Source: an optimization exercise on an open RTL-to-GDS flow (aim: a short achievable clock period and few clock cycles). Production flows keep margins and buffers that such runs may drop.
RTL that was checked went through simulation tests only; none was proved equivalent to the original.
Not every run is shown, and edits may drop behaviour that the tests do not exercise.
For run 6, only the layout was checked, not whether the RTL still works.
No activity file was given, so power comes from the tool's default toggle rates.

`flow/run.sh`:
```
#!/bin/bash
# synth_recipe.tcl (not shown) runs the flow's synth.tcl, then flattens the netlist and writes it again
# the make line also repeats each setting of config.mk as NAME=value (left out here)
make -C /OpenROAD-flow-scripts/flow DESIGN_CONFIG=/design/flow/config.mk WORK_HOME=/design/flow/orfs CLKGATE_MAP_FILE= SYNTH_SCRIPT=/design/flow/synth_recipe.tcl finish
```
`flow/config.mk`:
```
export PLATFORM = sky130hd
export DESIGN_NAME = mips_core
export DESIGN_NICKNAME = mips_core
export VERILOG_FILES = /design/flow/design.v
export SDC_FILE = /design/flow/constraint.sdc
export NUM_CORES = 4
export LEC_CHECK = 0
export CAP_MARGIN = 20
export CORE_MARGIN = 2
export CORE_UTILIZATION = 40
export SETUP_SLACK_MARGIN = 5
export SLEW_MARGIN = 20
export SYNTH_HIERARCHICAL = 1
export SYNTH_MINIMUM_KEEP_SIZE = 0
export TNS_END_PERCENT = 100
```
`flow/constraint.sdc`:
```
create_clock -name core_clock -period 9.0 [get_ports {clk}]
set_input_delay 1.8000 -clock core_clock [delete_from_list [all_inputs] [get_ports {clk}]]
set_output_delay 1.8000 -clock core_clock [all_outputs]
set_load 0.01 [all_outputs]
```
`flow/design.v`:
```
`timescale 1ns / 1ps
module mips_core(clk, reset, imem_addr, imem_data, dmem_addr, dmem_we, dmem_wdata, dmem_rdata, halted);
	input clk;
	input reset;
	output [7:0] imem_addr;
	input [31:0] imem_data;
	output [7:0] dmem_addr;
	output [3:0] dmem_we;
	output [31:0] dmem_wdata;
	input [31:0] dmem_rdata;
	output halted;
	localparam K_ADD = 4, K_SUB = 3, K_LOG = 2, K_SH = 1, K_SLT = 0;
	localparam F_WB = 1, F_REG = 0;
	reg        reset_q;
	reg  [7:0] pc;
	reg        d_valid;
	reg [31:0] d_ir;
	reg  [7:0] d_pc1, d_tgt;
	reg        d_pred;
	reg  [4:0] e_rd;
	reg  [3:0] e_we;
	reg        e_load, e_br, e_eop;
	reg        e_misEq, e_misNe;   
	reg  [7:0] e_alt;
	reg [31:0] e_a, e_b, e_t;
	reg  [6:0] e_fa, e_fb, e_ft;
	reg  [4:0] e_kind;
	reg        e_and, e_or, e_xor, e_nor, e_sll, e_sra;
	reg  [1:0] e_width;
	reg        mis_q;     
	reg        dead;      
	reg        h;         
	reg  [4:0] m_rd;
	reg  [3:0] m_we;
	reg        m_load;
	reg  [4:0] m_kind;
	reg [31:0] m_add, m_sub, m_log, m_sh;
	reg        m_slt;
	reg [31:0] m_wd;
	reg  [1:0] m_width;
	reg  [4:0] w_rd;
	reg [31:0] w_res;
	assign halted = h;
	wire [7:0] pcF = pc;
	assign imem_addr = pc;
	wire [31:0] fI = imem_data;
	wire [7:0] pc1F = pcF + 8'd1;
	wire [7:0] tgtF;
	wire predF;
	mc_fetch u_fetch(.pc1(pc1F), .ir(fI), .tgt(tgtF), .pred(predF));
	wire [5:0] op = d_ir[31:26];
	wire [4:0] rs = d_ir[25:21];
	wire [4:0] rt = d_ir[20:16];
	wire [4:0] rdf = d_ir[15:11];
	wire [4:0] sa = d_ir[10:6];
	wire [5:0] fn = d_ir[5:0];
	wire [15:0] imm = d_ir[15:0];
	wire isLoad  = (op[5:3] == 3'b100) & (op[1:0] != 2'b10);
	wire isStore = (op[5:2] == 4'b1010) & (op[1:0] != 2'b10);
	wire isADDI  = (op == 6'b001000);
	wire isSLTI  = (op == 6'b001010);
	wire isANDI  = (op == 6'b001100);
	wire isORI   = (op == 6'b001101);
	wire isXORI  = (op == 6'b001110);
	wire isLUI   = (op == 6'b001111);
	wire isBr    = (op[5:1] == 5'b00010);
	wire isJ     = (op == 6'b000010);
	wire isEOP   = (op == 6'b111111);
	wire isI     = isADDI | isSLTI | isANDI | isORI | isXORI | isLUI;
	wire isR     = ~(isLoad | isStore | isI | isBr | isJ | isEOP);
	wire fSLL  = (fn == 6'b000000);
	wire fSRL  = (fn == 6'b000010);
	wire fSRA  = (fn == 6'b000011);
	wire fSLLV = (fn == 6'b000100);
	wire fSRLV = (fn == 6'b000110);
	wire fSRAV = (fn == 6'b000111);
	wire fADD  = (fn == 6'b100000);
	wire fSUB  = (fn == 6'b100010);
	wire fAND  = (fn == 6'b100100);
	wire fOR   = (fn == 6'b100101);
	wire fXOR  = (fn == 6'b100110);
	wire fNOR  = (fn == 6'b100111);
	wire fSLT  = (fn == 6'b101010);
	wire shImm = isR & (fSLL | fSRL | fSRA);
	wire kAnd = (isR & fAND) | isANDI;
	wire kOr  = (isR & fOR) | isORI | isLUI;
	wire kXor = (isR & fXOR) | isXORI;
	wire kNor = isR & fNOR;
	wire kSll = isR & (fSLL | fSLLV);
	wire kSr  = isR & (fSRL | fSRLV | fSRA | fSRAV);
	wire [4:0] kind;
	assign kind[K_ADD] = (isR & fADD) | isADDI | isLoad | isStore;
	assign kind[K_SUB] = isR & fSUB;
	assign kind[K_LOG] = kAnd | kOr | kXor | kNor;
	assign kind[K_SH]  = kSll | kSr;
	assign kind[K_SLT] = (isR & fSLT) | isSLTI;
	wire useA = ((isR & ~shImm) | isLoad | isStore | (isI & ~isLUI) | isBr);
	wire useB = isR | isBr;
	wire useT = isStore;
	wire [4:0] dest = isR ? rdf : ((isLoad | isI) ? rt : 5'd0);
	wire [32*32-1:0] rf_flat;
	wire [31:0] rfA, rfB;
	mc_rfread u_rfread(.rf(rf_flat), .ra(rs), .rb(rt), .w_rd(w_rd), .w_res(w_res), .da(rfA), .db(rfB));
	wire [31:0] seImm = {{16{imm[15]}}, imm};
	wire [31:0] zeImm = {16'd0, imm};
	wire [31:0] immX = isLUI ? {imm, 16'd0} : ((isANDI | isORI | isXORI) ? zeImm : seImm);
	wire [31:0] aVal = shImm ? {27'd0, sa} : (isLUI ? 32'd0 : rfA);
	wire [31:0] bVal = useB ? rfB : immX;
	wire eLd = e_load & (e_rd != 5'd0);
	wire idValid = d_valid & ~mis_q;
	wire stall = idValid & eLd & ((useA & (rs == e_rd)) | ((useB | useT) & (rt == e_rd)));
	wire eW = (e_rd != 5'd0);
	wire mW = (m_rd != 5'd0);
	wire fam = useA & eW & (rs == e_rd);
	wire faw = useA & mW & (rs == m_rd) & ~fam;
	wire fbm = useB & eW & (rt == e_rd);
	wire fbw = useB & mW & (rt == m_rd) & ~fbm;
	wire ftm = useT & eW & (rt == e_rd);
	wire ftw = useT & mW & (rt == m_rd) & ~ftm;
	wire [6:0] selA = {{5{fam}} & e_kind, faw, ~(fam | faw)};
	wire [6:0] selB = {{5{fbm}} & e_kind, fbw, ~(fbm | fbw)};
	wire [6:0] selT = {{5{ftm}} & e_kind, ftw, ~(ftm | ftw)};
	wire [31:0] xAdd, xSub, xLog, xSh, T;
	wire xSlt, eq;
	mc_ex u_ex(.fa(e_fa), .fb(e_fb), .ft(e_ft),
		.m_add(m_add), .m_sub(m_sub), .m_log(m_log), .m_sh(m_sh), .m_slt(m_slt),
		.w_res(w_res), .e_a(e_a), .e_b(e_b), .e_t(e_t),
		.op_and(e_and), .op_or(e_or), .op_xor(e_xor), .op_nor(e_nor),
		.op_sll(e_sll), .op_sra(e_sra),
		.add(xAdd), .sub(xSub), .slt(xSlt), .log(xLog), .sh(xSh), .t(T), .eq(eq));
	wire eValid = ~mis_q;
	wire mis = e_br & eValid & (eq ? e_misEq : e_misNe);
	wire eopEX = e_eop & eValid;
	assign dmem_addr = m_add[7:0];
	assign dmem_we = m_we;
	assign dmem_wdata = m_wd;
	wire [31:0] mRes = ({32{m_kind[K_ADD]}} & m_add) | ({32{m_kind[K_SUB]}} & m_sub) |
	                   ({32{m_kind[K_LOG]}} & m_log) | ({32{m_kind[K_SH]}} & m_sh) |
	                   {31'd0, m_kind[K_SLT] & m_slt};
	wire [31:0] ldMask = {{16{m_width[1]}}, {8{m_width[0]}}, 8'hff};
	wire [31:0] resM = m_load ? (dmem_rdata & ldMask) : mRes;
	always @(posedge clk) reset_q <= reset;
	always @(posedge clk) begin
		if (reset) begin
			pc <= 8'd0;
			d_valid <= 1'b0;
			mis_q <= 1'b0;
			dead <= 1'b0;
			h <= 1'b0;
			e_rd <= 5'd0; e_we <= 4'd0; e_load <= 1'b0; e_br <= 1'b0; e_eop <= 1'b0;
			m_rd <= 5'd0; m_we <= 4'd0; m_load <= 1'b0;
			w_rd <= 5'd0;
		end else begin
			if (mis)
				pc <= e_alt;
			else if (~stall)
				pc <= predF ? tgtF : pc1F;
			if (~stall)
				d_valid <= 1'b1;
			mis_q <= mis;
			dead <= dead | eopEX;
			if (stall | ~idValid | dead | eopEX) begin
				e_rd <= 5'd0; e_we <= 4'd0; e_load <= 1'b0; e_br <= 1'b0; e_eop <= 1'b0;
			end else begin
				e_rd <= dest;
				e_we <= isStore ? {op[1] & op[0], op[1] & op[0], op[0], 1'b1} : 4'd0;
				e_load <= isLoad;
				e_br <= isBr & (rs != rt);
				e_eop <= isEOP;
			end
			m_rd <= eValid ? e_rd : 5'd0;
			m_we <= eValid ? e_we : 4'd0;
			m_load <= e_load & eValid;
			h <= h | eopEX;
			w_rd <= m_rd;
		end
	end
	always @(posedge clk) begin
		if (~stall) begin
			d_ir <= fI;
			d_pc1 <= pc1F;
			d_tgt <= tgtF;
			d_pred <= predF;
		end
		e_misEq <= op[0] ^ ~d_pred;
		e_misNe <= op[0] ^ d_pred;
		e_alt <= d_pred ? d_pc1 : d_tgt;
		e_a <= aVal; e_b <= bVal; e_t <= rfB;
		e_fa <= selA; e_fb <= selB; e_ft <= selT;
		e_kind <= kind;
		e_and <= kAnd; e_or <= kOr; e_xor <= kXor; e_nor <= kNor;
		e_sll <= kSll; e_sra <= fSRA | fSRAV;
		e_width <= op[1:0];
		m_kind <= e_kind;
		m_add <= xAdd; m_sub <= xSub; m_log <= xLog; m_sh <= xSh; m_slt <= xSlt;
		m_wd <= T;
		m_width <= e_width;
		w_res <= resM;
	end
	assign rf_flat[31:0] = 32'd0;
	genvar gi;
	generate
		for (gi = 1; gi < 32; gi = gi + 1) begin : g_rf
			reg [31:0] q;
			always @(posedge clk) begin
				if (reset_q)
					q <= 32'd0;
				else if (w_rd == gi)
					q <= w_res;
			end
			assign rf_flat[gi*32 +: 32] = q;
		end
	endgenerate
endmodule
module mc_fetch(pc1, ir, tgt, pred);
	input [7:0] pc1;
	input [31:0] ir;
	output [7:0] tgt;
	output pred;
	wire [5:0] op = ir[31:26];
	assign tgt = pc1 + ir[7:0];
	assign pred = (op == 6'b000010) |
	              ((op[5:1] == 5'b00010) & (op[0] ^ (ir[25:21] == ir[20:16])));
endmodule
module mc_rfread(rf, ra, rb, w_rd, w_res, da, db);
	input [32*32-1:0] rf;
	input [4:0] ra, rb, w_rd;
	input [31:0] w_res;
	output [31:0] da, db;
	assign da = (ra == 5'd0) ? 32'd0 : (ra == w_rd) ? w_res : rf[ra*32 +: 32];
	assign db = (rb == 5'd0) ? 32'd0 : (rb == w_rd) ? w_res : rf[rb*32 +: 32];
endmodule
module mc_ex(fa, fb, ft, m_add, m_sub, m_log, m_sh, m_slt, w_res, e_a, e_b, e_t,
	op_and, op_or, op_xor, op_nor, op_sll, op_sra, add, sub, slt, log, sh, t, eq);
	input [6:0] fa, fb, ft;
	input [31:0] m_add, m_sub, m_log, m_sh, w_res, e_a, e_b, e_t;
	input m_slt;
	input op_and, op_or, op_xor, op_nor, op_sll, op_sra;
	output [31:0] add, sub, log, sh, t;
	output slt, eq;
	wire [31:0] A, B, A2, B2;
	mc_fwd u_fa(.sel(fa), .m_add(m_add), .m_sub(m_sub), .m_log(m_log), .m_sh(m_sh), .m_slt(m_slt), .w_res(w_res), .r(e_a), .y(A));
	mc_fwd u_fb(.sel(fb), .m_add(m_add), .m_sub(m_sub), .m_log(m_log), .m_sh(m_sh), .m_slt(m_slt), .w_res(w_res), .r(e_b), .y(B));
	mc_fwd u_fa2(.sel(fa), .m_add(m_add), .m_sub(m_sub), .m_log(m_log), .m_sh(m_sh), .m_slt(m_slt), .w_res(w_res), .r(e_a), .y(A2));
	mc_fwd u_fb2(.sel(fb), .m_add(m_add), .m_sub(m_sub), .m_log(m_log), .m_sh(m_sh), .m_slt(m_slt), .w_res(w_res), .r(e_b), .y(B2));
	mc_fwd u_ft(.sel(ft), .m_add(m_add), .m_sub(m_sub), .m_log(m_log), .m_sh(m_sh), .m_slt(m_slt), .w_res(w_res), .r(e_t), .y(t));
	mc_add32 u_add(.a(A), .b(B), .cin(1'b0), .s(add));
	mc_add32 u_sub(.a(A), .b(~B), .cin(1'b1), .s(sub));
	assign slt = (A2[31] ^ B2[31]) ? A2[31] : sub[31];
	assign log = ({32{op_and}} & (A2 & B2)) | ({32{op_or}} & (A2 | B2)) |
	             ({32{op_xor}} & (A2 ^ B2)) | ({32{op_nor}} & ~(A2 | B2));
	wire [4:0] s = A2[4:0];
	wire [63:0] srx = {{31{op_sra & B2[31]}}, B2[31], B2} >> s;
	assign sh = op_sll ? (B2 << s) : srx[31:0];
	assign eq = (A == B);
endmodule
module mc_fwd(sel, m_add, m_sub, m_log, m_sh, m_slt, w_res, r, y);
	input [6:0] sel;
	input [31:0] m_add, m_sub, m_log, m_sh, w_res, r;
	input m_slt;
	output [31:0] y;
	assign y = ({32{sel[6]}} & m_add) | ({32{sel[5]}} & m_sub) | ({32{sel[4]}} & m_log) |
	           ({32{sel[3]}} & m_sh) | {31'd0, sel[2] & m_slt} | ({32{sel[1]}} & w_res) |
	           ({32{sel[0]}} & r);
endmodule
module mc_add32(a, b, cin, s);
	input [31:0] a, b;
	input cin;
	output [31:0] s;
	wire [31:0] p = a ^ b;
	wire [31:0] g = a & b;
	wire [31:0] t = a | b;
	wire [31:0] h0 = {g[31:1], g[0] | cin};
	wire [31:0] x0 = {t[30:0], 1'b0};
	wire [31:0] h1 = h0 | (x0 & {h0[30:0], 1'b0});
	wire [31:0] x1 = x0 & {x0[30:0], 1'b0};
	wire [31:0] h2 = h1 | (x1 & {h1[29:0], 2'b0});
	wire [31:0] x2 = x1 & {x1[29:0], 2'b0};
	wire [31:0] h3 = h2 | (x2 & {h2[27:0], 4'b0});
	wire [31:0] x3 = x2 & {x2[27:0], 4'b0};
	wire [31:0] h4 = h3 | (x3 & {h3[23:0], 8'b0});
	wire [31:0] x4 = x3 & {x3[23:0], 8'b0};
	wire [31:0] h5 = h4 | (x4 & {h4[15:0], 16'b0});
	wire [31:0] c = {t[30:0] & h5[30:0], cin};
	assign s = p ^ c;
endmodule
```
**Run 1: met1 routing**

(1.5 px per µm) Supply wires on this layer in grey.
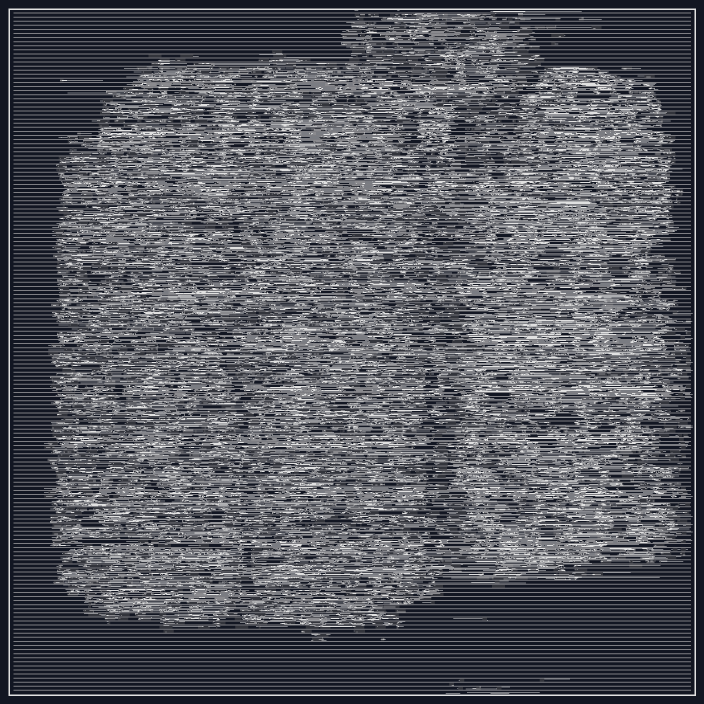
share of all routed wire: 36%
nets with wire on the layer: 8556
main direction: horizontal
longest straight run: 124 µm
wire length on this layer: 129 mm
total routed wirelength: 357200 µm
via count: 75570
met1 Resource Use GR: 0.4020

**Run 1: signal wires on met2**

(1 px per µm)
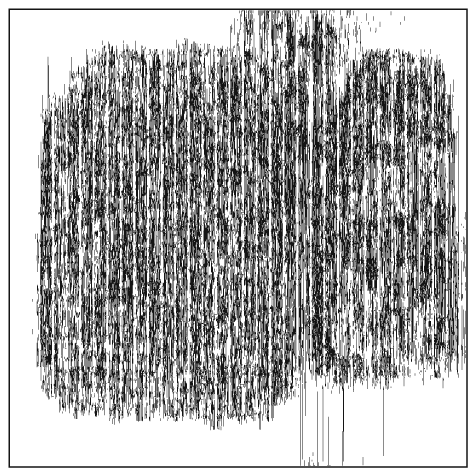
nets with wire on the layer: 6942
main direction: vertical

**Run 1: the metal 3 layer**

(1.5 px per µm)
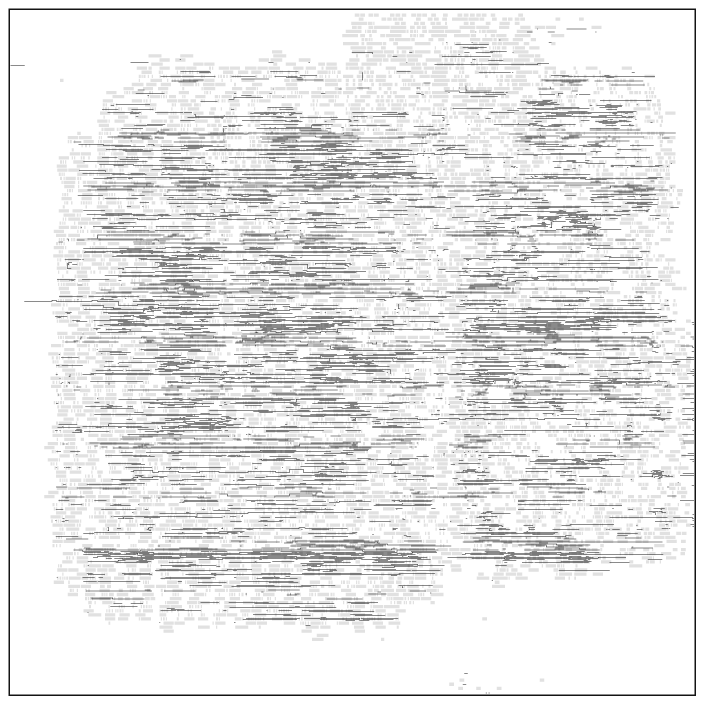
share of all routed wire: 12%
main direction: horizontal
nets with wire on the layer: 968
longest straight run: 196 µm

**Run 1: metal 4**

(1 px per µm) Supply wires on this layer in grey.
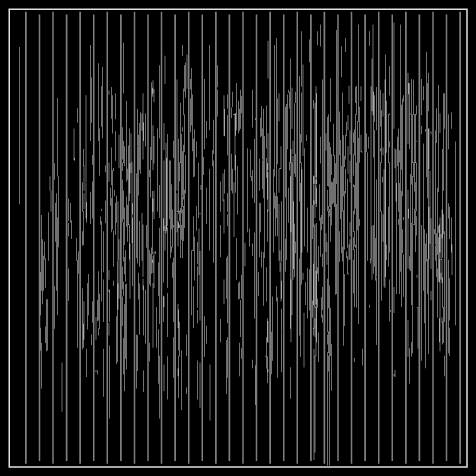
wire length on this layer: 29.9 mm
main direction: vertical

==> run notes, run 1 <==
----------------------------------------------------
[Yosys]
  Synth Flop Type ... sky130_fd_sc_hd__dfxtp_1
  Adder-Cell Fraction of Synth Area ... 0.04098
  Count of cell types in the netlist ... 106
  Post-synthesis sequential area ratio ... 0.3531
  Top post-synthesis cells by count ... 2280 x sky130_fd_sc_hd__nand2_1, 1370 x sky130_fd_sc_hd__dfxtp_1, 1134 x sky130_fd_sc_hd__a21oi_1, 581 x sky130_fd_sc_hd__clkbuf_1, 510 x sky130_fd_sc_hd__mux4_2
  Cell type with the largest total area after synthesis ... sky130_fd_sc_hd__dfxtp_1
  Cell types occupying the most area after synthesis ... sky130_fd_sc_hd__dfxtp_1 34%, sky130_fd_sc_hd__mux4_2 14%, sky130_fd_sc_hd__nand2_1 10%
  Cell count after synthesis ... 9161
  Post-synth ARST share ... 0
  Combinational family with the most area after synthesis ... compound AO/OA/AOI/OAI gates
  Post-synthesis share of cell area spent on xor and xnor gates ... 0.01509

[Worst setup path]
  Worst-path fanout max ... 31
  Number of cells on the worst reg-to-reg path ... 8
  Startpoint type of the worst setup path ... flip-flop
  Family with the most delay on the worst path ... compound AO/OA/AOI/OAI gates
  Start point of the critical path ... d_ir[24]$_DFFE_PN_
  Worst setup path category ... reg -> reg
  Cell type with the highest occurrence count on the critical path ... sky130_fd_sc_hd__buf_4
  Register-to-register setup slack ... 4850 ps
  End of the worst register-to-register path ... e_a[26]$_SDFF_PP0_
  Cell with the largest stage delay on the worst path ... sky130_fd_sc_hd__a221oi_1

[Timing]
  Final hold viol count ... 0
  Final worst-path cycle share ... 0.4610
  Clock skew after layout ... 71.51 ps
  Min setup slack post-route ... 4851 ps
  Worst-margin pin slew ... 1324 ps
  Max-slew headroom at the worst pin ... 0.1172

[Power and ir drop]
  Internal power summed over all cells ... 0.01139 W
  Switching power as a share of total power ... 0.3205
  Leading power group ... registers
  Net switching power ... 0.005372 W
  Leakage power ... 31.51 nW
  Clock distribution power ... 0.00690 W
  Part of the power in combinational logic ... 0.160
  Pwr dens ... 184.9 mW/mm²

[Finish]
  Biggest area consumer among cell classes ... multi-input combinational cells
  Sequential share of cell area ... 0.3196
  Number of diodes added for antenna fixing ... 9
  Comb_multi_in ... 6718
  Clock distribution area overhead in the final layout ... 0.06074
  Footprint of the multi-input gates ... 0.04875 mm²
  Commonest non-fill, non-tap cell in the layout ... sky130_fd_sc_hd__nand2_1
  Share of the final layout cell area in multi-input gates ... 0.5378
  Commonest cells after routing, fill and taps aside ... 2268 x sky130_fd_sc_hd__nand2_1, 1336 x sky130_fd_sc_hd__dfxtp_1, 1132 x sky130_fd_sc_hd__a21oi_1, 510 x sky130_fd_sc_hd__mux4_2, 438 x sky130_fd_sc_hd__a22oi_1
  Count of sequential standard cells ... 1419
  Final layout net count ... 9215
  Bufs w/o clock ... 326

[Clock tree]
  CTS clk-pin slew, worst paths ... 60 ps
  Post_cts resized ... 36
  CTS tree ... done
  Number of buffers inserted during clock tree synthesis ... 162
  CTS root buf ... sky130_fd_sc_hd__clkbuf_16

[Min path]
  Hold/Removal Path Class ... reg -> reg

[Global routing]
  Total congestion overflow ... 0
  Peak-usage layer in the global routing report ... met2
  First-pass GRT wire length ... 507600 µm
  Overall Global Routing Usage ... 0.3284
  Met3 track utilization from global routing ... 0.08550
  Pin count of the biggest net entering global routing ... 220

[Floorplanning]
  Num rows ... 166
  Tap cell count ... 2688
  Starting density of the core ... 0.4012
  Top-level port count ... 119

[Detailed routing]
  Total DRC errors in the routed layout ... 0
  Number of optimization iterations in the first detailed-route pass ... 7
  Detail-routed net length per standard cell ... 30.50 µm

[Placement]
  Post-detailed-placement half-perimeter wirelength ... 218900 µm
  Placed cell count ... 11400
  DP Worst Slack ... 3880 ps
  Cell area after placement ... 0.08470 mm²

[Run status]
  Result of the run ... finished clean

----------------------------------------------------
Testbench counts for the RTL of run 1, summed over its fixed seeds: cycles 73,312.
**Run 1: track usage over the die**

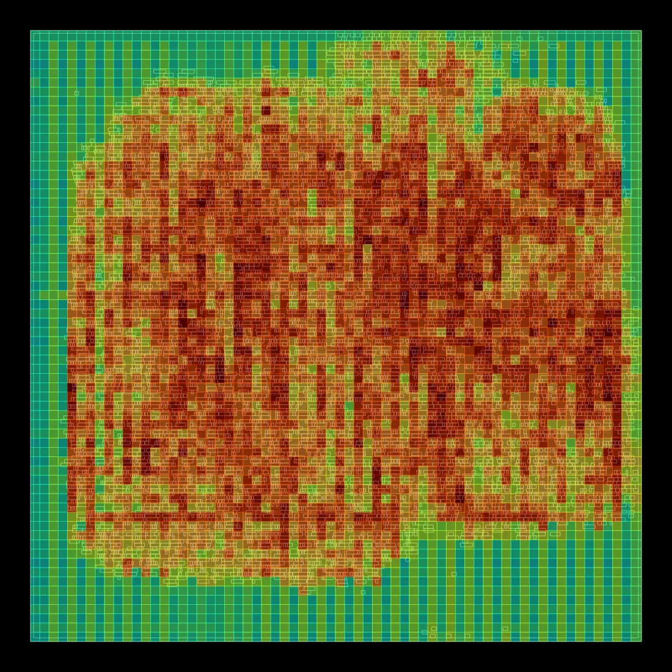

==> run 2: changes to the inputs <==
==> flow/flow/run.sh (new file) <==
#!/bin/bash
set -euo pipefail
bash standard.sh SETUP_SLACK_MARGIN=6.3 finish > make_finish.log 2>&1
==> flow/standard.sh (new file) <==
#!/bin/bash
# synth_recipe.tcl (not shown) runs the flow's synth.tcl, then flattens the netlist and writes it again
# the make line also repeats each setting of config.mk as NAME=value (left out here)
make -C /OpenROAD-flow-scripts/flow DESIGN_CONFIG=/design/flow/config.mk WORK_HOME=/design/flow/orfs CLKGATE_MAP_FILE= SYNTH_SCRIPT=/design/flow/synth_recipe.tcl "${@:-finish}"
removed: flow/run.sh
**Run 2: track usage over the die**

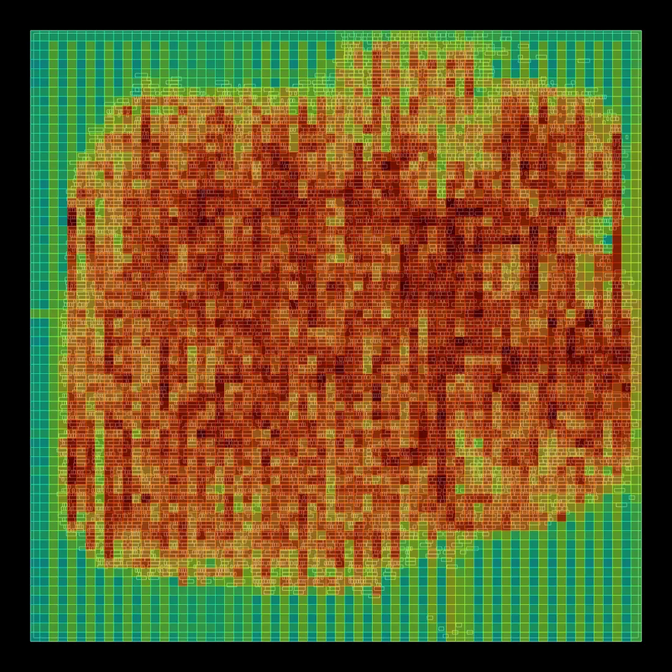
met1 Resource Use GR: 0.4275
met3 track utilization from global routing: 0.1099
utilization after layout: 0.4953

**Run 2: worst path highlighted**

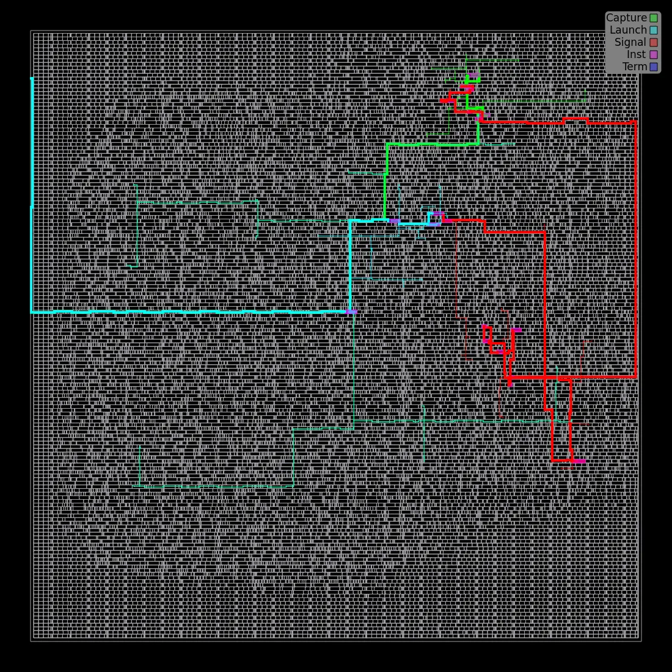
min setup slack post-route: 5475 ps
count of non-filler cells in the finished layout: 12190
minimum clock period after layout: 3525 ps

**Run 2: signal wires on met2**

(1 px per µm)
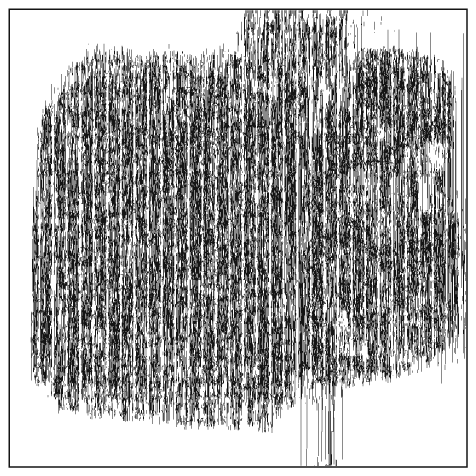
main direction: vertical
nets with wire on the layer: 7592
longest straight run: 320 µm
total routed wirelength: 393900 µm
via count: 80400
global-route track usage on met2: 0.5358

**Run 2: met1 routing**

(1.5 px per µm) Supply wires on this layer in grey.
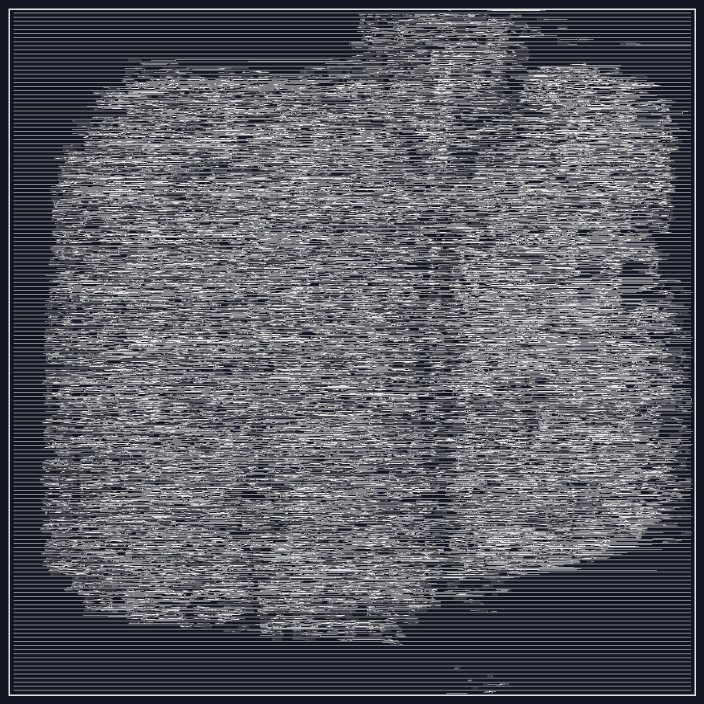
main direction: horizontal
share of all routed wire: 34%

==> run 2 against run 1 <==
Still clean. Clock power increased by 0.7%. Hold slack gained 31 ps. Wire length is 10% higher. Synthesized area unchanged. Clock skew decreased by 5.7 ps. Cell count rose by 4.1%. Register-to-register slack gained 620 ps. Combinational power is 29% higher. Global-route usage up 2.8 points. Design area rose by 11%. Core utilization grew 5.1 points. Via count increased by 6.4%. Critical path type unchanged.
==> run notes, run 2 <==
----------------------------------------------------
[Run status]
  Result of the run ... finished clean

[Placement]
  Cell area after placement ... 0.08497 mm² (+0.31%)
  Placed cell count ... 11400 (+0.018%)
  DP Worst Slack ... 3858 ps (-22.45 ps)
  Post-detailed-placement half-perimeter wirelength ... 219800 µm (+0.38%)

[Finish]
  Count of sequential standard cells ... 1419 (unchanged)
  Number of diodes added for antenna fixing ... 15 (+6)
  Sequential share of cell area ... 0.2881 (-0.03154)
  Post-route design area ... 0.1010 mm²
  Biggest area consumer among cell classes ... multi-input combinational cells
  Invs w/o clock ... 260
  Share of the final layout cell area in multi-input gates ... 0.5177 (-0.02004)
  Clock distribution area overhead in the final layout ... 0.05427 (-0.006468)
  Number of fill cells in the layout ... 18550
  Commonest non-fill, non-tap cell in the layout ... sky130_fd_sc_hd__nand2_1
  Commonest cells after routing, fill and taps aside ... 2244 x sky130_fd_sc_hd__nand2_1, 1280 x sky130_fd_sc_hd__dfxtp_1, 1087 x sky130_fd_sc_hd__a21oi_1, 510 x sky130_fd_sc_hd__mux4_2, 442 x sky130_fd_sc_hd__buf_4
  Footprint of the multi-input gates ... 0.05231 mm² (+7.3%)
  Comb_multi_in ... 6718 (unchanged)
  Bufs w/o clock ... 803 (+150%)
  Final layout net count ... 9694 (+5.2%)

[Power and ir drop]
  Fraction of power consumed by sequential logic ... 0.410
  Leakage power ... 36.31 nW (+15%)
  Total power draw ... 0.01764 W
  Portion of total power attributed to the clock network ... 0.394
  Internal power summed over all cells ... 0.01191 W (+4.5%)
  Seq. pwr ... 0.00723 W
  Max rail drop VDD ... 194.6 µV
  Clock distribution power ... 0.00695 W (+0.7%)
  Leading power group ... registers
  Net switching power ... 0.005732 W (+6.7%)
  Part of the power in combinational logic ... 0.196 (+0.036)
  Switching power as a share of total power ... 0.3250 (+0.004503)
  Pwr dens ... 174.6 mW/mm² (-5.6%)

[Worst setup path]
  End of the worst register-to-register path ... pc[5]$_SDFFE_PP0P_
  Number of cells on the worst reg-to-reg path ... 13 (+5)
  Worst setup path category ... reg -> reg
  Cell type with the highest occurrence count on the critical path ... sky130_fd_sc_hd__mux2_4
  Cell with the largest stage delay on the worst path ... sky130_fd_sc_hd__nor2_4
  Worst-path fanout max ... 12 (-61%)
  Start point of the critical path ... e_fa[3]$_DFF_P_
  Startpoint type of the worst setup path ... flip-flop
  Launching point of the worst reg2reg path ... e_fa[3]$_DFF_P_
  Register-to-register setup slack ... 5470 ps (+620 ps)
  Family with the most delay on the worst path ... simple AND/OR/NAND/NOR gates

[Min path]
  Cell depth of the worst min-delay path ... 0
  Hold wc startpoint ... e_width[1]$_DFF_P_
  Hold/Removal Path Class ... reg -> reg
  Hold EP ... m_width[1]$_DFF_P_

[Yosys]
  Yosys synthesis warning count ... 7
  Cell count after synthesis ... 9161 (unchanged)
  Adder-Cell Fraction of Synth Area ... 0.04098 (unchanged)
  Post-synth ARST share ... 0 (unchanged)
  Top post-synthesis cells by count ... 2280 x sky130_fd_sc_hd__nand2_1, 1370 x sky130_fd_sc_hd__dfxtp_1, 1134 x sky130_fd_sc_hd__a21oi_1, 581 x sky130_fd_sc_hd__clkbuf_1, 510 x sky130_fd_sc_hd__mux4_2
  Post-synthesis share of cell area spent on xor and xnor gates ... 0.01509 (unchanged)
  Post-synthesis sequential area ratio ... 0.3531 (unchanged)
  Count of cell types in the netlist ... 106 (unchanged)
  Post-Synthesis Mean Instance Area ... 8.933 µm²
  Count of flip-flops with a built-in enable after synthesis ... 49
  Combinational family with the most area after synthesis ... compound AO/OA/AOI/OAI gates
  Cell types occupying the most area after synthesis ... sky130_fd_sc_hd__dfxtp_1 34%, sky130_fd_sc_hd__mux4_2 14%, sky130_fd_sc_hd__nand2_1 10%
  Cell type with the largest total area after synthesis ... sky130_fd_sc_hd__dfxtp_1
  Number of synthesized register bits ... 1419
  Multiplexer share of the synthesized area ... 0.1814
  Synth Flop Type ... sky130_fd_sc_hd__dfxtp_1

[Clock tree]
  Post CTS Setup Buffer Count ... 220
  Post_cts resized ... 1029 (+2800%)
  Latest clock arrival within the worst-skew pair ... 850 ps
  # H-tree levels ... 4
  CTS clk-pin slew, worst paths ... 60 ps (about the same)
  CTS tree ... done
  Number of buffers inserted during clock tree synthesis ... 161 (-0.62%)
  CTS root buf ... sky130_fd_sc_hd__clkbuf_16

[Timing]
  Unrepaired setup endpoints after global routing ... yes
  Final setup violating endpoints ... 0
  Final worst-path cycle share ... 0.3917 (-0.06930)
  Worst Hold Slack ... 328.6 ps
  Max-slew headroom at the worst pin ... 0.2506 (+0.1334)
  Clock skew after layout ... 65.85 ps (-5.652 ps)
  Final hold viol count ... 0 (unchanged)
  Post-Route Setup TNS ... 0 ps
  Worst-margin pin slew ... 1124 ps (-200.1 ps)

[Floorplanning]
  Tap cell count ... 2688 (unchanged)
  Num rows ... 166 (unchanged)
  Die height ... 456.3 µm
  Starting density of the core ... 0.4012 (unchanged)
  Top-level port count ... 119 (unchanged)

[Global routing]
  Overall Global Routing Usage ... 0.3568 (+0.02841)
  Peak-usage layer in the global routing report ... met2
  Pin count of the biggest net entering global routing ... 238 (+8.2%)
  First-pass GRT wire length ... 545300 µm (+7.4%)
  Total congestion overflow ... 0 (unchanged)

[Detailed routing]
  Number of optimization iterations in the first detailed-route pass ... 12 (+5)
  Total DRC errors in the routed layout ... 0 (unchanged)
  Detail-routed net length per standard cell ... 32.30 µm (+5.9%)
  Routed Antenna Nets ... 0
  Routed length on met1 ... 135400 µm

----------------------------------------------------
**Run 2: metal 4**

(1 px per µm) Supply wires on this layer in grey.
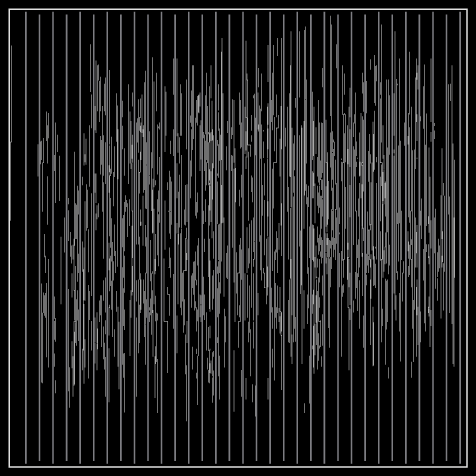

==> run 3: changes to the inputs <==
--- a/flow/design.v
+++ b/flow/design.v
@@ -15,7 +15,7 @@
 	reg  [7:0] pc;
 	reg        d_valid;
 	reg [31:0] d_ir;
-	reg  [7:0] d_pc1, d_tgt;
+	reg  [7:0] d_pc1, d_tgt, d_alt;
 	reg        d_pred;
 	reg  [4:0] e_rd;
 	reg  [3:0] e_we;
@@ -23,11 +23,11 @@
 	reg        e_misEq, e_misNe;   
 	reg  [7:0] e_alt;
 	reg [31:0] e_a, e_b, e_t;
-	reg  [6:0] e_fa, e_fb, e_ft;
 	reg  [4:0] e_kind;
 	reg        e_and, e_or, e_xor, e_nor, e_sll, e_sra;
 	reg  [1:0] e_width;
 	reg        mis_q;     
+	reg        er_q;      
 	reg        dead;      
 	reg        h;         
 	reg  [4:0] m_rd;
@@ -107,7 +107,8 @@
 	wire [31:0] aVal = shImm ? {27'd0, sa} : (isLUI ? 32'd0 : rfA);
 	wire [31:0] bVal = useB ? rfB : immX;
 	wire eLd = e_load & (e_rd != 5'd0);
-	wire idValid = d_valid & ~mis_q;
+	wire eValid = ~mis_q;
+	wire idValid = d_valid & ~mis_q & ~er_q;
 	wire stall = idValid & eLd & ((useA & (rs == e_rd)) | ((useB | useT) & (rt == e_rd)));
 	wire eW = (e_rd != 5'd0);
 	wire mW = (m_rd != 5'd0);
@@ -121,16 +122,22 @@
 	wire [6:0] selB = {{5{fbm}} & e_kind, fbw, ~(fbm | fbw)};
 	wire [6:0] selT = {{5{ftm}} & e_kind, ftw, ~(ftm | ftw)};
 	wire [31:0] xAdd, xSub, xLog, xSh, T;
-	wire xSlt, eq;
-	mc_ex u_ex(.fa(e_fa), .fb(e_fb), .ft(e_ft),
+	wire xSlt, mis, er;
+	wire [7:0] pcNext;
+	mc_ex u_ex(.clk(clk), .fa_d(selA), .fb_d(selB), .ft_d(selT),
 		.m_add(m_add), .m_sub(m_sub), .m_log(m_log), .m_sh(m_sh), .m_slt(m_slt),
 		.w_res(w_res), .e_a(e_a), .e_b(e_b), .e_t(e_t),
 		.op_and(e_and), .op_or(e_or), .op_xor(e_xor), .op_nor(e_nor),
 		.op_sll(e_sll), .op_sra(e_sra),
-		.add(xAdd), .sub(xSub), .slt(xSlt), .log(xLog), .sh(xSh), .t(T), .eq(eq));
-	wire eValid = ~mis_q;
-	wire mis = e_br & eValid & (eq ? e_misEq : e_misNe);
+		.add(xAdd), .sub(xSub), .slt(xSlt), .log(xLog), .sh(xSh), .t(T),
+		.br(e_br & eValid), .mis_eq(e_misEq), .mis_ne(e_misNe), .er_z(erZ), .er_nz(erNZ),
+		.e_alt(e_alt), .d_alt(d_alt), .pc_seq(pcSeq), .mis(mis), .er(er), .pc_next(pcNext));
 	wire eopEX = e_eop & eValid;
+	wire erOK = idValid & isBr & (rs != rt) & eValid & e_kind[K_ADD] & ~e_load & eW &
+	            (((rs == e_rd) & (rt == 5'd0)) | ((rt == e_rd) & (rs == 5'd0)));
+	wire erZ = erOK & ~(op[0] ^ d_pred);
+	wire erNZ = erOK & (op[0] ^ d_pred);
+	wire [7:0] pcSeq = stall ? pc : (predF ? tgtF : pc1F);
 	assign dmem_addr = m_add[7:0];
 	assign dmem_we = m_we;
 	assign dmem_wdata = m_wd;
@@ -145,19 +152,18 @@
 			pc <= 8'd0;
 			d_valid <= 1'b0;
 			mis_q <= 1'b0;
+			er_q <= 1'b0;
 			dead <= 1'b0;
 			h <= 1'b0;
 			e_rd <= 5'd0; e_we <= 4'd0; e_load <= 1'b0; e_br <= 1'b0; e_eop <= 1'b0;
 			m_rd <= 5'd0; m_we <= 4'd0; m_load <= 1'b0;
 			w_rd <= 5'd0;
 		end else begin
-			if (mis)
-				pc <= e_alt;
-			else if (~stall)
-				pc <= predF ? tgtF : pc1F;
+			pc <= pcNext;
 			if (~stall)
 				d_valid <= 1'b1;
 			mis_q <= mis;
+			er_q <= er & ~mis;
 			dead <= dead | eopEX;
 			if (stall | ~idValid | dead | eopEX) begin
 				e_rd <= 5'd0; e_we <= 4'd0; e_load <= 1'b0; e_br <= 1'b0; e_eop <= 1'b0;
@@ -165,7 +171,7 @@
 				e_rd <= dest;
 				e_we <= isStore ? {op[1] & op[0], op[1] & op[0], op[0], 1'b1} : 4'd0;
 				e_load <= isLoad;
-				e_br <= isBr & (rs != rt);
+				e_br <= isBr & (rs != rt) & ~erOK;
 				e_eop <= isEOP;
 			end
 			m_rd <= eValid ? e_rd : 5'd0;
@@ -180,13 +186,13 @@
 			d_ir <= fI;
 			d_pc1 <= pc1F;
 			d_tgt <= tgtF;
+			d_alt <= predF ? pc1F : tgtF;
 			d_pred <= predF;
 		end
 		e_misEq <= op[0] ^ ~d_pred;
 		e_misNe <= op[0] ^ d_pred;
 		e_alt <= d_pred ? d_pc1 : d_tgt;
 		e_a <= aVal; e_b <= bVal; e_t <= rfB;
-		e_fa <= selA; e_fb <= selB; e_ft <= selT;
 		e_kind <= kind;
 		e_and <= kAnd; e_or <= kOr; e_xor <= kXor; e_nor <= kNor;
 		e_sll <= kSll; e_sra <= fSRA | fSRAV;
@@ -230,29 +236,53 @@
 	assign da = (ra == 5'd0) ? 32'd0 : (ra == w_rd) ? w_res : rf[ra*32 +: 32];
 	assign db = (rb == 5'd0) ? 32'd0 : (rb == w_rd) ? w_res : rf[rb*32 +: 32];
 endmodule
-module mc_ex(fa, fb, ft, m_add, m_sub, m_log, m_sh, m_slt, w_res, e_a, e_b, e_t,
-	op_and, op_or, op_xor, op_nor, op_sll, op_sra, add, sub, slt, log, sh, t, eq);
-	input [6:0] fa, fb, ft;
+module mc_ex(clk, fa_d, fb_d, ft_d, m_add, m_sub, m_log, m_sh, m_slt, w_res, e_a, e_b, e_t,
+	op_and, op_or, op_xor, op_nor, op_sll, op_sra, add, sub, slt, log, sh, t,
+	br, mis_eq, mis_ne, er_z, er_nz, e_alt, d_alt, pc_seq, mis, er, pc_next);
+	input clk;
+	input [6:0] fa_d, fb_d, ft_d;    
 	input [31:0] m_add, m_sub, m_log, m_sh, w_res, e_a, e_b, e_t;
 	input m_slt;
 	input op_and, op_or, op_xor, op_nor, op_sll, op_sra;
 	output [31:0] add, sub, log, sh, t;
-	output slt, eq;
+	output slt;
+	input br, mis_eq, mis_ne, er_z, er_nz;
+	input [7:0] e_alt, d_alt, pc_seq;
+	output mis, er;
+	output [7:0] pc_next;
 	wire [31:0] A, B, A2, B2;
-	mc_fwd u_fa(.sel(fa), .m_add(m_add), .m_sub(m_sub), .m_log(m_log), .m_sh(m_sh), .m_slt(m_slt), .w_res(w_res), .r(e_a), .y(A));
-	mc_fwd u_fb(.sel(fb), .m_add(m_add), .m_sub(m_sub), .m_log(m_log), .m_sh(m_sh), .m_slt(m_slt), .w_res(w_res), .r(e_b), .y(B));
-	mc_fwd u_fa2(.sel(fa), .m_add(m_add), .m_sub(m_sub), .m_log(m_log), .m_sh(m_sh), .m_slt(m_slt), .w_res(w_res), .r(e_a), .y(A2));
-	mc_fwd u_fb2(.sel(fb), .m_add(m_add), .m_sub(m_sub), .m_log(m_log), .m_sh(m_sh), .m_slt(m_slt), .w_res(w_res), .r(e_b), .y(B2));
-	mc_fwd u_ft(.sel(ft), .m_add(m_add), .m_sub(m_sub), .m_log(m_log), .m_sh(m_sh), .m_slt(m_slt), .w_res(w_res), .r(e_t), .y(t));
+	mc_fwdr u_fa(.clk(clk), .sel_d(fa_d), .m_add(m_add), .m_sub(m_sub), .m_log(m_log), .m_sh(m_sh), .m_slt(m_slt), .w_res(w_res), .r(e_a), .y(A));
+	mc_fwdr u_fb(.clk(clk), .sel_d(fb_d), .m_add(m_add), .m_sub(m_sub), .m_log(m_log), .m_sh(m_sh), .m_slt(m_slt), .w_res(w_res), .r(e_b), .y(B));
+	mc_fwdr u_fa2(.clk(clk), .sel_d(fa_d), .m_add(m_add), .m_sub(m_sub), .m_log(m_log), .m_sh(m_sh), .m_slt(m_slt), .w_res(w_res), .r(e_a), .y(A2));
+	mc_fwdr u_fb2(.clk(clk), .sel_d(fb_d), .m_add(m_add), .m_sub(m_sub), .m_log(m_log), .m_sh(m_sh), .m_slt(m_slt), .w_res(w_res), .r(e_b), .y(B2));
+	wire [31:0] A3;
+	mc_fwdr u_fa3(.clk(clk), .sel_d(fa_d), .m_add(m_add), .m_sub(m_sub), .m_log(m_log), .m_sh(m_sh), .m_slt(m_slt), .w_res(w_res), .r(e_a), .y(A3));
+	mc_fwdr u_ft(.clk(clk), .sel_d(ft_d), .m_add(m_add), .m_sub(m_sub), .m_log(m_log), .m_sh(m_sh), .m_slt(m_slt), .w_res(w_res), .r(e_t), .y(t));
 	mc_add32 u_add(.a(A), .b(B), .cin(1'b0), .s(add));
 	mc_add32 u_sub(.a(A), .b(~B), .cin(1'b1), .s(sub));
 	assign slt = (A2[31] ^ B2[31]) ? A2[31] : sub[31];
 	assign log = ({32{op_and}} & (A2 & B2)) | ({32{op_or}} & (A2 | B2)) |
 	             ({32{op_xor}} & (A2 ^ B2)) | ({32{op_nor}} & ~(A2 | B2));
-	wire [4:0] s = A2[4:0];
+	wire [4:0] s = A3[4:0];
 	wire [63:0] srx = {{31{op_sra & B2[31]}}, B2[31], B2} >> s;
 	assign sh = op_sll ? (B2 << s) : srx[31:0];
-	assign eq = (A == B);
+	wire eq = (A == B);
+	assign mis = br & (eq ? mis_eq : mis_ne);
+	wire sum_zero = ((A ^ B) == {A[30:0] | B[30:0], 1'b0});
+	assign er = sum_zero ? er_z : er_nz;
+	assign pc_next = mis ? e_alt : (er ? d_alt : pc_seq);
+endmodule
+module mc_fwdr(clk, sel_d, m_add, m_sub, m_log, m_sh, m_slt, w_res, r, y);
+	input clk;
+	input [6:0] sel_d;
+	input [31:0] m_add, m_sub, m_log, m_sh, w_res, r;
+	input m_slt;
+	output [31:0] y;
+	reg [6:0] sel;
+	always @(posedge clk) sel <= sel_d;
+	assign y = ({32{sel[6]}} & m_add) | ({32{sel[5]}} & m_sub) | ({32{sel[4]}} & m_log) |
+	           ({32{sel[3]}} & m_sh) | {31'd0, sel[2] & m_slt} | ({32{sel[1]}} & w_res) |
+	           ({32{sel[0]}} & r);
 endmodule
 module mc_fwd(sel, m_add, m_sub, m_log, m_sh, m_slt, w_res, r, y);
 	input [6:0] sel;
**Run 3: metal 4**

(1 px per µm) Supply wires on this layer in grey.
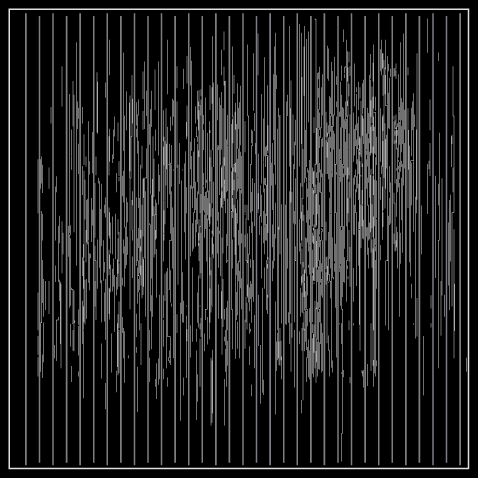
longest straight run: 223 µm
main direction: vertical
wire length on this layer: 40.4 mm
via count: 82780
total routed wirelength: 416900 µm

**Run 3: worst path highlighted**

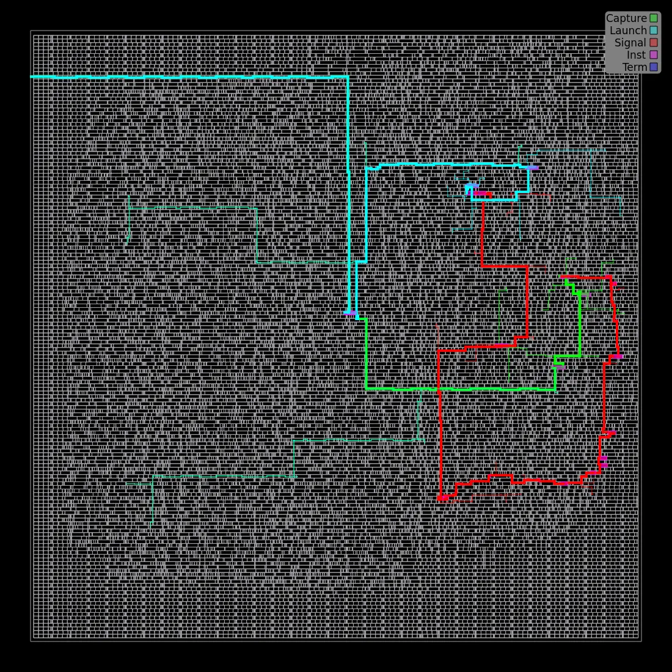
utilization after layout: 0.5201
minimum clock period after layout: 3492 ps
min setup slack post-route: 5508 ps

==> run 3 against run 2 <==
Die area rose by 0.68%. Highest routed layer unchanged. Cell count rose by 2.3%. Worst setup slack improved by 34 ps. Non-clock buffer count rose by 193. Synthesized area rose by 0.68%. Via count rose by 3.0%. Still clean. Sequential share of layout area fell by 0.79 points. First-iteration DRC count rose by 9.3%. Combinational power rose by 22%.
==> run notes, run 3 <==
----------------------------------------------------
[Clock tree]
  CTS clk-pin slew, worst paths ... 70 ps (about the same)
  Post_cts resized ... 1351 (+31%)
  CTS tree ... done
  Latest clock arrival within the worst-skew pair ... 850 ps (about the same)
  Clock Path Buffers ... 3
  # H-tree levels ... 4 (unchanged)
  CTS root buf ... sky130_fd_sc_hd__clkbuf_16
  Number of buffers inserted during clock tree synthesis ... 165 (+2.5%)
  Post CTS Setup Buffer Count ... 332 (+51%)

[Global routing]
  Met3 track utilization from global routing ... 0.1389 (+0.02904)
  Pin count of the biggest net entering global routing ... 186 (-22%)
  Met1 Resource Use GR ... 0.4429 (+0.01546)
  Overall Global Routing Usage ... 0.3749 (+0.01809)
  Total congestion overflow ... 0 (unchanged)
  First-pass GRT wire length ... 570400 µm (+4.6%)
  Peak-usage layer in the global routing report ... met2

[Min path]
  Hold wc startpoint ... e_width[0]$_DFF_P_
  Cell depth of the worst min-delay path ... 0 (unchanged)
  Hold EP ... m_width[0]$_DFF_P_
  Hold/Removal Path Class ... reg -> reg

[Floorplanning]
  Num rows ... 166 (unchanged)
  Tap cell count ... 2688 (unchanged)
  Die height ... 457.8 µm (+0.34%)
  Starting density of the core ... 0.4027 (+0.001500)
  Top-level port count ... 119 (unchanged)
  Die area ... 0.2096 mm²

[Placement]
  DP Worst Slack ... 4244 ps (+386.2 ps)
  Cell area after placement ... 0.08583 mm² (+1.0%)
  Placed cell count ... 11470 (+0.65%)
  PortBufs ... 118
  Post-detailed-placement half-perimeter wirelength ... 231800 µm (+5.5%)

[Worst setup path]
  End of the worst register-to-register path ... m_sub[25]$_DFF_P_
  Endpoint arrival time on the critical path ... 4230 ps
  Startpoint type of the worst setup path ... flip-flop
  Register-to-register setup slack ... 5510 ps (+30 ps)
  Worst-path fanout max ... 10 (-2)
  Buffers & Inverters on Critical Path ... 5
  Worst setup path category ... reg -> reg
  Start point of the critical path ... u_ex.u_fb.sel[1]$_DFF_P_
  Family with the most delay on the worst path ... simple AND/OR/NAND/NOR gates
  Launching point of the worst reg2reg path ... u_ex.u_fb.sel[1]$_DFF_P_
  Number of cells on the worst reg-to-reg path ... 15 (+2)
  Cell with the largest stage delay on the worst path ... sky130_fd_sc_hd__or4_4

[Power and ir drop]
  Net switching power ... 0.006186 W (+7.9%)
  Clock distribution power ... 0.00730 W (+5.0%)
  Switching power as a share of total power ... 0.3270 (+0.002030)
  Leakage power ... 38.49 nW (+6.0%)
  Internal power summed over all cells ... 0.01273 W (+6.9%)
  Fraction of power consumed by sequential logic ... 0.391 (-0.019)
  Portion of total power attributed to the clock network ... 0.386 (-0.008)
  Total power draw ... 0.01892 W (+7.2%)
  Pwr dens ... 177.8 mW/mm² (+1.8%)
  Part of the power in combinational logic ... 0.223 (+0.027)
  Leading power group ... registers
  Seq. pwr ... 0.00739 W (+2%)
  Max rail drop VDD ... 170.2 µV (-13%)

[Run status]
  Result of the run ... finished clean

[Detailed routing]
  Total DRC errors in the routed layout ... 0 (unchanged)
  Routed Antenna Nets ... 0 (unchanged)
  Highest metal layer with signal wires ... met5
  Detail-routed net length per standard cell ... 33.44 µm (+3.5%)
  Number of optimization iterations in the first detailed-route pass ... 10 (-2)
  Routed length on met1 ... 141800 µm (+4.7%)

[Yosys]
  Yosys synthesis warning count ... 8 (+1)
  Cell count after synthesis ... 9227 (+0.72%)
  Post-Synthesis Mean Instance Area ... 8.929 µm² (about the same)

[Finish]
  Clock distribution area overhead in the final layout ... 0.05434 (+0.00007243)
  Biggest area consumer among cell classes ... multi-input combinational cells
  Invs w/o clock ... 301 (+16%)
  Count of non-filler cells in the finished layout ... 12470 (+2.3%)
  Count of clock-net buffers in the final layout ... 233
  Final layout net count ... 9985 (+3.0%)
  Commonest non-fill, non-tap cell in the layout ... sky130_fd_sc_hd__nand2_1
  Number of fill cells in the layout ... 17910 (-3.4%)
  Sequential share of cell area ... 0.2802 (-0.007879)
  Commonest cells after routing, fill and taps aside ... 2183 x sky130_fd_sc_hd__nand2_1, 1294 x sky130_fd_sc_hd__dfxtp_1, 1077 x sky130_fd_sc_hd__a21oi_1, 517 x sky130_fd_sc_hd__mux4_2, 506 x sky130_fd_sc_hd__buf_4
  Post-route design area ... 0.1064 mm² (+5.3%)
  Share of the final layout cell area in multi-input gates ... 0.5087 (-0.009023)
  Layout Area Growth over Synthesis ... 29.14%
  Bufs w/o clock ... 996 (+24%)
  Number of diodes added for antenna fixing ... 25 (+10)
  Share of final layout cell area taken by non-clock buffers ... 0.1132
  Count of sequential standard cells ... 1449 (+2.1%)
  Footprint of the multi-input gates ... 0.05412 mm² (+3.5%)
  Comb_multi_in ... 6712 (-0.089%)

[Timing]
  Final hold viol count ... 0 (unchanged)
  Final worst-path cycle share ... 0.3880 (-0.003763)
  Final setup violating endpoints ... 0 (unchanged)
  Unrepaired setup endpoints after global routing ... yes
  Clock skew after layout ... 70.99 ps (+5.137 ps)
  Post-Route Setup TNS ... 0 ps (unchanged)
  Worst Hold Slack ... 339.9 ps (+11.35 ps)
  Max-slew headroom at the worst pin ... 0.1835 (-0.06702)
  Worst-margin pin slew ... 1225 ps (+100.5 ps)

----------------------------------------------------
Testbench counts for the RTL of run 3, summed over its fixed seeds: cycles 71,745.
**Run 3: signal wires on met2**

(1 px per µm)
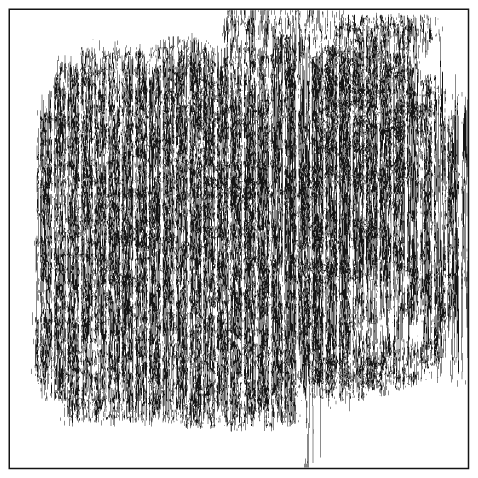
global-route track usage on met2: 0.5518

**Run 3: the metal 3 layer**

(1.5 px per µm)
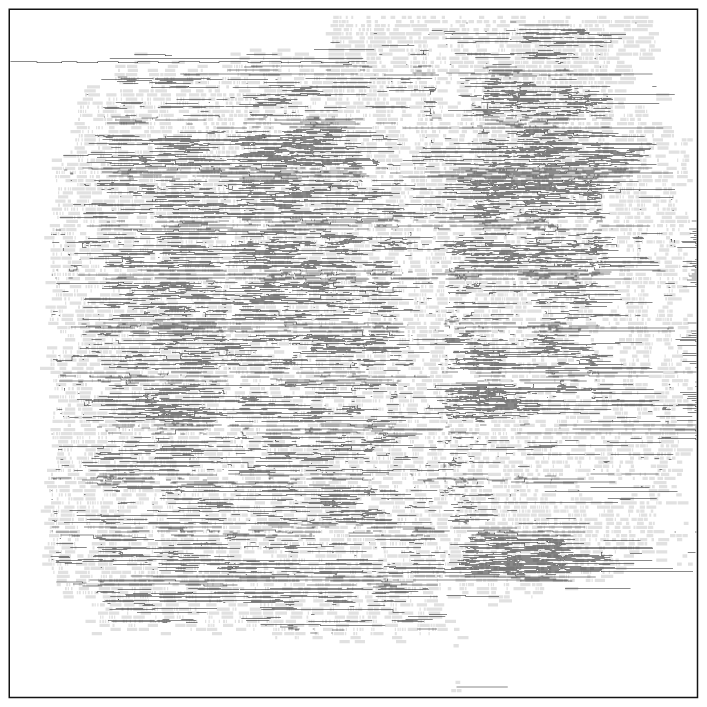
nets with wire on the layer: 1340
main direction: horizontal
wire length on this layer: 59.5 mm
longest straight run: 169 µm

**Run 3: track usage over the die**

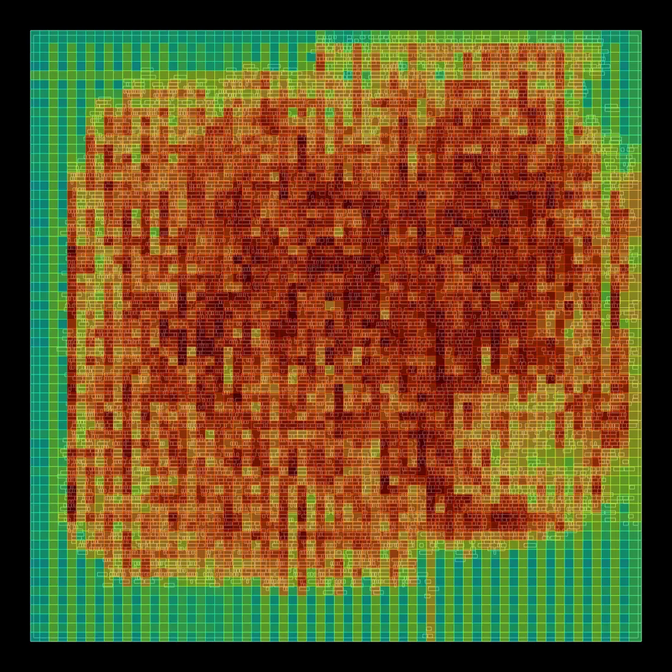

==> run 4: changes to the inputs <==
--- a/flow/design.v
+++ b/flow/design.v
@@ -130,8 +130,9 @@
 		.op_and(e_and), .op_or(e_or), .op_xor(e_xor), .op_nor(e_nor),
 		.op_sll(e_sll), .op_sra(e_sra),
 		.add(xAdd), .sub(xSub), .slt(xSlt), .log(xLog), .sh(xSh), .t(T),
-		.br(e_br & eValid), .mis_eq(e_misEq), .mis_ne(e_misNe), .er_z(erZ), .er_nz(erNZ),
-		.e_alt(e_alt), .d_alt(d_alt), .pc_seq(pcSeq), .mis(mis), .er(er), .pc_next(pcNext));
+		.br(e_br & eValid & ~reset), .mis_eq(e_misEq), .mis_ne(e_misNe),
+		.er_z(erZ & ~reset), .er_nz(erNZ & ~reset),
+		.e_alt(e_alt), .d_alt(d_alt), .pc_seq(reset ? 8'd0 : pcSeq), .mis(mis), .er(er), .pc_next(pcNext));
 	wire eopEX = e_eop & eValid;
 	wire erOK = idValid & isBr & (rs != rt) & eValid & e_kind[K_ADD] & ~e_load & eW &
 	            (((rs == e_rd) & (rt == 5'd0)) | ((rt == e_rd) & (rs == 5'd0)));
@@ -147,9 +148,9 @@
 	wire [31:0] ldMask = {{16{m_width[1]}}, {8{m_width[0]}}, 8'hff};
 	wire [31:0] resM = m_load ? (dmem_rdata & ldMask) : mRes;
 	always @(posedge clk) reset_q <= reset;
+	always @(posedge clk) pc <= pcNext;
 	always @(posedge clk) begin
 		if (reset) begin
-			pc <= 8'd0;
 			d_valid <= 1'b0;
 			mis_q <= 1'b0;
 			er_q <= 1'b0;
@@ -159,7 +160,6 @@
 			m_rd <= 5'd0; m_we <= 4'd0; m_load <= 1'b0;
 			w_rd <= 5'd0;
 		end else begin
-			pc <= pcNext;
 			if (~stall)
 				d_valid <= 1'b1;
 			mis_q <= mis;
**Run 4: track usage over the die**

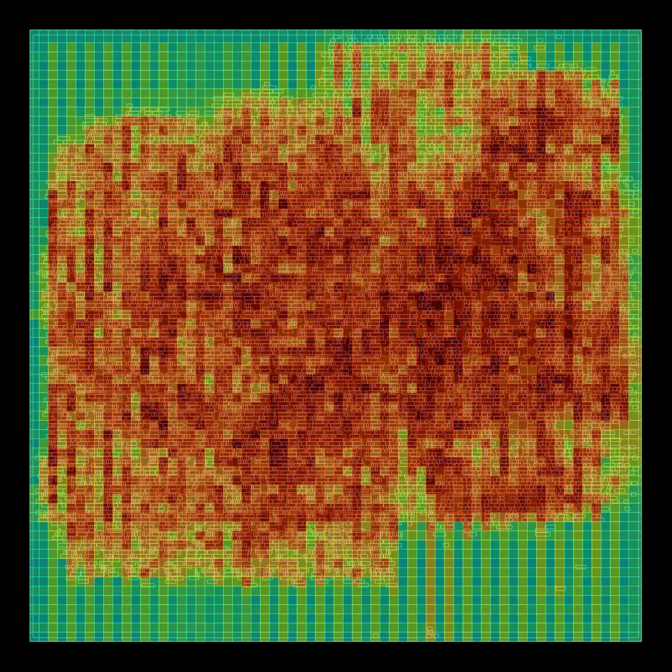
met3 track utilization from global routing: 0.1354
global-route track usage on met2: 0.5521
Overall Global Routing Usage: 0.3741
met1 Resource Use GR: 0.4414

**Run 4: signal wires on met2**

(1 px per µm)
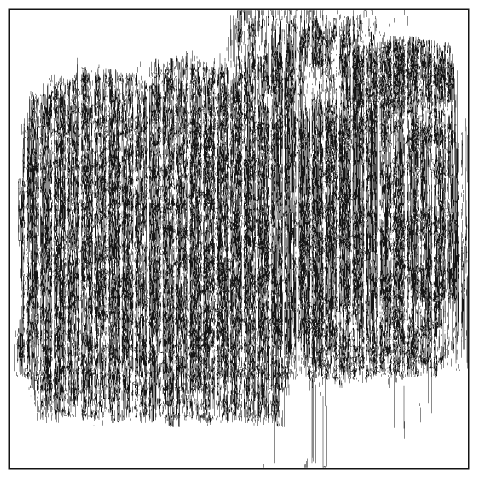
via count: 82680
total routed wirelength: 418800 µm

==> run 4 against run 3 <==
Die area about the same. Total power down 1.8%. Cell count down 0.18%. Via count down 0.12%. Worst setup slack worse by 120 ps. Sequential power about the same. Synthesized area about the same. Wire length up 0.44%. Largest cell class unchanged. Largest power group unchanged.
==> run notes, run 4 <==
----------------------------------------------------
[Detailed routing]
  Highest metal layer with signal wires ... met5
  Detail-routed net length per standard cell ... 33.65 µm (+0.62%)
  Routed Antenna Nets ... 0 (unchanged)
  Number of optimization iterations in the first detailed-route pass ... 10 (unchanged)
  Met2 wire length ... 175300 µm
  Routed length on met1 ... 141400 µm (-0.29%)
  Iter 0 DRT Violations ... 13540
  Vias per Instance ... 6.643
  Total DRC errors in the routed layout ... 0 (unchanged)

[Timing]
  Worst-margin pin slew ... 1362 ps (+137.7 ps)
  Post-Route Setup TNS ... 0 ps (unchanged)
  Unrepaired setup endpoints after global routing ... yes
  Final setup violating endpoints ... 0 (unchanged)
  Final worst-path cycle share ... 0.4014 (+0.01348)
  Clock skew after layout ... 62.84 ps (-8.156 ps)
  Maximum clock frequency ... 0.2768 GHz
  Final hold viol count ... 0 (unchanged)
  Max Slew Vio Count ... 0
  Max-slew headroom at the worst pin ... 0.09172 (-0.09182)
  Worst Hold Slack ... 328.1 ps (-11.86 ps)

[Worst setup path]
  Worst setup path category ... reg -> reg
  Cell with the largest stage delay on the worst path ... sky130_fd_sc_hd__nor4_4
  Launching point of the worst reg2reg path ... u_ex.u_fb.sel[4]$_DFF_P_
  Cell type with the highest occurrence count on the critical path ... sky130_fd_sc_hd__buf_12
  Buffers & Inverters on Critical Path ... 6 (+1)
  Endpoint arrival time on the critical path ... 4320 ps (+90 ps)
  Number of cells on the worst reg-to-reg path ... 15 (unchanged)
  Family with the most delay on the worst path ... simple AND/OR/NAND/NOR gates
  Crit end category ... flip-flop
  Start point of the critical path ... u_ex.u_fb.sel[4]$_DFF_P_
  Required time reported for the critical path endpoint ... 9710 ps
  Register-to-register setup slack ... 5390 ps (-120 ps)
  Startpoint type of the worst setup path ... flip-flop
  Worst-path fanout max ... 9 (-1)
  End of the worst register-to-register path ... pc[2]$_DFF_P_
  Critical path cell sequence ... buf_12 -> buf_4 -> a22oi_1 -> nand3_2 -> inv_2 -> ha_4 -> nor4_4 -> nand4_1 -> buf_4 -> nor4_4 -> buf_12 -> o21ai_4 -> buf_12 -> o211ai_1 -> o221ai_2
  Worst stage delay on the critical path ... 480 ps

[Clock tree]
  CTS root buf ... sky130_fd_sc_hd__clkbuf_16
  Post_cts resized ... 1289 (-4.6%)
  CTS tree ... done
  Clock Path Buffers ... 3 (unchanged)
  Latest clock arrival within the worst-skew pair ... 870 ps (+20 ps)
  Number of buffers inserted during clock tree synthesis ... 164 (-0.61%)
  Post-CTS Hold Fix Bufs ... 0
  Sinks on the clock net ... 1449
  # H-tree levels ... 4 (unchanged)
  Post CTS Setup Buffer Count ... 320 (-3.6%)
  CTS clk-pin slew, worst paths ... 60 ps (about the same)

[Floorplanning]
  Core area ... 0.2048 mm²
  Num rows ... 166 (unchanged)
  Die area ... 0.2098 mm² (about the same)
  Top-level port count ... 119 (unchanged)
  Die height ... 458.0 µm (about the same)
  Starting density of the core ... 0.4026 (about the same)
  Tap cell count ... 2688 (unchanged)
  Die outline width ... 458.0 µm

[Yosys]
  Netlist area before placement ... 0.08245 mm²
  Post-Synthesis Mean Instance Area ... 8.927 µm² (about the same)
  Yosys synthesis warning count ... 8 (unchanged)
  Cell count after synthesis ... 9236 (+0.098%)

[Placement]
  Post-detailed-placement half-perimeter wirelength ... 225900 µm (-2.5%)
  PortBufs ... 118 (unchanged)
  DP Worst Slack ... 4007 ps (-236.8 ps)
  Cell area after placement ... 0.08557 mm² (-0.30%)
  Placed cell count ... 11480 (+0.044%)

[Finish]
  Number of fill cells in the layout ... 18090 (+0.98%)
  Share of final layout cell area taken by non-clock buffers ... 0.1156 (+0.002363)
  Count of sequential standard cells ... 1449 (unchanged)
  Commonest non-fill, non-tap cell in the layout ... sky130_fd_sc_hd__nand2_1
  Final layout net count ... 9951 (-0.34%)
  Sequential share of cell area ... 0.2820 (+0.001789)
  Count of non-filler cells in the finished layout ... 12450 (-0.18%)
  Utilization after layout ... 0.5159 (-0.004169)
  Clock distribution area overhead in the final layout ... 0.05411 (-0.0002321)
  Invs w/o clock ... 297 (-1.3%)
  Biggest area consumer among cell classes ... multi-input combinational cells
  Proportion of layout cells with a drive suffix above 1 ... 0.2858
  Footprint of the multi-input gates ... 0.05334 mm² (-1.5%)
  Comb_multi_in ... 6725 (+0.19%)
  Number of diodes added for antenna fixing ... 32 (+28%)
  Share of the final layout cell area in multi-input gates ... 0.5049 (-0.003857)
  Max reg flops ... 992
  Bufs w/o clock ... 954 (-4.2%)
  Commonest cells after routing, fill and taps aside ... 2183 x sky130_fd_sc_hd__nand2_1, 1286 x sky130_fd_sc_hd__dfxtp_1, 1073 x sky130_fd_sc_hd__a21oi_1, 517 x sky130_fd_sc_hd__mux4_2, 456 x sky130_fd_sc_hd__a22oi_1
  Layout Area Growth over Synthesis ... 28.14%
  Count of clock-net buffers in the final layout ... 235 (+0.86%)
  Post-route design area ... 0.1056 mm² (-0.70%)

[Global routing]
  First-pass GRT wire length ... 568200 µm (-0.38%)
  Pin count of the biggest net entering global routing ... 210 (+13%)
  Total congestion overflow ... 0 (unchanged)
  Peak-usage layer in the global routing report ... met2

[Power and ir drop]
  Internal power summed over all cells ... 0.01252 W (-1.6%)
  Net switching power ... 0.006056 W (-2.1%)
  Total power draw ... 0.01858 W (-1.8%)
  Seq. pwr ... 0.00738 W (about the same)
  Pwr dens ... 175.9 mW/mm² (-1.1%)
  Clock distribution power ... 0.00721 W (-1%)
  Leading power group ... registers
  Part of the power in combinational logic ... 0.214 (-0.009)
  Portion of total power attributed to the clock network ... 0.388 (+0.002)
  Max rail drop VDD ... 215.8 µV (+27%)
  Power Combinational ... 0.00398 W
  Fraction of power consumed by sequential logic ... 0.397 (+0.006)
  Leakage power ... 38.29 nW (-0.50%)
  Switching power as a share of total power ... 0.3259 (-0.001042)

[Run status]
  Result of the run ... finished clean

[Min path]
  Cell depth of the worst min-delay path ... 0 (unchanged)
  Hold EP ... m_width[0]$_DFF_P_
  Hold wc startpoint ... e_width[0]$_DFF_P_
  Hold/Removal Path Class ... reg -> reg

----------------------------------------------------
Testbench counts for the RTL of run 4, summed over its fixed seeds: cycles 71,745.
**Run 4: worst path highlighted**

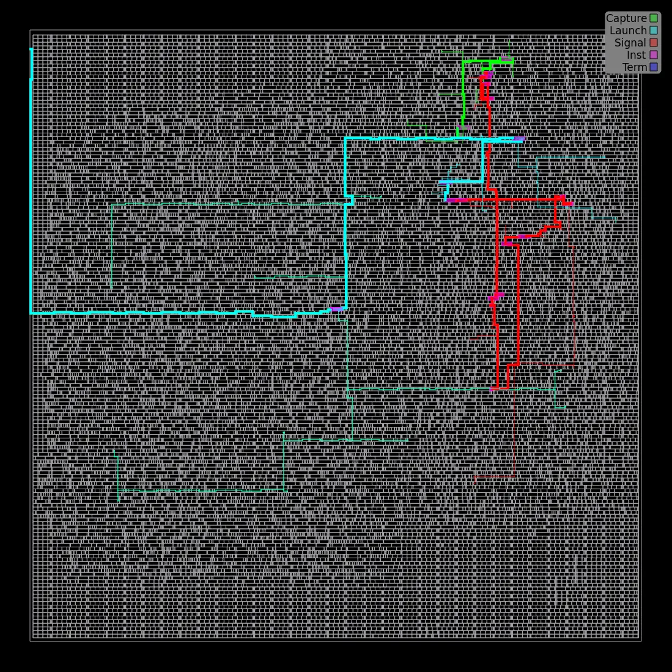
min setup slack post-route: 5387 ps
minimum clock period after layout: 3613 ps

**Run 4: metal 4**

(1 px per µm) Supply wires on this layer in grey.
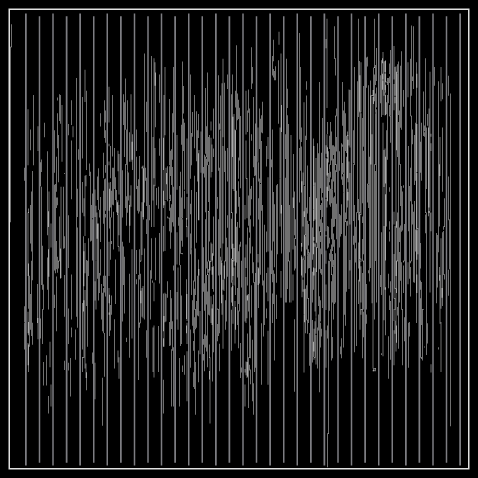

**Run 4: met1 routing**

(1.5 px per µm) Supply wires on this layer in grey.
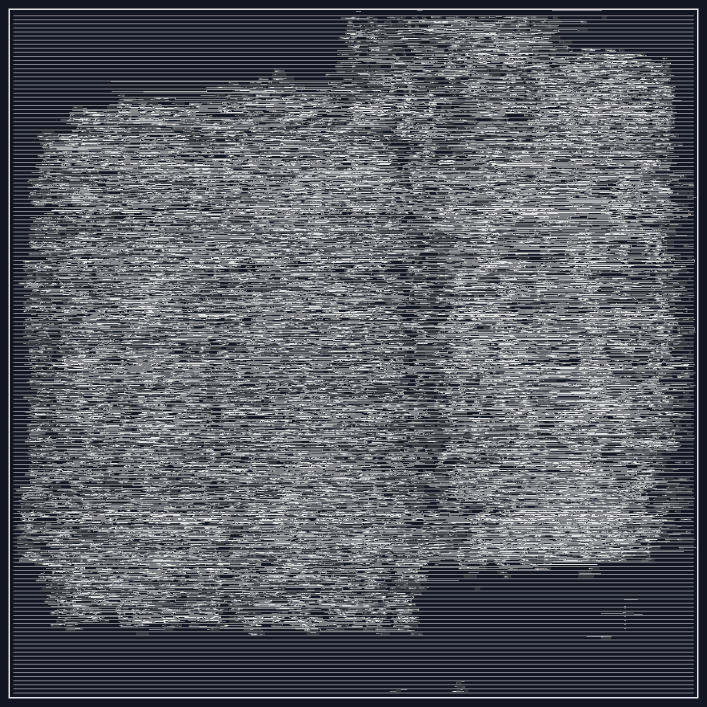

==> run 5: changes to the inputs <==
--- a/flow/design.v
+++ b/flow/design.v
@@ -251,13 +251,19 @@
 	output mis, er;
 	output [7:0] pc_next;
 	wire [31:0] A, B, A2, B2;
-	mc_fwdr u_fa(.clk(clk), .sel_d(fa_d), .m_add(m_add), .m_sub(m_sub), .m_log(m_log), .m_sh(m_sh), .m_slt(m_slt), .w_res(w_res), .r(e_a), .y(A));
-	mc_fwdr u_fb(.clk(clk), .sel_d(fb_d), .m_add(m_add), .m_sub(m_sub), .m_log(m_log), .m_sh(m_sh), .m_slt(m_slt), .w_res(w_res), .r(e_b), .y(B));
-	mc_fwdr u_fa2(.clk(clk), .sel_d(fa_d), .m_add(m_add), .m_sub(m_sub), .m_log(m_log), .m_sh(m_sh), .m_slt(m_slt), .w_res(w_res), .r(e_a), .y(A2));
-	mc_fwdr u_fb2(.clk(clk), .sel_d(fb_d), .m_add(m_add), .m_sub(m_sub), .m_log(m_log), .m_sh(m_sh), .m_slt(m_slt), .w_res(w_res), .r(e_b), .y(B2));
+	mc_fwdr16 #(.LO(1)) u_fa_lo(.clk(clk), .sel_d(fa_d), .m_add(m_add[15:0]), .m_sub(m_sub[15:0]), .m_log(m_log[15:0]), .m_sh(m_sh[15:0]), .m_slt(m_slt), .w_res(w_res[15:0]), .r(e_a[15:0]), .y(A[15:0]));
+	mc_fwdr16 #(.LO(0)) u_fa_hi(.clk(clk), .sel_d(fa_d), .m_add(m_add[31:16]), .m_sub(m_sub[31:16]), .m_log(m_log[31:16]), .m_sh(m_sh[31:16]), .m_slt(1'b0), .w_res(w_res[31:16]), .r(e_a[31:16]), .y(A[31:16]));
+	mc_fwdr16 #(.LO(1)) u_fb_lo(.clk(clk), .sel_d(fb_d), .m_add(m_add[15:0]), .m_sub(m_sub[15:0]), .m_log(m_log[15:0]), .m_sh(m_sh[15:0]), .m_slt(m_slt), .w_res(w_res[15:0]), .r(e_b[15:0]), .y(B[15:0]));
+	mc_fwdr16 #(.LO(0)) u_fb_hi(.clk(clk), .sel_d(fb_d), .m_add(m_add[31:16]), .m_sub(m_sub[31:16]), .m_log(m_log[31:16]), .m_sh(m_sh[31:16]), .m_slt(1'b0), .w_res(w_res[31:16]), .r(e_b[31:16]), .y(B[31:16]));
+	mc_fwdr16 #(.LO(1)) u_fa2_lo(.clk(clk), .sel_d(fa_d), .m_add(m_add[15:0]), .m_sub(m_sub[15:0]), .m_log(m_log[15:0]), .m_sh(m_sh[15:0]), .m_slt(m_slt), .w_res(w_res[15:0]), .r(e_a[15:0]), .y(A2[15:0]));
+	mc_fwdr16 #(.LO(0)) u_fa2_hi(.clk(clk), .sel_d(fa_d), .m_add(m_add[31:16]), .m_sub(m_sub[31:16]), .m_log(m_log[31:16]), .m_sh(m_sh[31:16]), .m_slt(1'b0), .w_res(w_res[31:16]), .r(e_a[31:16]), .y(A2[31:16]));
+	mc_fwdr16 #(.LO(1)) u_fb2_lo(.clk(clk), .sel_d(fb_d), .m_add(m_add[15:0]), .m_sub(m_sub[15:0]), .m_log(m_log[15:0]), .m_sh(m_sh[15:0]), .m_slt(m_slt), .w_res(w_res[15:0]), .r(e_b[15:0]), .y(B2[15:0]));
+	mc_fwdr16 #(.LO(0)) u_fb2_hi(.clk(clk), .sel_d(fb_d), .m_add(m_add[31:16]), .m_sub(m_sub[31:16]), .m_log(m_log[31:16]), .m_sh(m_sh[31:16]), .m_slt(1'b0), .w_res(w_res[31:16]), .r(e_b[31:16]), .y(B2[31:16]));
 	wire [31:0] A3;
-	mc_fwdr u_fa3(.clk(clk), .sel_d(fa_d), .m_add(m_add), .m_sub(m_sub), .m_log(m_log), .m_sh(m_sh), .m_slt(m_slt), .w_res(w_res), .r(e_a), .y(A3));
-	mc_fwdr u_ft(.clk(clk), .sel_d(ft_d), .m_add(m_add), .m_sub(m_sub), .m_log(m_log), .m_sh(m_sh), .m_slt(m_slt), .w_res(w_res), .r(e_t), .y(t));
+	mc_fwdr16 #(.LO(1)) u_fa3_lo(.clk(clk), .sel_d(fa_d), .m_add(m_add[15:0]), .m_sub(m_sub[15:0]), .m_log(m_log[15:0]), .m_sh(m_sh[15:0]), .m_slt(m_slt), .w_res(w_res[15:0]), .r(e_a[15:0]), .y(A3[15:0]));
+	assign A3[31:16] = 16'd0;
+	mc_fwdr16 #(.LO(1)) u_ft_lo(.clk(clk), .sel_d(ft_d), .m_add(m_add[15:0]), .m_sub(m_sub[15:0]), .m_log(m_log[15:0]), .m_sh(m_sh[15:0]), .m_slt(m_slt), .w_res(w_res[15:0]), .r(e_t[15:0]), .y(t[15:0]));
+	mc_fwdr16 #(.LO(0)) u_ft_hi(.clk(clk), .sel_d(ft_d), .m_add(m_add[31:16]), .m_sub(m_sub[31:16]), .m_log(m_log[31:16]), .m_sh(m_sh[31:16]), .m_slt(1'b0), .w_res(w_res[31:16]), .r(e_t[31:16]), .y(t[31:16]));
 	mc_add32 u_add(.a(A), .b(B), .cin(1'b0), .s(add));
 	mc_add32 u_sub(.a(A), .b(~B), .cin(1'b1), .s(sub));
 	assign slt = (A2[31] ^ B2[31]) ? A2[31] : sub[31];
@@ -272,6 +278,19 @@
 	assign er = sum_zero ? er_z : er_nz;
 	assign pc_next = mis ? e_alt : (er ? d_alt : pc_seq);
 endmodule
+module mc_fwdr16 #(parameter LO = 1) (clk, sel_d, m_add, m_sub, m_log, m_sh, m_slt, w_res, r, y);
+	input clk;
+	input [6:0] sel_d;
+	input [15:0] m_add, m_sub, m_log, m_sh, w_res, r;
+	input m_slt;
+	output [15:0] y;
+	reg [6:0] sel;
+	always @(posedge clk) sel <= sel_d;
+	wire slt = (LO != 0) & sel[2] & m_slt;
+	assign y = ({16{sel[6]}} & m_add) | ({16{sel[5]}} & m_sub) | ({16{sel[4]}} & m_log) |
+	           ({16{sel[3]}} & m_sh) | {15'd0, slt} | ({16{sel[1]}} & w_res) |
+	           ({16{sel[0]}} & r);
+endmodule
 module mc_fwdr(clk, sel_d, m_add, m_sub, m_log, m_sh, m_slt, w_res, r, y);
 	input clk;
 	input [6:0] sel_d;
**Run 5: met1 routing**

(1.5 px per µm) Supply wires on this layer in grey.
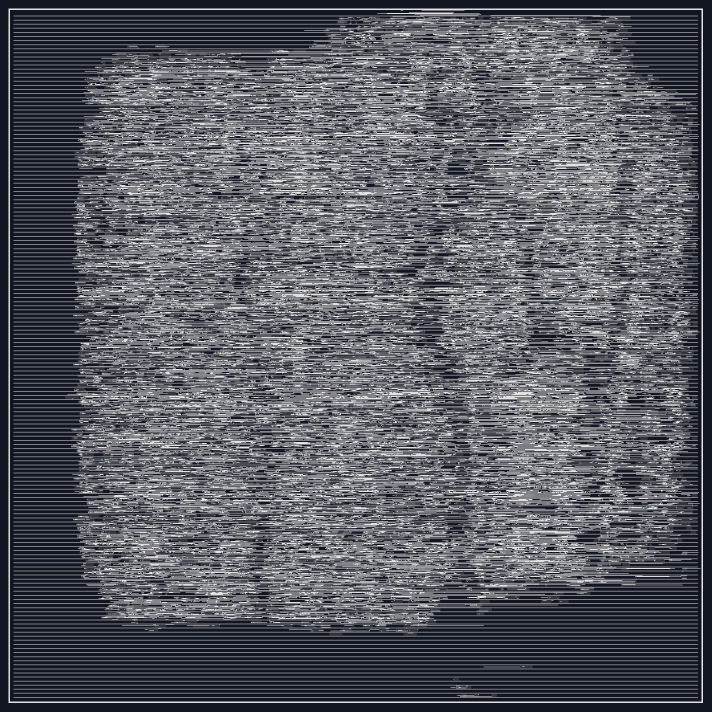
total routed wirelength: 406000 µm
met1 Resource Use GR: 0.4362
via count: 82080

**Run 5: the metal 3 layer**

(1.5 px per µm)
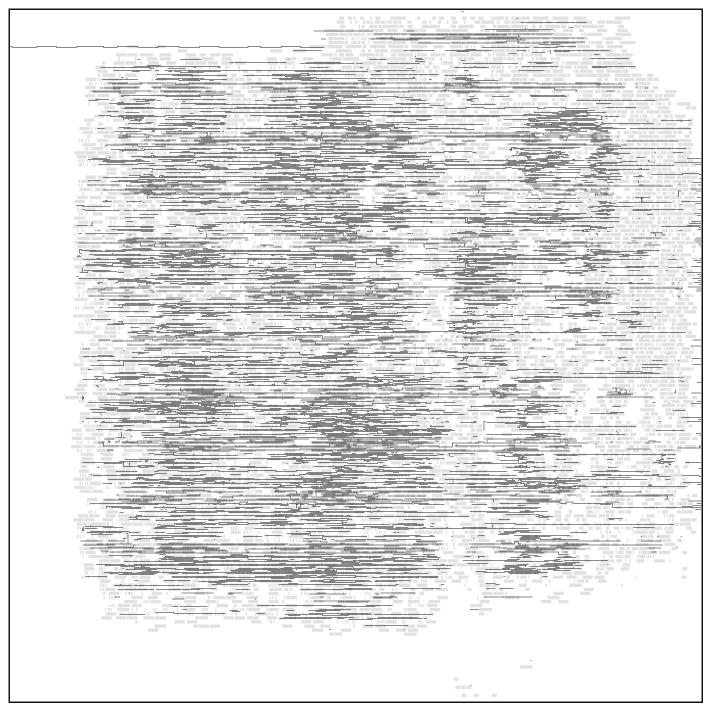
main direction: horizontal
share of all routed wire: 15%
longest straight run: 193 µm
met3 track utilization from global routing: 0.1206

**Run 5: signal wires on met2**

(1 px per µm)
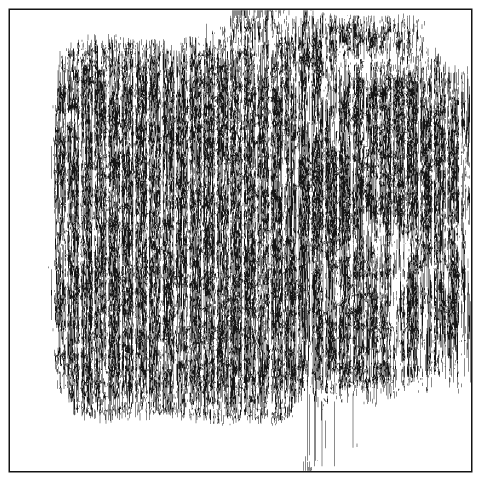
main direction: vertical
nets with wire on the layer: 7819
longest straight run: 116 µm
share of all routed wire: 41%
wire length on this layer: 167 mm

**Run 5: worst path highlighted**

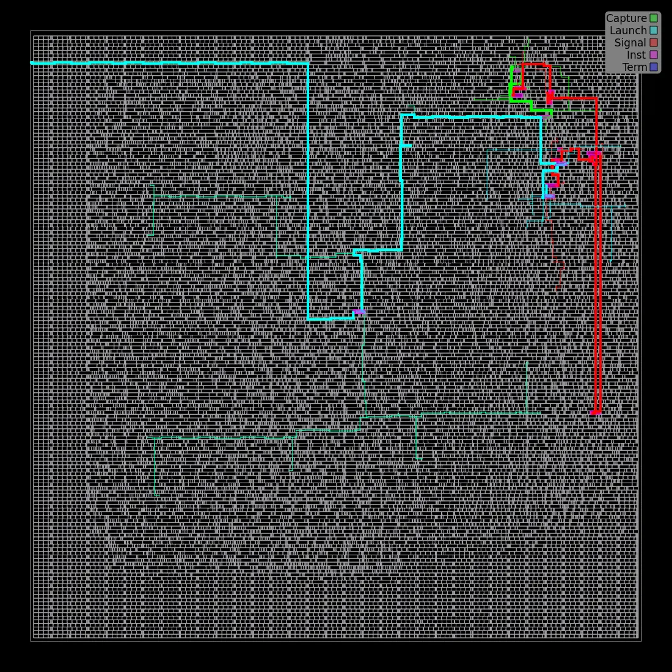
min setup slack post-route: 5641 ps
count of non-filler cells in the finished layout: 12520
Post-Route Setup TNS: 0 ps
utilization after layout: 0.5084
minimum clock period after layout: 3359 ps

==> run 5 against run 4 <==
Synthesized area grew 1.3%. Die area grew 1.3%. Design area shrank 0.25%. First-iteration DRC count shrank 3.5%. Hold slack lost 0.88 ps. Global-route usage shrank 1.7 points. Total power grew 0.79%. Core utilization shrank 0.75 points. Sequential power grew 1%. Register-to-register slack gained 250 ps. Sequential cell count grew 30.
==> run notes, run 5 <==
----------------------------------------------------
[Clock tree]
  CTS tree ... done
  Post_cts resized ... 1391 (+7.9%)
  # H-tree levels ... 4 (unchanged)
  Number of buffers inserted during clock tree synthesis ... 165 (+0.61%)
  Latest clock arrival within the worst-skew pair ... 850 ps (-20 ps)
  Post-CTS Hold Fix Bufs ... 0 (unchanged)
  Post CTS Setup Buffer Count ... 330 (+3.1%)
  CTS root buf ... sky130_fd_sc_hd__clkbuf_16
  CTS clk-pin slew, worst paths ... 60 ps (about the same)
  Sinks on the clock net ... 1479 (+2.1%)

[Yosys]
  Post-Synthesis Mean Instance Area ... 8.998 µm² (+0.80%)
  Cell count after synthesis ... 9285 (+0.53%)
  Netlist area before placement ... 0.08355 mm² (+1.3%)
  Yosys synthesis warning count ... 9 (+1)

[Detailed routing]
  Vias per Instance ... 6.554 (-1.3%)
  Routed Antenna Nets ... 0 (unchanged)
  Detail-routed net length per standard cell ... 32.42 µm (-3.7%)
  Iter 0 DRT Violations ... 13070 (-3.5%)
  Routed length on met1 ... 141100 µm (-0.22%)
  Total DRC errors in the routed layout ... 0 (unchanged)
  Number of optimization iterations in the first detailed-route pass ... 9 (-1)
  Highest metal layer with signal wires ... met5
  Met2 wire length ... 167200 µm (-4.6%)

[Finish]
  Sequential share of cell area ... 0.2898 (+0.007801)
  Share of final layout cell area taken by non-clock buffers ... 0.1105 (-0.005079)
  Footprint of the multi-input gates ... 0.05307 mm² (-0.50%)
  Comb_multi_in ... 6719 (-0.089%)
  Count of sequential standard cells ... 1479 (+2.1%)
  Clock distribution area overhead in the final layout ... 0.05223 (-0.001884)
  Invs w/o clock ... 291 (-2.0%)
  Share of the final layout cell area in multi-input gates ... 0.5036 (-0.001261)
  Commonest cells after routing, fill and taps aside ... 2185 x sky130_fd_sc_hd__nand2_1, 1270 x sky130_fd_sc_hd__dfxtp_1, 1080 x sky130_fd_sc_hd__a21oi_1, 517 x sky130_fd_sc_hd__mux4_2, 493 x sky130_fd_sc_hd__a22oi_1
  Bufs w/o clock ... 936 (-1.9%)
  Final layout net count ... 9952 (+0.010%)
  Count of clock-net buffers in the final layout ... 236 (+0.43%)
  Post-route design area ... 0.1054 mm² (-0.25%)
  Number of fill cells in the layout ... 18310 (+1.2%)
  Proportion of layout cells with a drive suffix above 1 ... 0.2837 (-0.002174)
  Biggest area consumer among cell classes ... multi-input combinational cells
  Max reg flops ... 992 (unchanged)
  Layout Area Growth over Synthesis ... 26.14%
  Commonest non-fill, non-tap cell in the layout ... sky130_fd_sc_hd__nand2_1

[Placement]
  Placed cell count ... 11570 (+0.77%)
  DP Worst Slack ... 4269 ps (+261.5 ps)
  Post-detailed-placement half-perimeter wirelength ... 219600 µm (-2.8%)
  Cell area after placement ... 0.08595 mm² (+0.44%)

[Worst setup path]
  Start point of the critical path ... u_ex.u_fb_lo.sel[0]$_DFF_P_
  Endpoint arrival time on the critical path ... 4050 ps (-270 ps)
  Family with the most delay on the worst path ... compound AO/OA/AOI/OAI gates
  Worst stage delay on the critical path ... 600 ps (+120 ps)
  Cell with the largest stage delay on the worst path ... sky130_fd_sc_hd__nor4_4
  Buffers & Inverters on Critical Path ... 2 (-4)
  Number of cells on the worst reg-to-reg path ... 11 (-4)
  Launching point of the worst reg2reg path ... u_ex.u_fb_lo.sel[0]$_DFF_P_
  Worst setup path category ... reg -> reg
  Crit end category ... flip-flop
  Register-to-register setup slack ... 5640 ps (+250 ps)
  Worst-path fanout max ... 15 (+6)

[Power and ir drop]
  Seq. pwr ... 0.00749 W (+1%)
  Portion of total power attributed to the clock network ... 0.377 (-0.011)
  Leakage power ... 38.14 nW (-0.39%)
  Clock distribution power ... 0.00705 W (-2%)
  Switching power as a share of total power ... 0.3270 (+0.001078)
  Leading power group ... registers
  Power Combinational ... 0.00418 W (+5%)
  Fraction of power consumed by sequential logic ... 0.400 (+0.003)
  Part of the power in combinational logic ... 0.223 (+0.009)
  Net switching power ... 0.006124 W (+1.1%)
  Internal power summed over all cells ... 0.01260 W (+0.63%)
  Pwr dens ... 177.7 mW/mm² (+1.0%)
  Total power draw ... 0.01873 W (+0.79%)

[Global routing]
  Pin count of the biggest net entering global routing ... 227 (+8.1%)
  Total congestion overflow ... 0 (unchanged)
  Global-route track usage on met2 ... 0.5231 (-0.02905)
  First-pass GRT wire length ... 552400 µm (-2.8%)
  Peak-usage layer in the global routing report ... met2
  Overall Global Routing Usage ... 0.3570 (-0.01714)

[Floorplanning]
  Tap cell count ... 2788 (+3.7%)
  Num rows ... 167 (+0.60%)
  Die outline width ... 461.0 µm (+0.66%)
  Starting density of the core ... 0.4031 (+0.0004686)
  Top-level port count ... 119 (unchanged)
  Core area ... 0.2073 mm² (+1.2%)
  Die area ... 0.2125 mm² (+1.3%)

[Timing]
  Max Slew Vio Count ... 0 (unchanged)
  Final hold viol count ... 0 (unchanged)
  Worst Hold Slack ... 327.2 ps (-0.8820 ps)
  Final setup violating endpoints ... 0 (unchanged)
  Maximum clock frequency ... 0.2977 GHz (+7.6%)
  Worst-margin pin slew ... 1240 ps (-122.9 ps)
  Max-slew headroom at the worst pin ... 0.1736 (+0.08190)
  Clock skew after layout ... 48.82 ps (-14.01 ps)
  Unrepaired setup endpoints after global routing ... yes
  Final worst-path cycle share ... 0.3732 (-0.02822)

[Min path]
  Cell depth of the worst min-delay path ... 0 (unchanged)
  Hold wc startpoint ... e_width[1]$_DFF_P_
  Hold EP ... m_width[1]$_DFF_P_
  Hold/Removal Path Class ... reg -> reg

[Run status]
  Result of the run ... finished clean

----------------------------------------------------
Testbench counts for the RTL of run 5, summed over its fixed seeds: cycles 71,745.
**Run 5: metal 4**

(1 px per µm) Supply wires on this layer in grey.
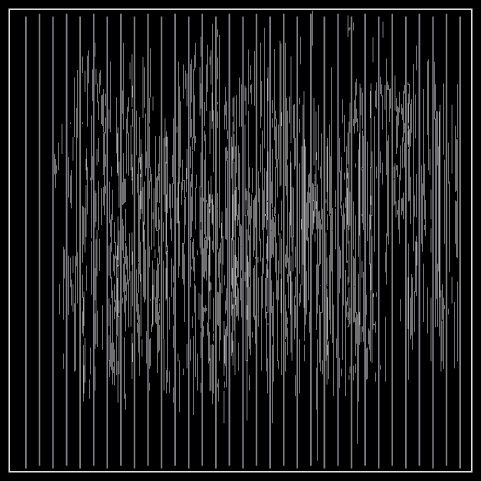

## Run 6: files that changed since run 5, shown whole
removed: flow/flow/run.sh
removed: flow/standard.sh
==> flow/design.v <==
`timescale 1ns / 1ps
module mips_core(clk, reset, imem_addr, imem_data, dmem_addr, dmem_we, dmem_wdata, dmem_rdata, halted);
	input clk;
	input reset;
	output [7:0] imem_addr;
	input [31:0] imem_data;
	output [7:0] dmem_addr;
	output [3:0] dmem_we;
	output [31:0] dmem_wdata;
	input [31:0] dmem_rdata;
	output halted;
	localparam K_ADD = 4, K_SUB = 3, K_LOG = 2, K_SH = 1, K_SLT = 0;
	localparam F_WB = 1, F_REG = 0;
	reg        reset_q;
	reg  [7:0] fa_seq, fa_tgt;
	reg        fa_sel;
	reg        d_valid;
	reg [31:0] d_ir;
	reg  [7:0] d_pc1, d_tgt;
	reg        d_pred;
	reg  [4:0] e_rd;
	reg  [3:0] e_we;
	reg        e_load, e_br, e_eop;
	reg        e_bne, e_pred;
	reg  [7:0] e_alt;
	reg [31:0] e_a, e_b, e_t;
	reg  [6:0] e_fa, e_fb, e_ft;
	reg  [4:0] e_kind;
	reg        e_and, e_or, e_xor, e_nor, e_sll, e_sra;
	reg  [1:0] e_width;
	reg        mis_q;     
	reg        dead;      
	reg        h;         
	reg  [4:0] m_rd;
	reg  [3:0] m_we;
	reg        m_load;
	reg  [4:0] m_kind;
	reg [31:0] m_add, m_sub, m_log, m_sh;
	reg        m_slt;
	reg [31:0] m_wd;
	reg  [1:0] m_width;
	reg  [4:0] w_rd;
	reg [31:0] w_res;
	assign halted = h;
	wire [7:0] pcF = fa_sel ? fa_tgt : fa_seq;
	assign imem_addr = pcF;
	wire [31:0] fI = imem_data;
	wire [7:0] pc1F = pcF + 8'd1;
	wire [7:0] tgtF;
	wire predF;
	mc_fetch u_fetch(.pc1(pc1F), .ir(fI), .tgt(tgtF), .pred(predF));
	wire [5:0] op = d_ir[31:26];
	wire [4:0] rs = d_ir[25:21];
	wire [4:0] rt = d_ir[20:16];
	wire [4:0] rdf = d_ir[15:11];
	wire [4:0] sa = d_ir[10:6];
	wire [5:0] fn = d_ir[5:0];
	wire [15:0] imm = d_ir[15:0];
	wire isLoad  = (op[5:3] == 3'b100) & (op[1:0] != 2'b10);
	wire isStore = (op[5:2] == 4'b1010) & (op[1:0] != 2'b10);
	wire isADDI  = (op == 6'b001000);
	wire isSLTI  = (op == 6'b001010);
	wire isANDI  = (op == 6'b001100);
	wire isORI   = (op == 6'b001101);
	wire isXORI  = (op == 6'b001110);
	wire isLUI   = (op == 6'b001111);
	wire isBr    = (op[5:1] == 5'b00010);
	wire isJ     = (op == 6'b000010);
	wire isEOP   = (op == 6'b111111);
	wire isI     = isADDI | isSLTI | isANDI | isORI | isXORI | isLUI;
	wire isR     = ~(isLoad | isStore | isI | isBr | isJ | isEOP);
	wire fSLL  = (fn == 6'b000000);
	wire fSRL  = (fn == 6'b000010);
	wire fSRA  = (fn == 6'b000011);
	wire fSLLV = (fn == 6'b000100);
	wire fSRLV = (fn == 6'b000110);
	wire fSRAV = (fn == 6'b000111);
	wire fADD  = (fn == 6'b100000);
	wire fSUB  = (fn == 6'b100010);
	wire fAND  = (fn == 6'b100100);
	wire fOR   = (fn == 6'b100101);
	wire fXOR  = (fn == 6'b100110);
	wire fNOR  = (fn == 6'b100111);
	wire fSLT  = (fn == 6'b101010);
	wire shImm = isR & (fSLL | fSRL | fSRA);
	wire kAnd = (isR & fAND) | isANDI;
	wire kOr  = (isR & fOR) | isORI | isLUI;
	wire kXor = (isR & fXOR) | isXORI;
	wire kNor = isR & fNOR;
	wire kSll = isR & (fSLL | fSLLV);
	wire kSr  = isR & (fSRL | fSRLV | fSRA | fSRAV);
	wire [4:0] kind;
	assign kind[K_ADD] = (isR & fADD) | isADDI | isLoad | isStore;
	assign kind[K_SUB] = isR & fSUB;
	assign kind[K_LOG] = kAnd | kOr | kXor | kNor;
	assign kind[K_SH]  = kSll | kSr;
	assign kind[K_SLT] = (isR & fSLT) | isSLTI;
	wire useA = ((isR & ~shImm) | isLoad | isStore | (isI & ~isLUI) | isBr);
	wire useB = isR | isBr;
	wire useT = isStore;
	wire [4:0] dest = isR ? rdf : ((isLoad | isI) ? rt : 5'd0);
	wire [32*32-1:0] rf_flat;
	wire [31:0] rfA, rfB;
	mc_rfread u_rfread(.rf(rf_flat), .ra(rs), .rb(rt), .w_rd(w_rd), .w_res(w_res), .da(rfA), .db(rfB));
	wire [31:0] seImm = {{16{imm[15]}}, imm};
	wire [31:0] zeImm = {16'd0, imm};
	wire [31:0] immX = isLUI ? {imm, 16'd0} : ((isANDI | isORI | isXORI) ? zeImm : seImm);
	wire [31:0] aVal = shImm ? {27'd0, sa} : (isLUI ? 32'd0 : rfA);
	wire [31:0] bVal = useB ? rfB : immX;
	wire eLd = e_load & (e_rd != 5'd0);
	wire stall = d_valid & eLd & ((useA & (rs == e_rd)) | ((useB | useT) & (rt == e_rd)));
	wire eW = (e_rd != 5'd0);
	wire mW = (m_rd != 5'd0);
	wire fam = useA & eW & (rs == e_rd);
	wire faw = useA & mW & (rs == m_rd) & ~fam;
	wire fbm = useB & eW & (rt == e_rd);
	wire fbw = useB & mW & (rt == m_rd) & ~fbm;
	wire ftm = useT & eW & (rt == e_rd);
	wire ftw = useT & mW & (rt == m_rd) & ~ftm;
	wire [6:0] selA = {{5{fam}} & e_kind, faw, ~(fam | faw)};
	wire [6:0] selB = {{5{fbm}} & e_kind, fbw, ~(fbm | fbw)};
	wire [6:0] selT = {{5{ftm}} & e_kind, ftw, ~(ftm | ftw)};
	wire [31:0] xAdd, xSub, xLog, xSh, T;
	wire xSlt, eq;
	mc_ex u_ex(.fa(e_fa), .fb(e_fb), .ft(e_ft),
		.m_add(m_add), .m_sub(m_sub), .m_log(m_log), .m_sh(m_sh), .m_slt(m_slt),
		.w_res(w_res), .e_a(e_a), .e_b(e_b), .e_t(e_t),
		.op_and(e_and), .op_or(e_or), .op_xor(e_xor), .op_nor(e_nor),
		.op_sll(e_sll), .op_sra(e_sra),
		.add(xAdd), .sub(xSub), .slt(xSlt), .log(xLog), .sh(xSh), .t(T), .eq(eq));
	wire eValid = ~mis_q;
	wire mis = e_br & eValid & ((e_bne ^ eq) ^ e_pred);
	wire eopEX = e_eop & eValid;
	assign dmem_addr = m_add[7:0];
	assign dmem_we = m_we;
	assign dmem_wdata = m_wd;
	wire [31:0] mRes = ({32{m_kind[K_ADD]}} & m_add) | ({32{m_kind[K_SUB]}} & m_sub) |
	                   ({32{m_kind[K_LOG]}} & m_log) | ({32{m_kind[K_SH]}} & m_sh) |
	                   {31'd0, m_kind[K_SLT] & m_slt};
	wire [31:0] ldMask = {{16{m_width[1]}}, {8{m_width[0]}}, 8'hff};
	wire [31:0] resM = m_load ? (dmem_rdata & ldMask) : mRes;
	always @(posedge clk) reset_q <= reset;
	always @(posedge clk) begin
		if (reset) begin
			fa_seq <= 8'd0;
			fa_sel <= 1'b0;
			d_valid <= 1'b0;
			mis_q <= 1'b0;
			dead <= 1'b0;
			h <= 1'b0;
			e_rd <= 5'd0; e_we <= 4'd0; e_load <= 1'b0; e_br <= 1'b0; e_eop <= 1'b0;
			m_rd <= 5'd0; m_we <= 4'd0; m_load <= 1'b0;
			w_rd <= 5'd0;
		end else begin
			if (mis) begin
				fa_seq <= e_alt;
				fa_sel <= 1'b0;
				d_valid <= 1'b0;
			end else if (stall) begin
				fa_seq <= pcF;
				fa_sel <= 1'b0;
			end else begin
				fa_seq <= pc1F;
				fa_sel <= predF;
				d_valid <= 1'b1;
			end
			mis_q <= mis;
			dead <= dead | eopEX;
			if (stall | ~d_valid | dead | eopEX) begin
				e_rd <= 5'd0; e_we <= 4'd0; e_load <= 1'b0; e_br <= 1'b0; e_eop <= 1'b0;
			end else begin
				e_rd <= dest;
				e_we <= isStore ? {op[1] & op[0], op[1] & op[0], op[0], 1'b1} : 4'd0;
				e_load <= isLoad;
				e_br <= isBr & (rs != rt);
				e_eop <= isEOP;
			end
			m_rd <= eValid ? e_rd : 5'd0;
			m_we <= eValid ? e_we : 4'd0;
			m_load <= e_load & eValid;
			h <= h | eopEX;
			w_rd <= m_rd;
		end
	end
	always @(posedge clk) fa_tgt <= tgtF;
	always @(posedge clk) begin
		if (~stall) begin
			d_ir <= fI;
			d_pc1 <= pc1F;
			d_tgt <= tgtF;
			d_pred <= predF;
		end
		e_bne <= op[0];
		e_pred <= d_pred;
		e_alt <= d_pred ? d_pc1 : d_tgt;
		e_a <= aVal; e_b <= bVal; e_t <= rfB;
		e_fa <= selA; e_fb <= selB; e_ft <= selT;
		e_kind <= kind;
		e_and <= kAnd; e_or <= kOr; e_xor <= kXor; e_nor <= kNor;
		e_sll <= kSll; e_sra <= fSRA | fSRAV;
		e_width <= op[1:0];
		m_kind <= e_kind;
		m_add <= xAdd; m_sub <= xSub; m_log <= xLog; m_sh <= xSh; m_slt <= xSlt;
		m_wd <= T;
		m_width <= e_width;
		w_res <= resM;
	end
	assign rf_flat[31:0] = 32'd0;
	genvar gi;
	generate
		for (gi = 1; gi < 32; gi = gi + 1) begin : g_rf
			reg [31:0] q;
			always @(posedge clk) begin
				if (reset_q)
					q <= 32'd0;
				else if (w_rd == gi)
					q <= w_res;
			end
			assign rf_flat[gi*32 +: 32] = q;
		end
	endgenerate
endmodule
module mc_fetch(pc1, ir, tgt, pred);
	input [7:0] pc1;
	input [31:0] ir;
	output [7:0] tgt;
	output pred;
	wire [5:0] op = ir[31:26];
	assign tgt = pc1 + ir[7:0];
	assign pred = (op == 6'b000010) |
	              ((op[5:1] == 5'b00010) & (op[0] ^ (ir[25:21] == ir[20:16])));
endmodule
module mc_rfread(rf, ra, rb, w_rd, w_res, da, db);
	input [32*32-1:0] rf;
	input [4:0] ra, rb, w_rd;
	input [31:0] w_res;
	output [31:0] da, db;
	assign da = (ra == 5'd0) ? 32'd0 : (ra == w_rd) ? w_res : rf[ra*32 +: 32];
	assign db = (rb == 5'd0) ? 32'd0 : (rb == w_rd) ? w_res : rf[rb*32 +: 32];
endmodule
module mc_ex(fa, fb, ft, m_add, m_sub, m_log, m_sh, m_slt, w_res, e_a, e_b, e_t,
	op_and, op_or, op_xor, op_nor, op_sll, op_sra, add, sub, slt, log, sh, t, eq);
	input [6:0] fa, fb, ft;
	input [31:0] m_add, m_sub, m_log, m_sh, w_res, e_a, e_b, e_t;
	input m_slt;
	input op_and, op_or, op_xor, op_nor, op_sll, op_sra;
	output [31:0] add, sub, log, sh, t;
	output slt, eq;
	wire [31:0] A = ({32{fa[6]}} & m_add) | ({32{fa[5]}} & m_sub) | ({32{fa[4]}} & m_log) |
	                ({32{fa[3]}} & m_sh) | {31'd0, fa[2] & m_slt} | ({32{fa[1]}} & w_res) |
	                ({32{fa[0]}} & e_a);
	wire [31:0] B = ({32{fb[6]}} & m_add) | ({32{fb[5]}} & m_sub) | ({32{fb[4]}} & m_log) |
	                ({32{fb[3]}} & m_sh) | {31'd0, fb[2] & m_slt} | ({32{fb[1]}} & w_res) |
	                ({32{fb[0]}} & e_b);
	assign t      = ({32{ft[6]}} & m_add) | ({32{ft[5]}} & m_sub) | ({32{ft[4]}} & m_log) |
	                ({32{ft[3]}} & m_sh) | {31'd0, ft[2] & m_slt} | ({32{ft[1]}} & w_res) |
	                ({32{ft[0]}} & e_t);
	mc_add32 u_add(.a(A), .b(B), .cin(1'b0), .s(add));
	mc_add32 u_sub(.a(A), .b(~B), .cin(1'b1), .s(sub));
	assign slt = (A[31] ^ B[31]) ? A[31] : sub[31];
	assign log = ({32{op_and}} & (A & B)) | ({32{op_or}} & (A | B)) |
	             ({32{op_xor}} & (A ^ B)) | ({32{op_nor}} & ~(A | B));
	wire [4:0] s = A[4:0];
	wire [33:0] srx = $signed({op_sra & B[31], B[31], B}) >>> s;
	assign sh = op_sll ? (B << s) : srx[31:0];
	assign eq = (A == B);
endmodule
module mc_add32(a, b, cin, s);
	input [31:0] a, b;
	input cin;
	output [31:0] s;
	wire [31:0] p0 = a ^ b;
	wire [31:0] g0 = (a & b) | {31'd0, p0[0] & cin};
	wire [31:0] g1, p1, g2, p2, g3, p3, g4, p4, g5, p5;
	genvar i;
	generate
		for (i = 0; i < 32; i = i + 1) begin : g_ks
			if (i >= 1) begin : l1
				assign g1[i] = g0[i] | (p0[i] & g0[i-1]);
				assign p1[i] = p0[i] & p0[i-1];
			end else begin : l1n
				assign g1[i] = g0[i];
				assign p1[i] = p0[i];
			end
			if (i >= 2) begin : l2
				assign g2[i] = g1[i] | (p1[i] & g1[i-2]);
				assign p2[i] = p1[i] & p1[i-2];
			end else begin : l2n
				assign g2[i] = g1[i];
				assign p2[i] = p1[i];
			end
			if (i >= 4) begin : l3
				assign g3[i] = g2[i] | (p2[i] & g2[i-4]);
				assign p3[i] = p2[i] & p2[i-4];
			end else begin : l3n
				assign g3[i] = g2[i];
				assign p3[i] = p2[i];
			end
			if (i >= 8) begin : l4
				assign g4[i] = g3[i] | (p3[i] & g3[i-8]);
				assign p4[i] = p3[i] & p3[i-8];
			end else begin : l4n
				assign g4[i] = g3[i];
				assign p4[i] = p3[i];
			end
			if (i >= 16) begin : l5
				assign g5[i] = g4[i] | (p4[i] & g4[i-16]);
				assign p5[i] = p4[i] & p4[i-16];
			end else begin : l5n
				assign g5[i] = g4[i];
				assign p5[i] = p4[i];
			end
		end
	endgenerate
	wire [31:0] c = {g5[30:0], cin};
	assign s = p0 ^ c;
endmodule
==> flow/run.sh <==
#!/bin/bash
# synth_recipe.tcl (not shown) runs the flow's synth.tcl, then flattens the netlist and writes it again
# the make line also repeats each setting of config.mk as NAME=value (left out here)
make -C /OpenROAD-flow-scripts/flow DESIGN_CONFIG=/design/flow/config.mk WORK_HOME=/design/flow/orfs CLKGATE_MAP_FILE= SYNTH_SCRIPT=/design/flow/synth_recipe.tcl finish
**Run 6: metal 4**

(1 px per µm) Supply wires on this layer in grey.
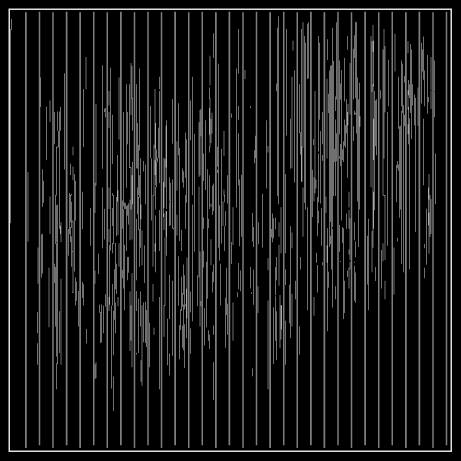
total routed wirelength: 331100 µm
via count: 71050

**Run 6: met1 routing**

(1.5 px per µm) Supply wires on this layer in grey.
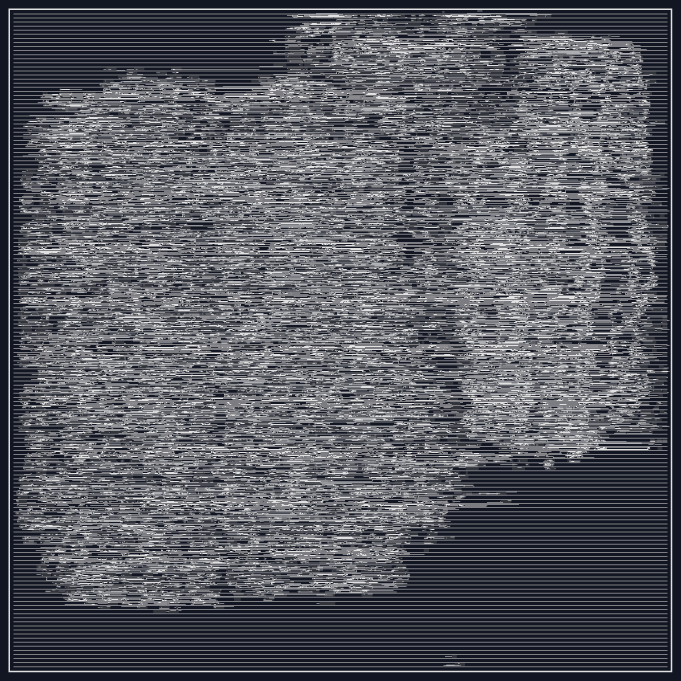
nets with wire on the layer: 8166
wire length on this layer: 125 mm
share of all routed wire: 38%
main direction: horizontal
longest straight run: 102 µm
met1 Resource Use GR: 0.4274

**Run 6: worst path highlighted**

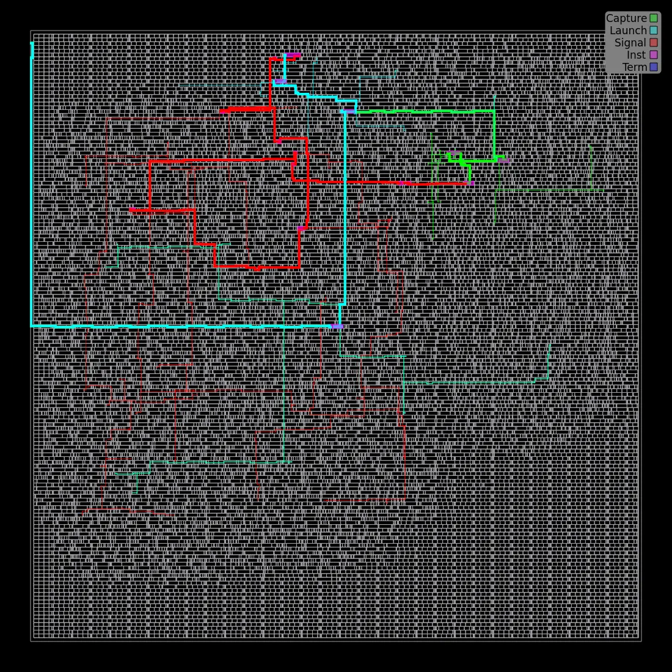
utilization after layout: 0.4501
min setup slack post-route: 4906 ps

**Run 6: the metal 3 layer**

(1.5 px per µm)
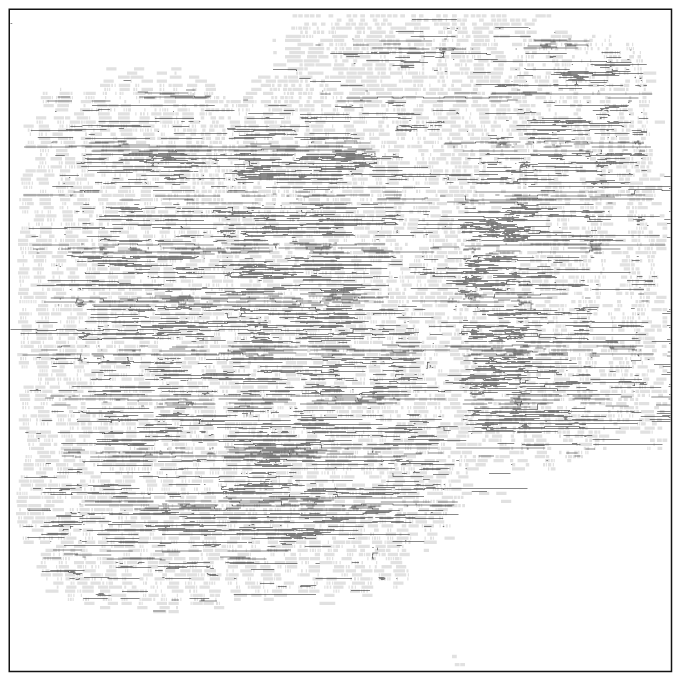
met3 track utilization from global routing: 0.08821

==> run 6 against run 5 <==
Hold slack better by 2.5 ps. Sequential power is 4.8% lower. Design area is 19% lower. Synthesized cell count is 6.8% lower. Clock-buffer cell count is 17 lower. Wire length is 18% lower. Clock skew is 5.5 ps lower. First-iteration DRC count is 16% lower. Combinational power is 39% lower. Clock power hardly changed. Die area is 8.7% lower. Register-to-register slack worse by 740 ps.
==> run notes, run 6 <==
----------------------------------------------------
[Placement]
  Post-detailed-placement half-perimeter wirelength ... 201900 µm (-8.1%)
  DP Worst Slack ... 4456 ps (+187.7 ps)

[Detailed routing]
  Highest metal layer with signal wires ... met5
  Total DRC errors in the routed layout ... 0 (unchanged)
  Routed length on met1 ... 125000 µm (-11%)
  Iter 0 DRT Violations ... 10980 (-16%)
  Detail-routed net length per standard cell ... 30.01 µm (-7.4%)
  Number of optimization iterations in the first detailed-route pass ... 10 (+1)
  Vias per Instance ... 6.441 (-1.7%)

[Power and ir drop]
  Total power draw ... 0.01673 W (-11%)
  Seq. pwr ... 0.00713 W (-4.8%)
  Leading power group ... registers
  Leakage power ... 29.76 nW (-22%)
  Switching power as a share of total power ... 0.3103 (-0.01669)
  Net switching power ... 0.005193 W (-15%)
  Power Combinational ... 0.00256 W (-39%)
  Portion of total power attributed to the clock network ... 0.421 (+0.044)
  Fraction of power consumed by sequential logic ... 0.426 (+0.026)

[Timing]
  Post-Route Setup TNS ... 0 ps (unchanged)
  Max Slew Vio Count ... 0 (unchanged)
  Minimum clock period after layout ... 4094 ps (+735.5 ps)
  Max-slew headroom at the worst pin ... 0.1749 (+0.001277)
  Maximum clock frequency ... 0.2442 GHz (-18%)
  Clock skew after layout ... 43.36 ps (-5.464 ps)
  Worst Hold Slack ... 329.7 ps (+2.518 ps)
  Unrepaired setup endpoints after global routing ... yes

[Global routing]
  Global-route track usage on met2 ... 0.4938 (-0.02934)
  Total congestion overflow ... 0 (unchanged)
  Peak-usage layer in the global routing report ... met2
  First-pass GRT wire length ... 470600 µm (-15%)
  Pin count of the biggest net entering global routing ... 223 (-1.8%)
  Overall Global Routing Usage ... 0.3290 (-0.02803)

[Run status]
  Result of the run ... finished clean

[Worst setup path]
  Launching point of the worst reg2reg path ... d_ir[24]$_DFFE_PN_
  Endpoint arrival time on the critical path ... 4810 ps (+760 ps)
  Family with the most delay on the worst path ... buffers and inverters
  Start point of the critical path ... d_ir[24]$_DFFE_PN_
  Crit end category ... flip-flop
  Buffers & Inverters on Critical Path ... 4 (+2)

[Min path]
  Cell depth of the worst min-delay path ... 0 (unchanged)
  Hold/Removal Path Class ... reg -> reg

[Clock tree]
  Sinks on the clock net ... 1427 (-3.5%)
  CTS root buf ... sky130_fd_sc_hd__clkbuf_16
  Latest clock arrival within the worst-skew pair ... 830 ps (-20 ps)
  CTS clk-pin slew, worst paths ... 70 ps (about the same)
  Post CTS Setup Buffer Count ... 6 (-98%)
  # H-tree levels ... 4 (unchanged)
  Post-CTS Hold Fix Bufs ... 0 (unchanged)

[Floorplanning]
  Die outline width ... 440.5 µm (-4.4%)
  Top-level port count ... 119 (unchanged)
  Num rows ... 160 (-4.2%)
  Tap cell count ... 2511 (-9.9%)
  Core area ... 0.1898 mm² (-8.4%)

[Finish]
  Post-route design area ... 0.08541 mm² (-19%)
  Biggest area consumer among cell classes ... multi-input combinational cells
  Comb_multi_in ... 6378 (-5.1%)
  Max reg flops ... 992 (unchanged)
  Commonest non-fill, non-tap cell in the layout ... sky130_fd_sc_hd__nand2_1
  Share of final layout cell area taken by non-clock buffers ... 0.03410 (-0.07642)
  Number of fill cells in the layout ... 18170 (-0.75%)
  Final layout net count ... 8589 (-14%)
  Count of clock-net buffers in the final layout ... 219 (-7.2%)
  Footprint of the multi-input gates ... 0.04427 mm² (-17%)

[Yosys]
  Yosys synthesis warning count ... 7 (-2)
  Netlist area before placement ... 0.07622 mm² (-8.8%)
  Post-Synthesis Mean Instance Area ... 8.811 µm² (-2.1%)

----------------------------------------------------

-- afterwards: timing with drivers on the ports --
The results above use ideal ports. As a check the final layouts listed here were re-extracted and re-timed, cells and wires unchanged. Step 1 (the two cells are an assumption about what drives the block):
set clk [get_ports {clk}]
set_driving_cell -lib_cell sky130_fd_sc_hd__clkbuf_16 $clk
set_driving_cell -lib_cell sky130_fd_sc_hd__buf_2 [delete_from_list [all_inputs] $clk]
Step 2 times the ports against the registers' clock, not the clock port: input delays grow and output delays shrink by t, the midpoint of the rising clock arrivals with the driver on. a / b / c = ideal ports / drivers / drivers and shift; a / b = the first two.
run | shift t [ns] | slack for setup (ns) | worst register clock-pin slew, ns | worst slew at a driven data input, ns
run 1 | 0.920 | 4.851 / 4.851 / 4.594 | 0.07 / 0.07 | 0.07
run 2 | 0.906 | 5.475 / 5.475 / 4.981 | 0.07 / 0.07 | 0.06
run 3 | 0.909 | 5.508 / 5.508 / 4.984 | 0.07 / 0.07 | 0.10
run 4 | 0.932 | 5.387 / 5.387 / 4.953 | 0.07 / 0.07 | 0.09
run 5 | 0.924 | 5.641 / 5.641 / 5.077 | 0.07 / 0.07 | 0.09
run 6 | 0.897 | 4.906 / 4.878 / 4.906 | 0.07 / 0.07 | 0.07
After both steps every run listed still meets setup and hold. For run 5, which loses most, drivers alone change the setup slack by 0.000 ns; drivers and shift together by -0.564 ns.
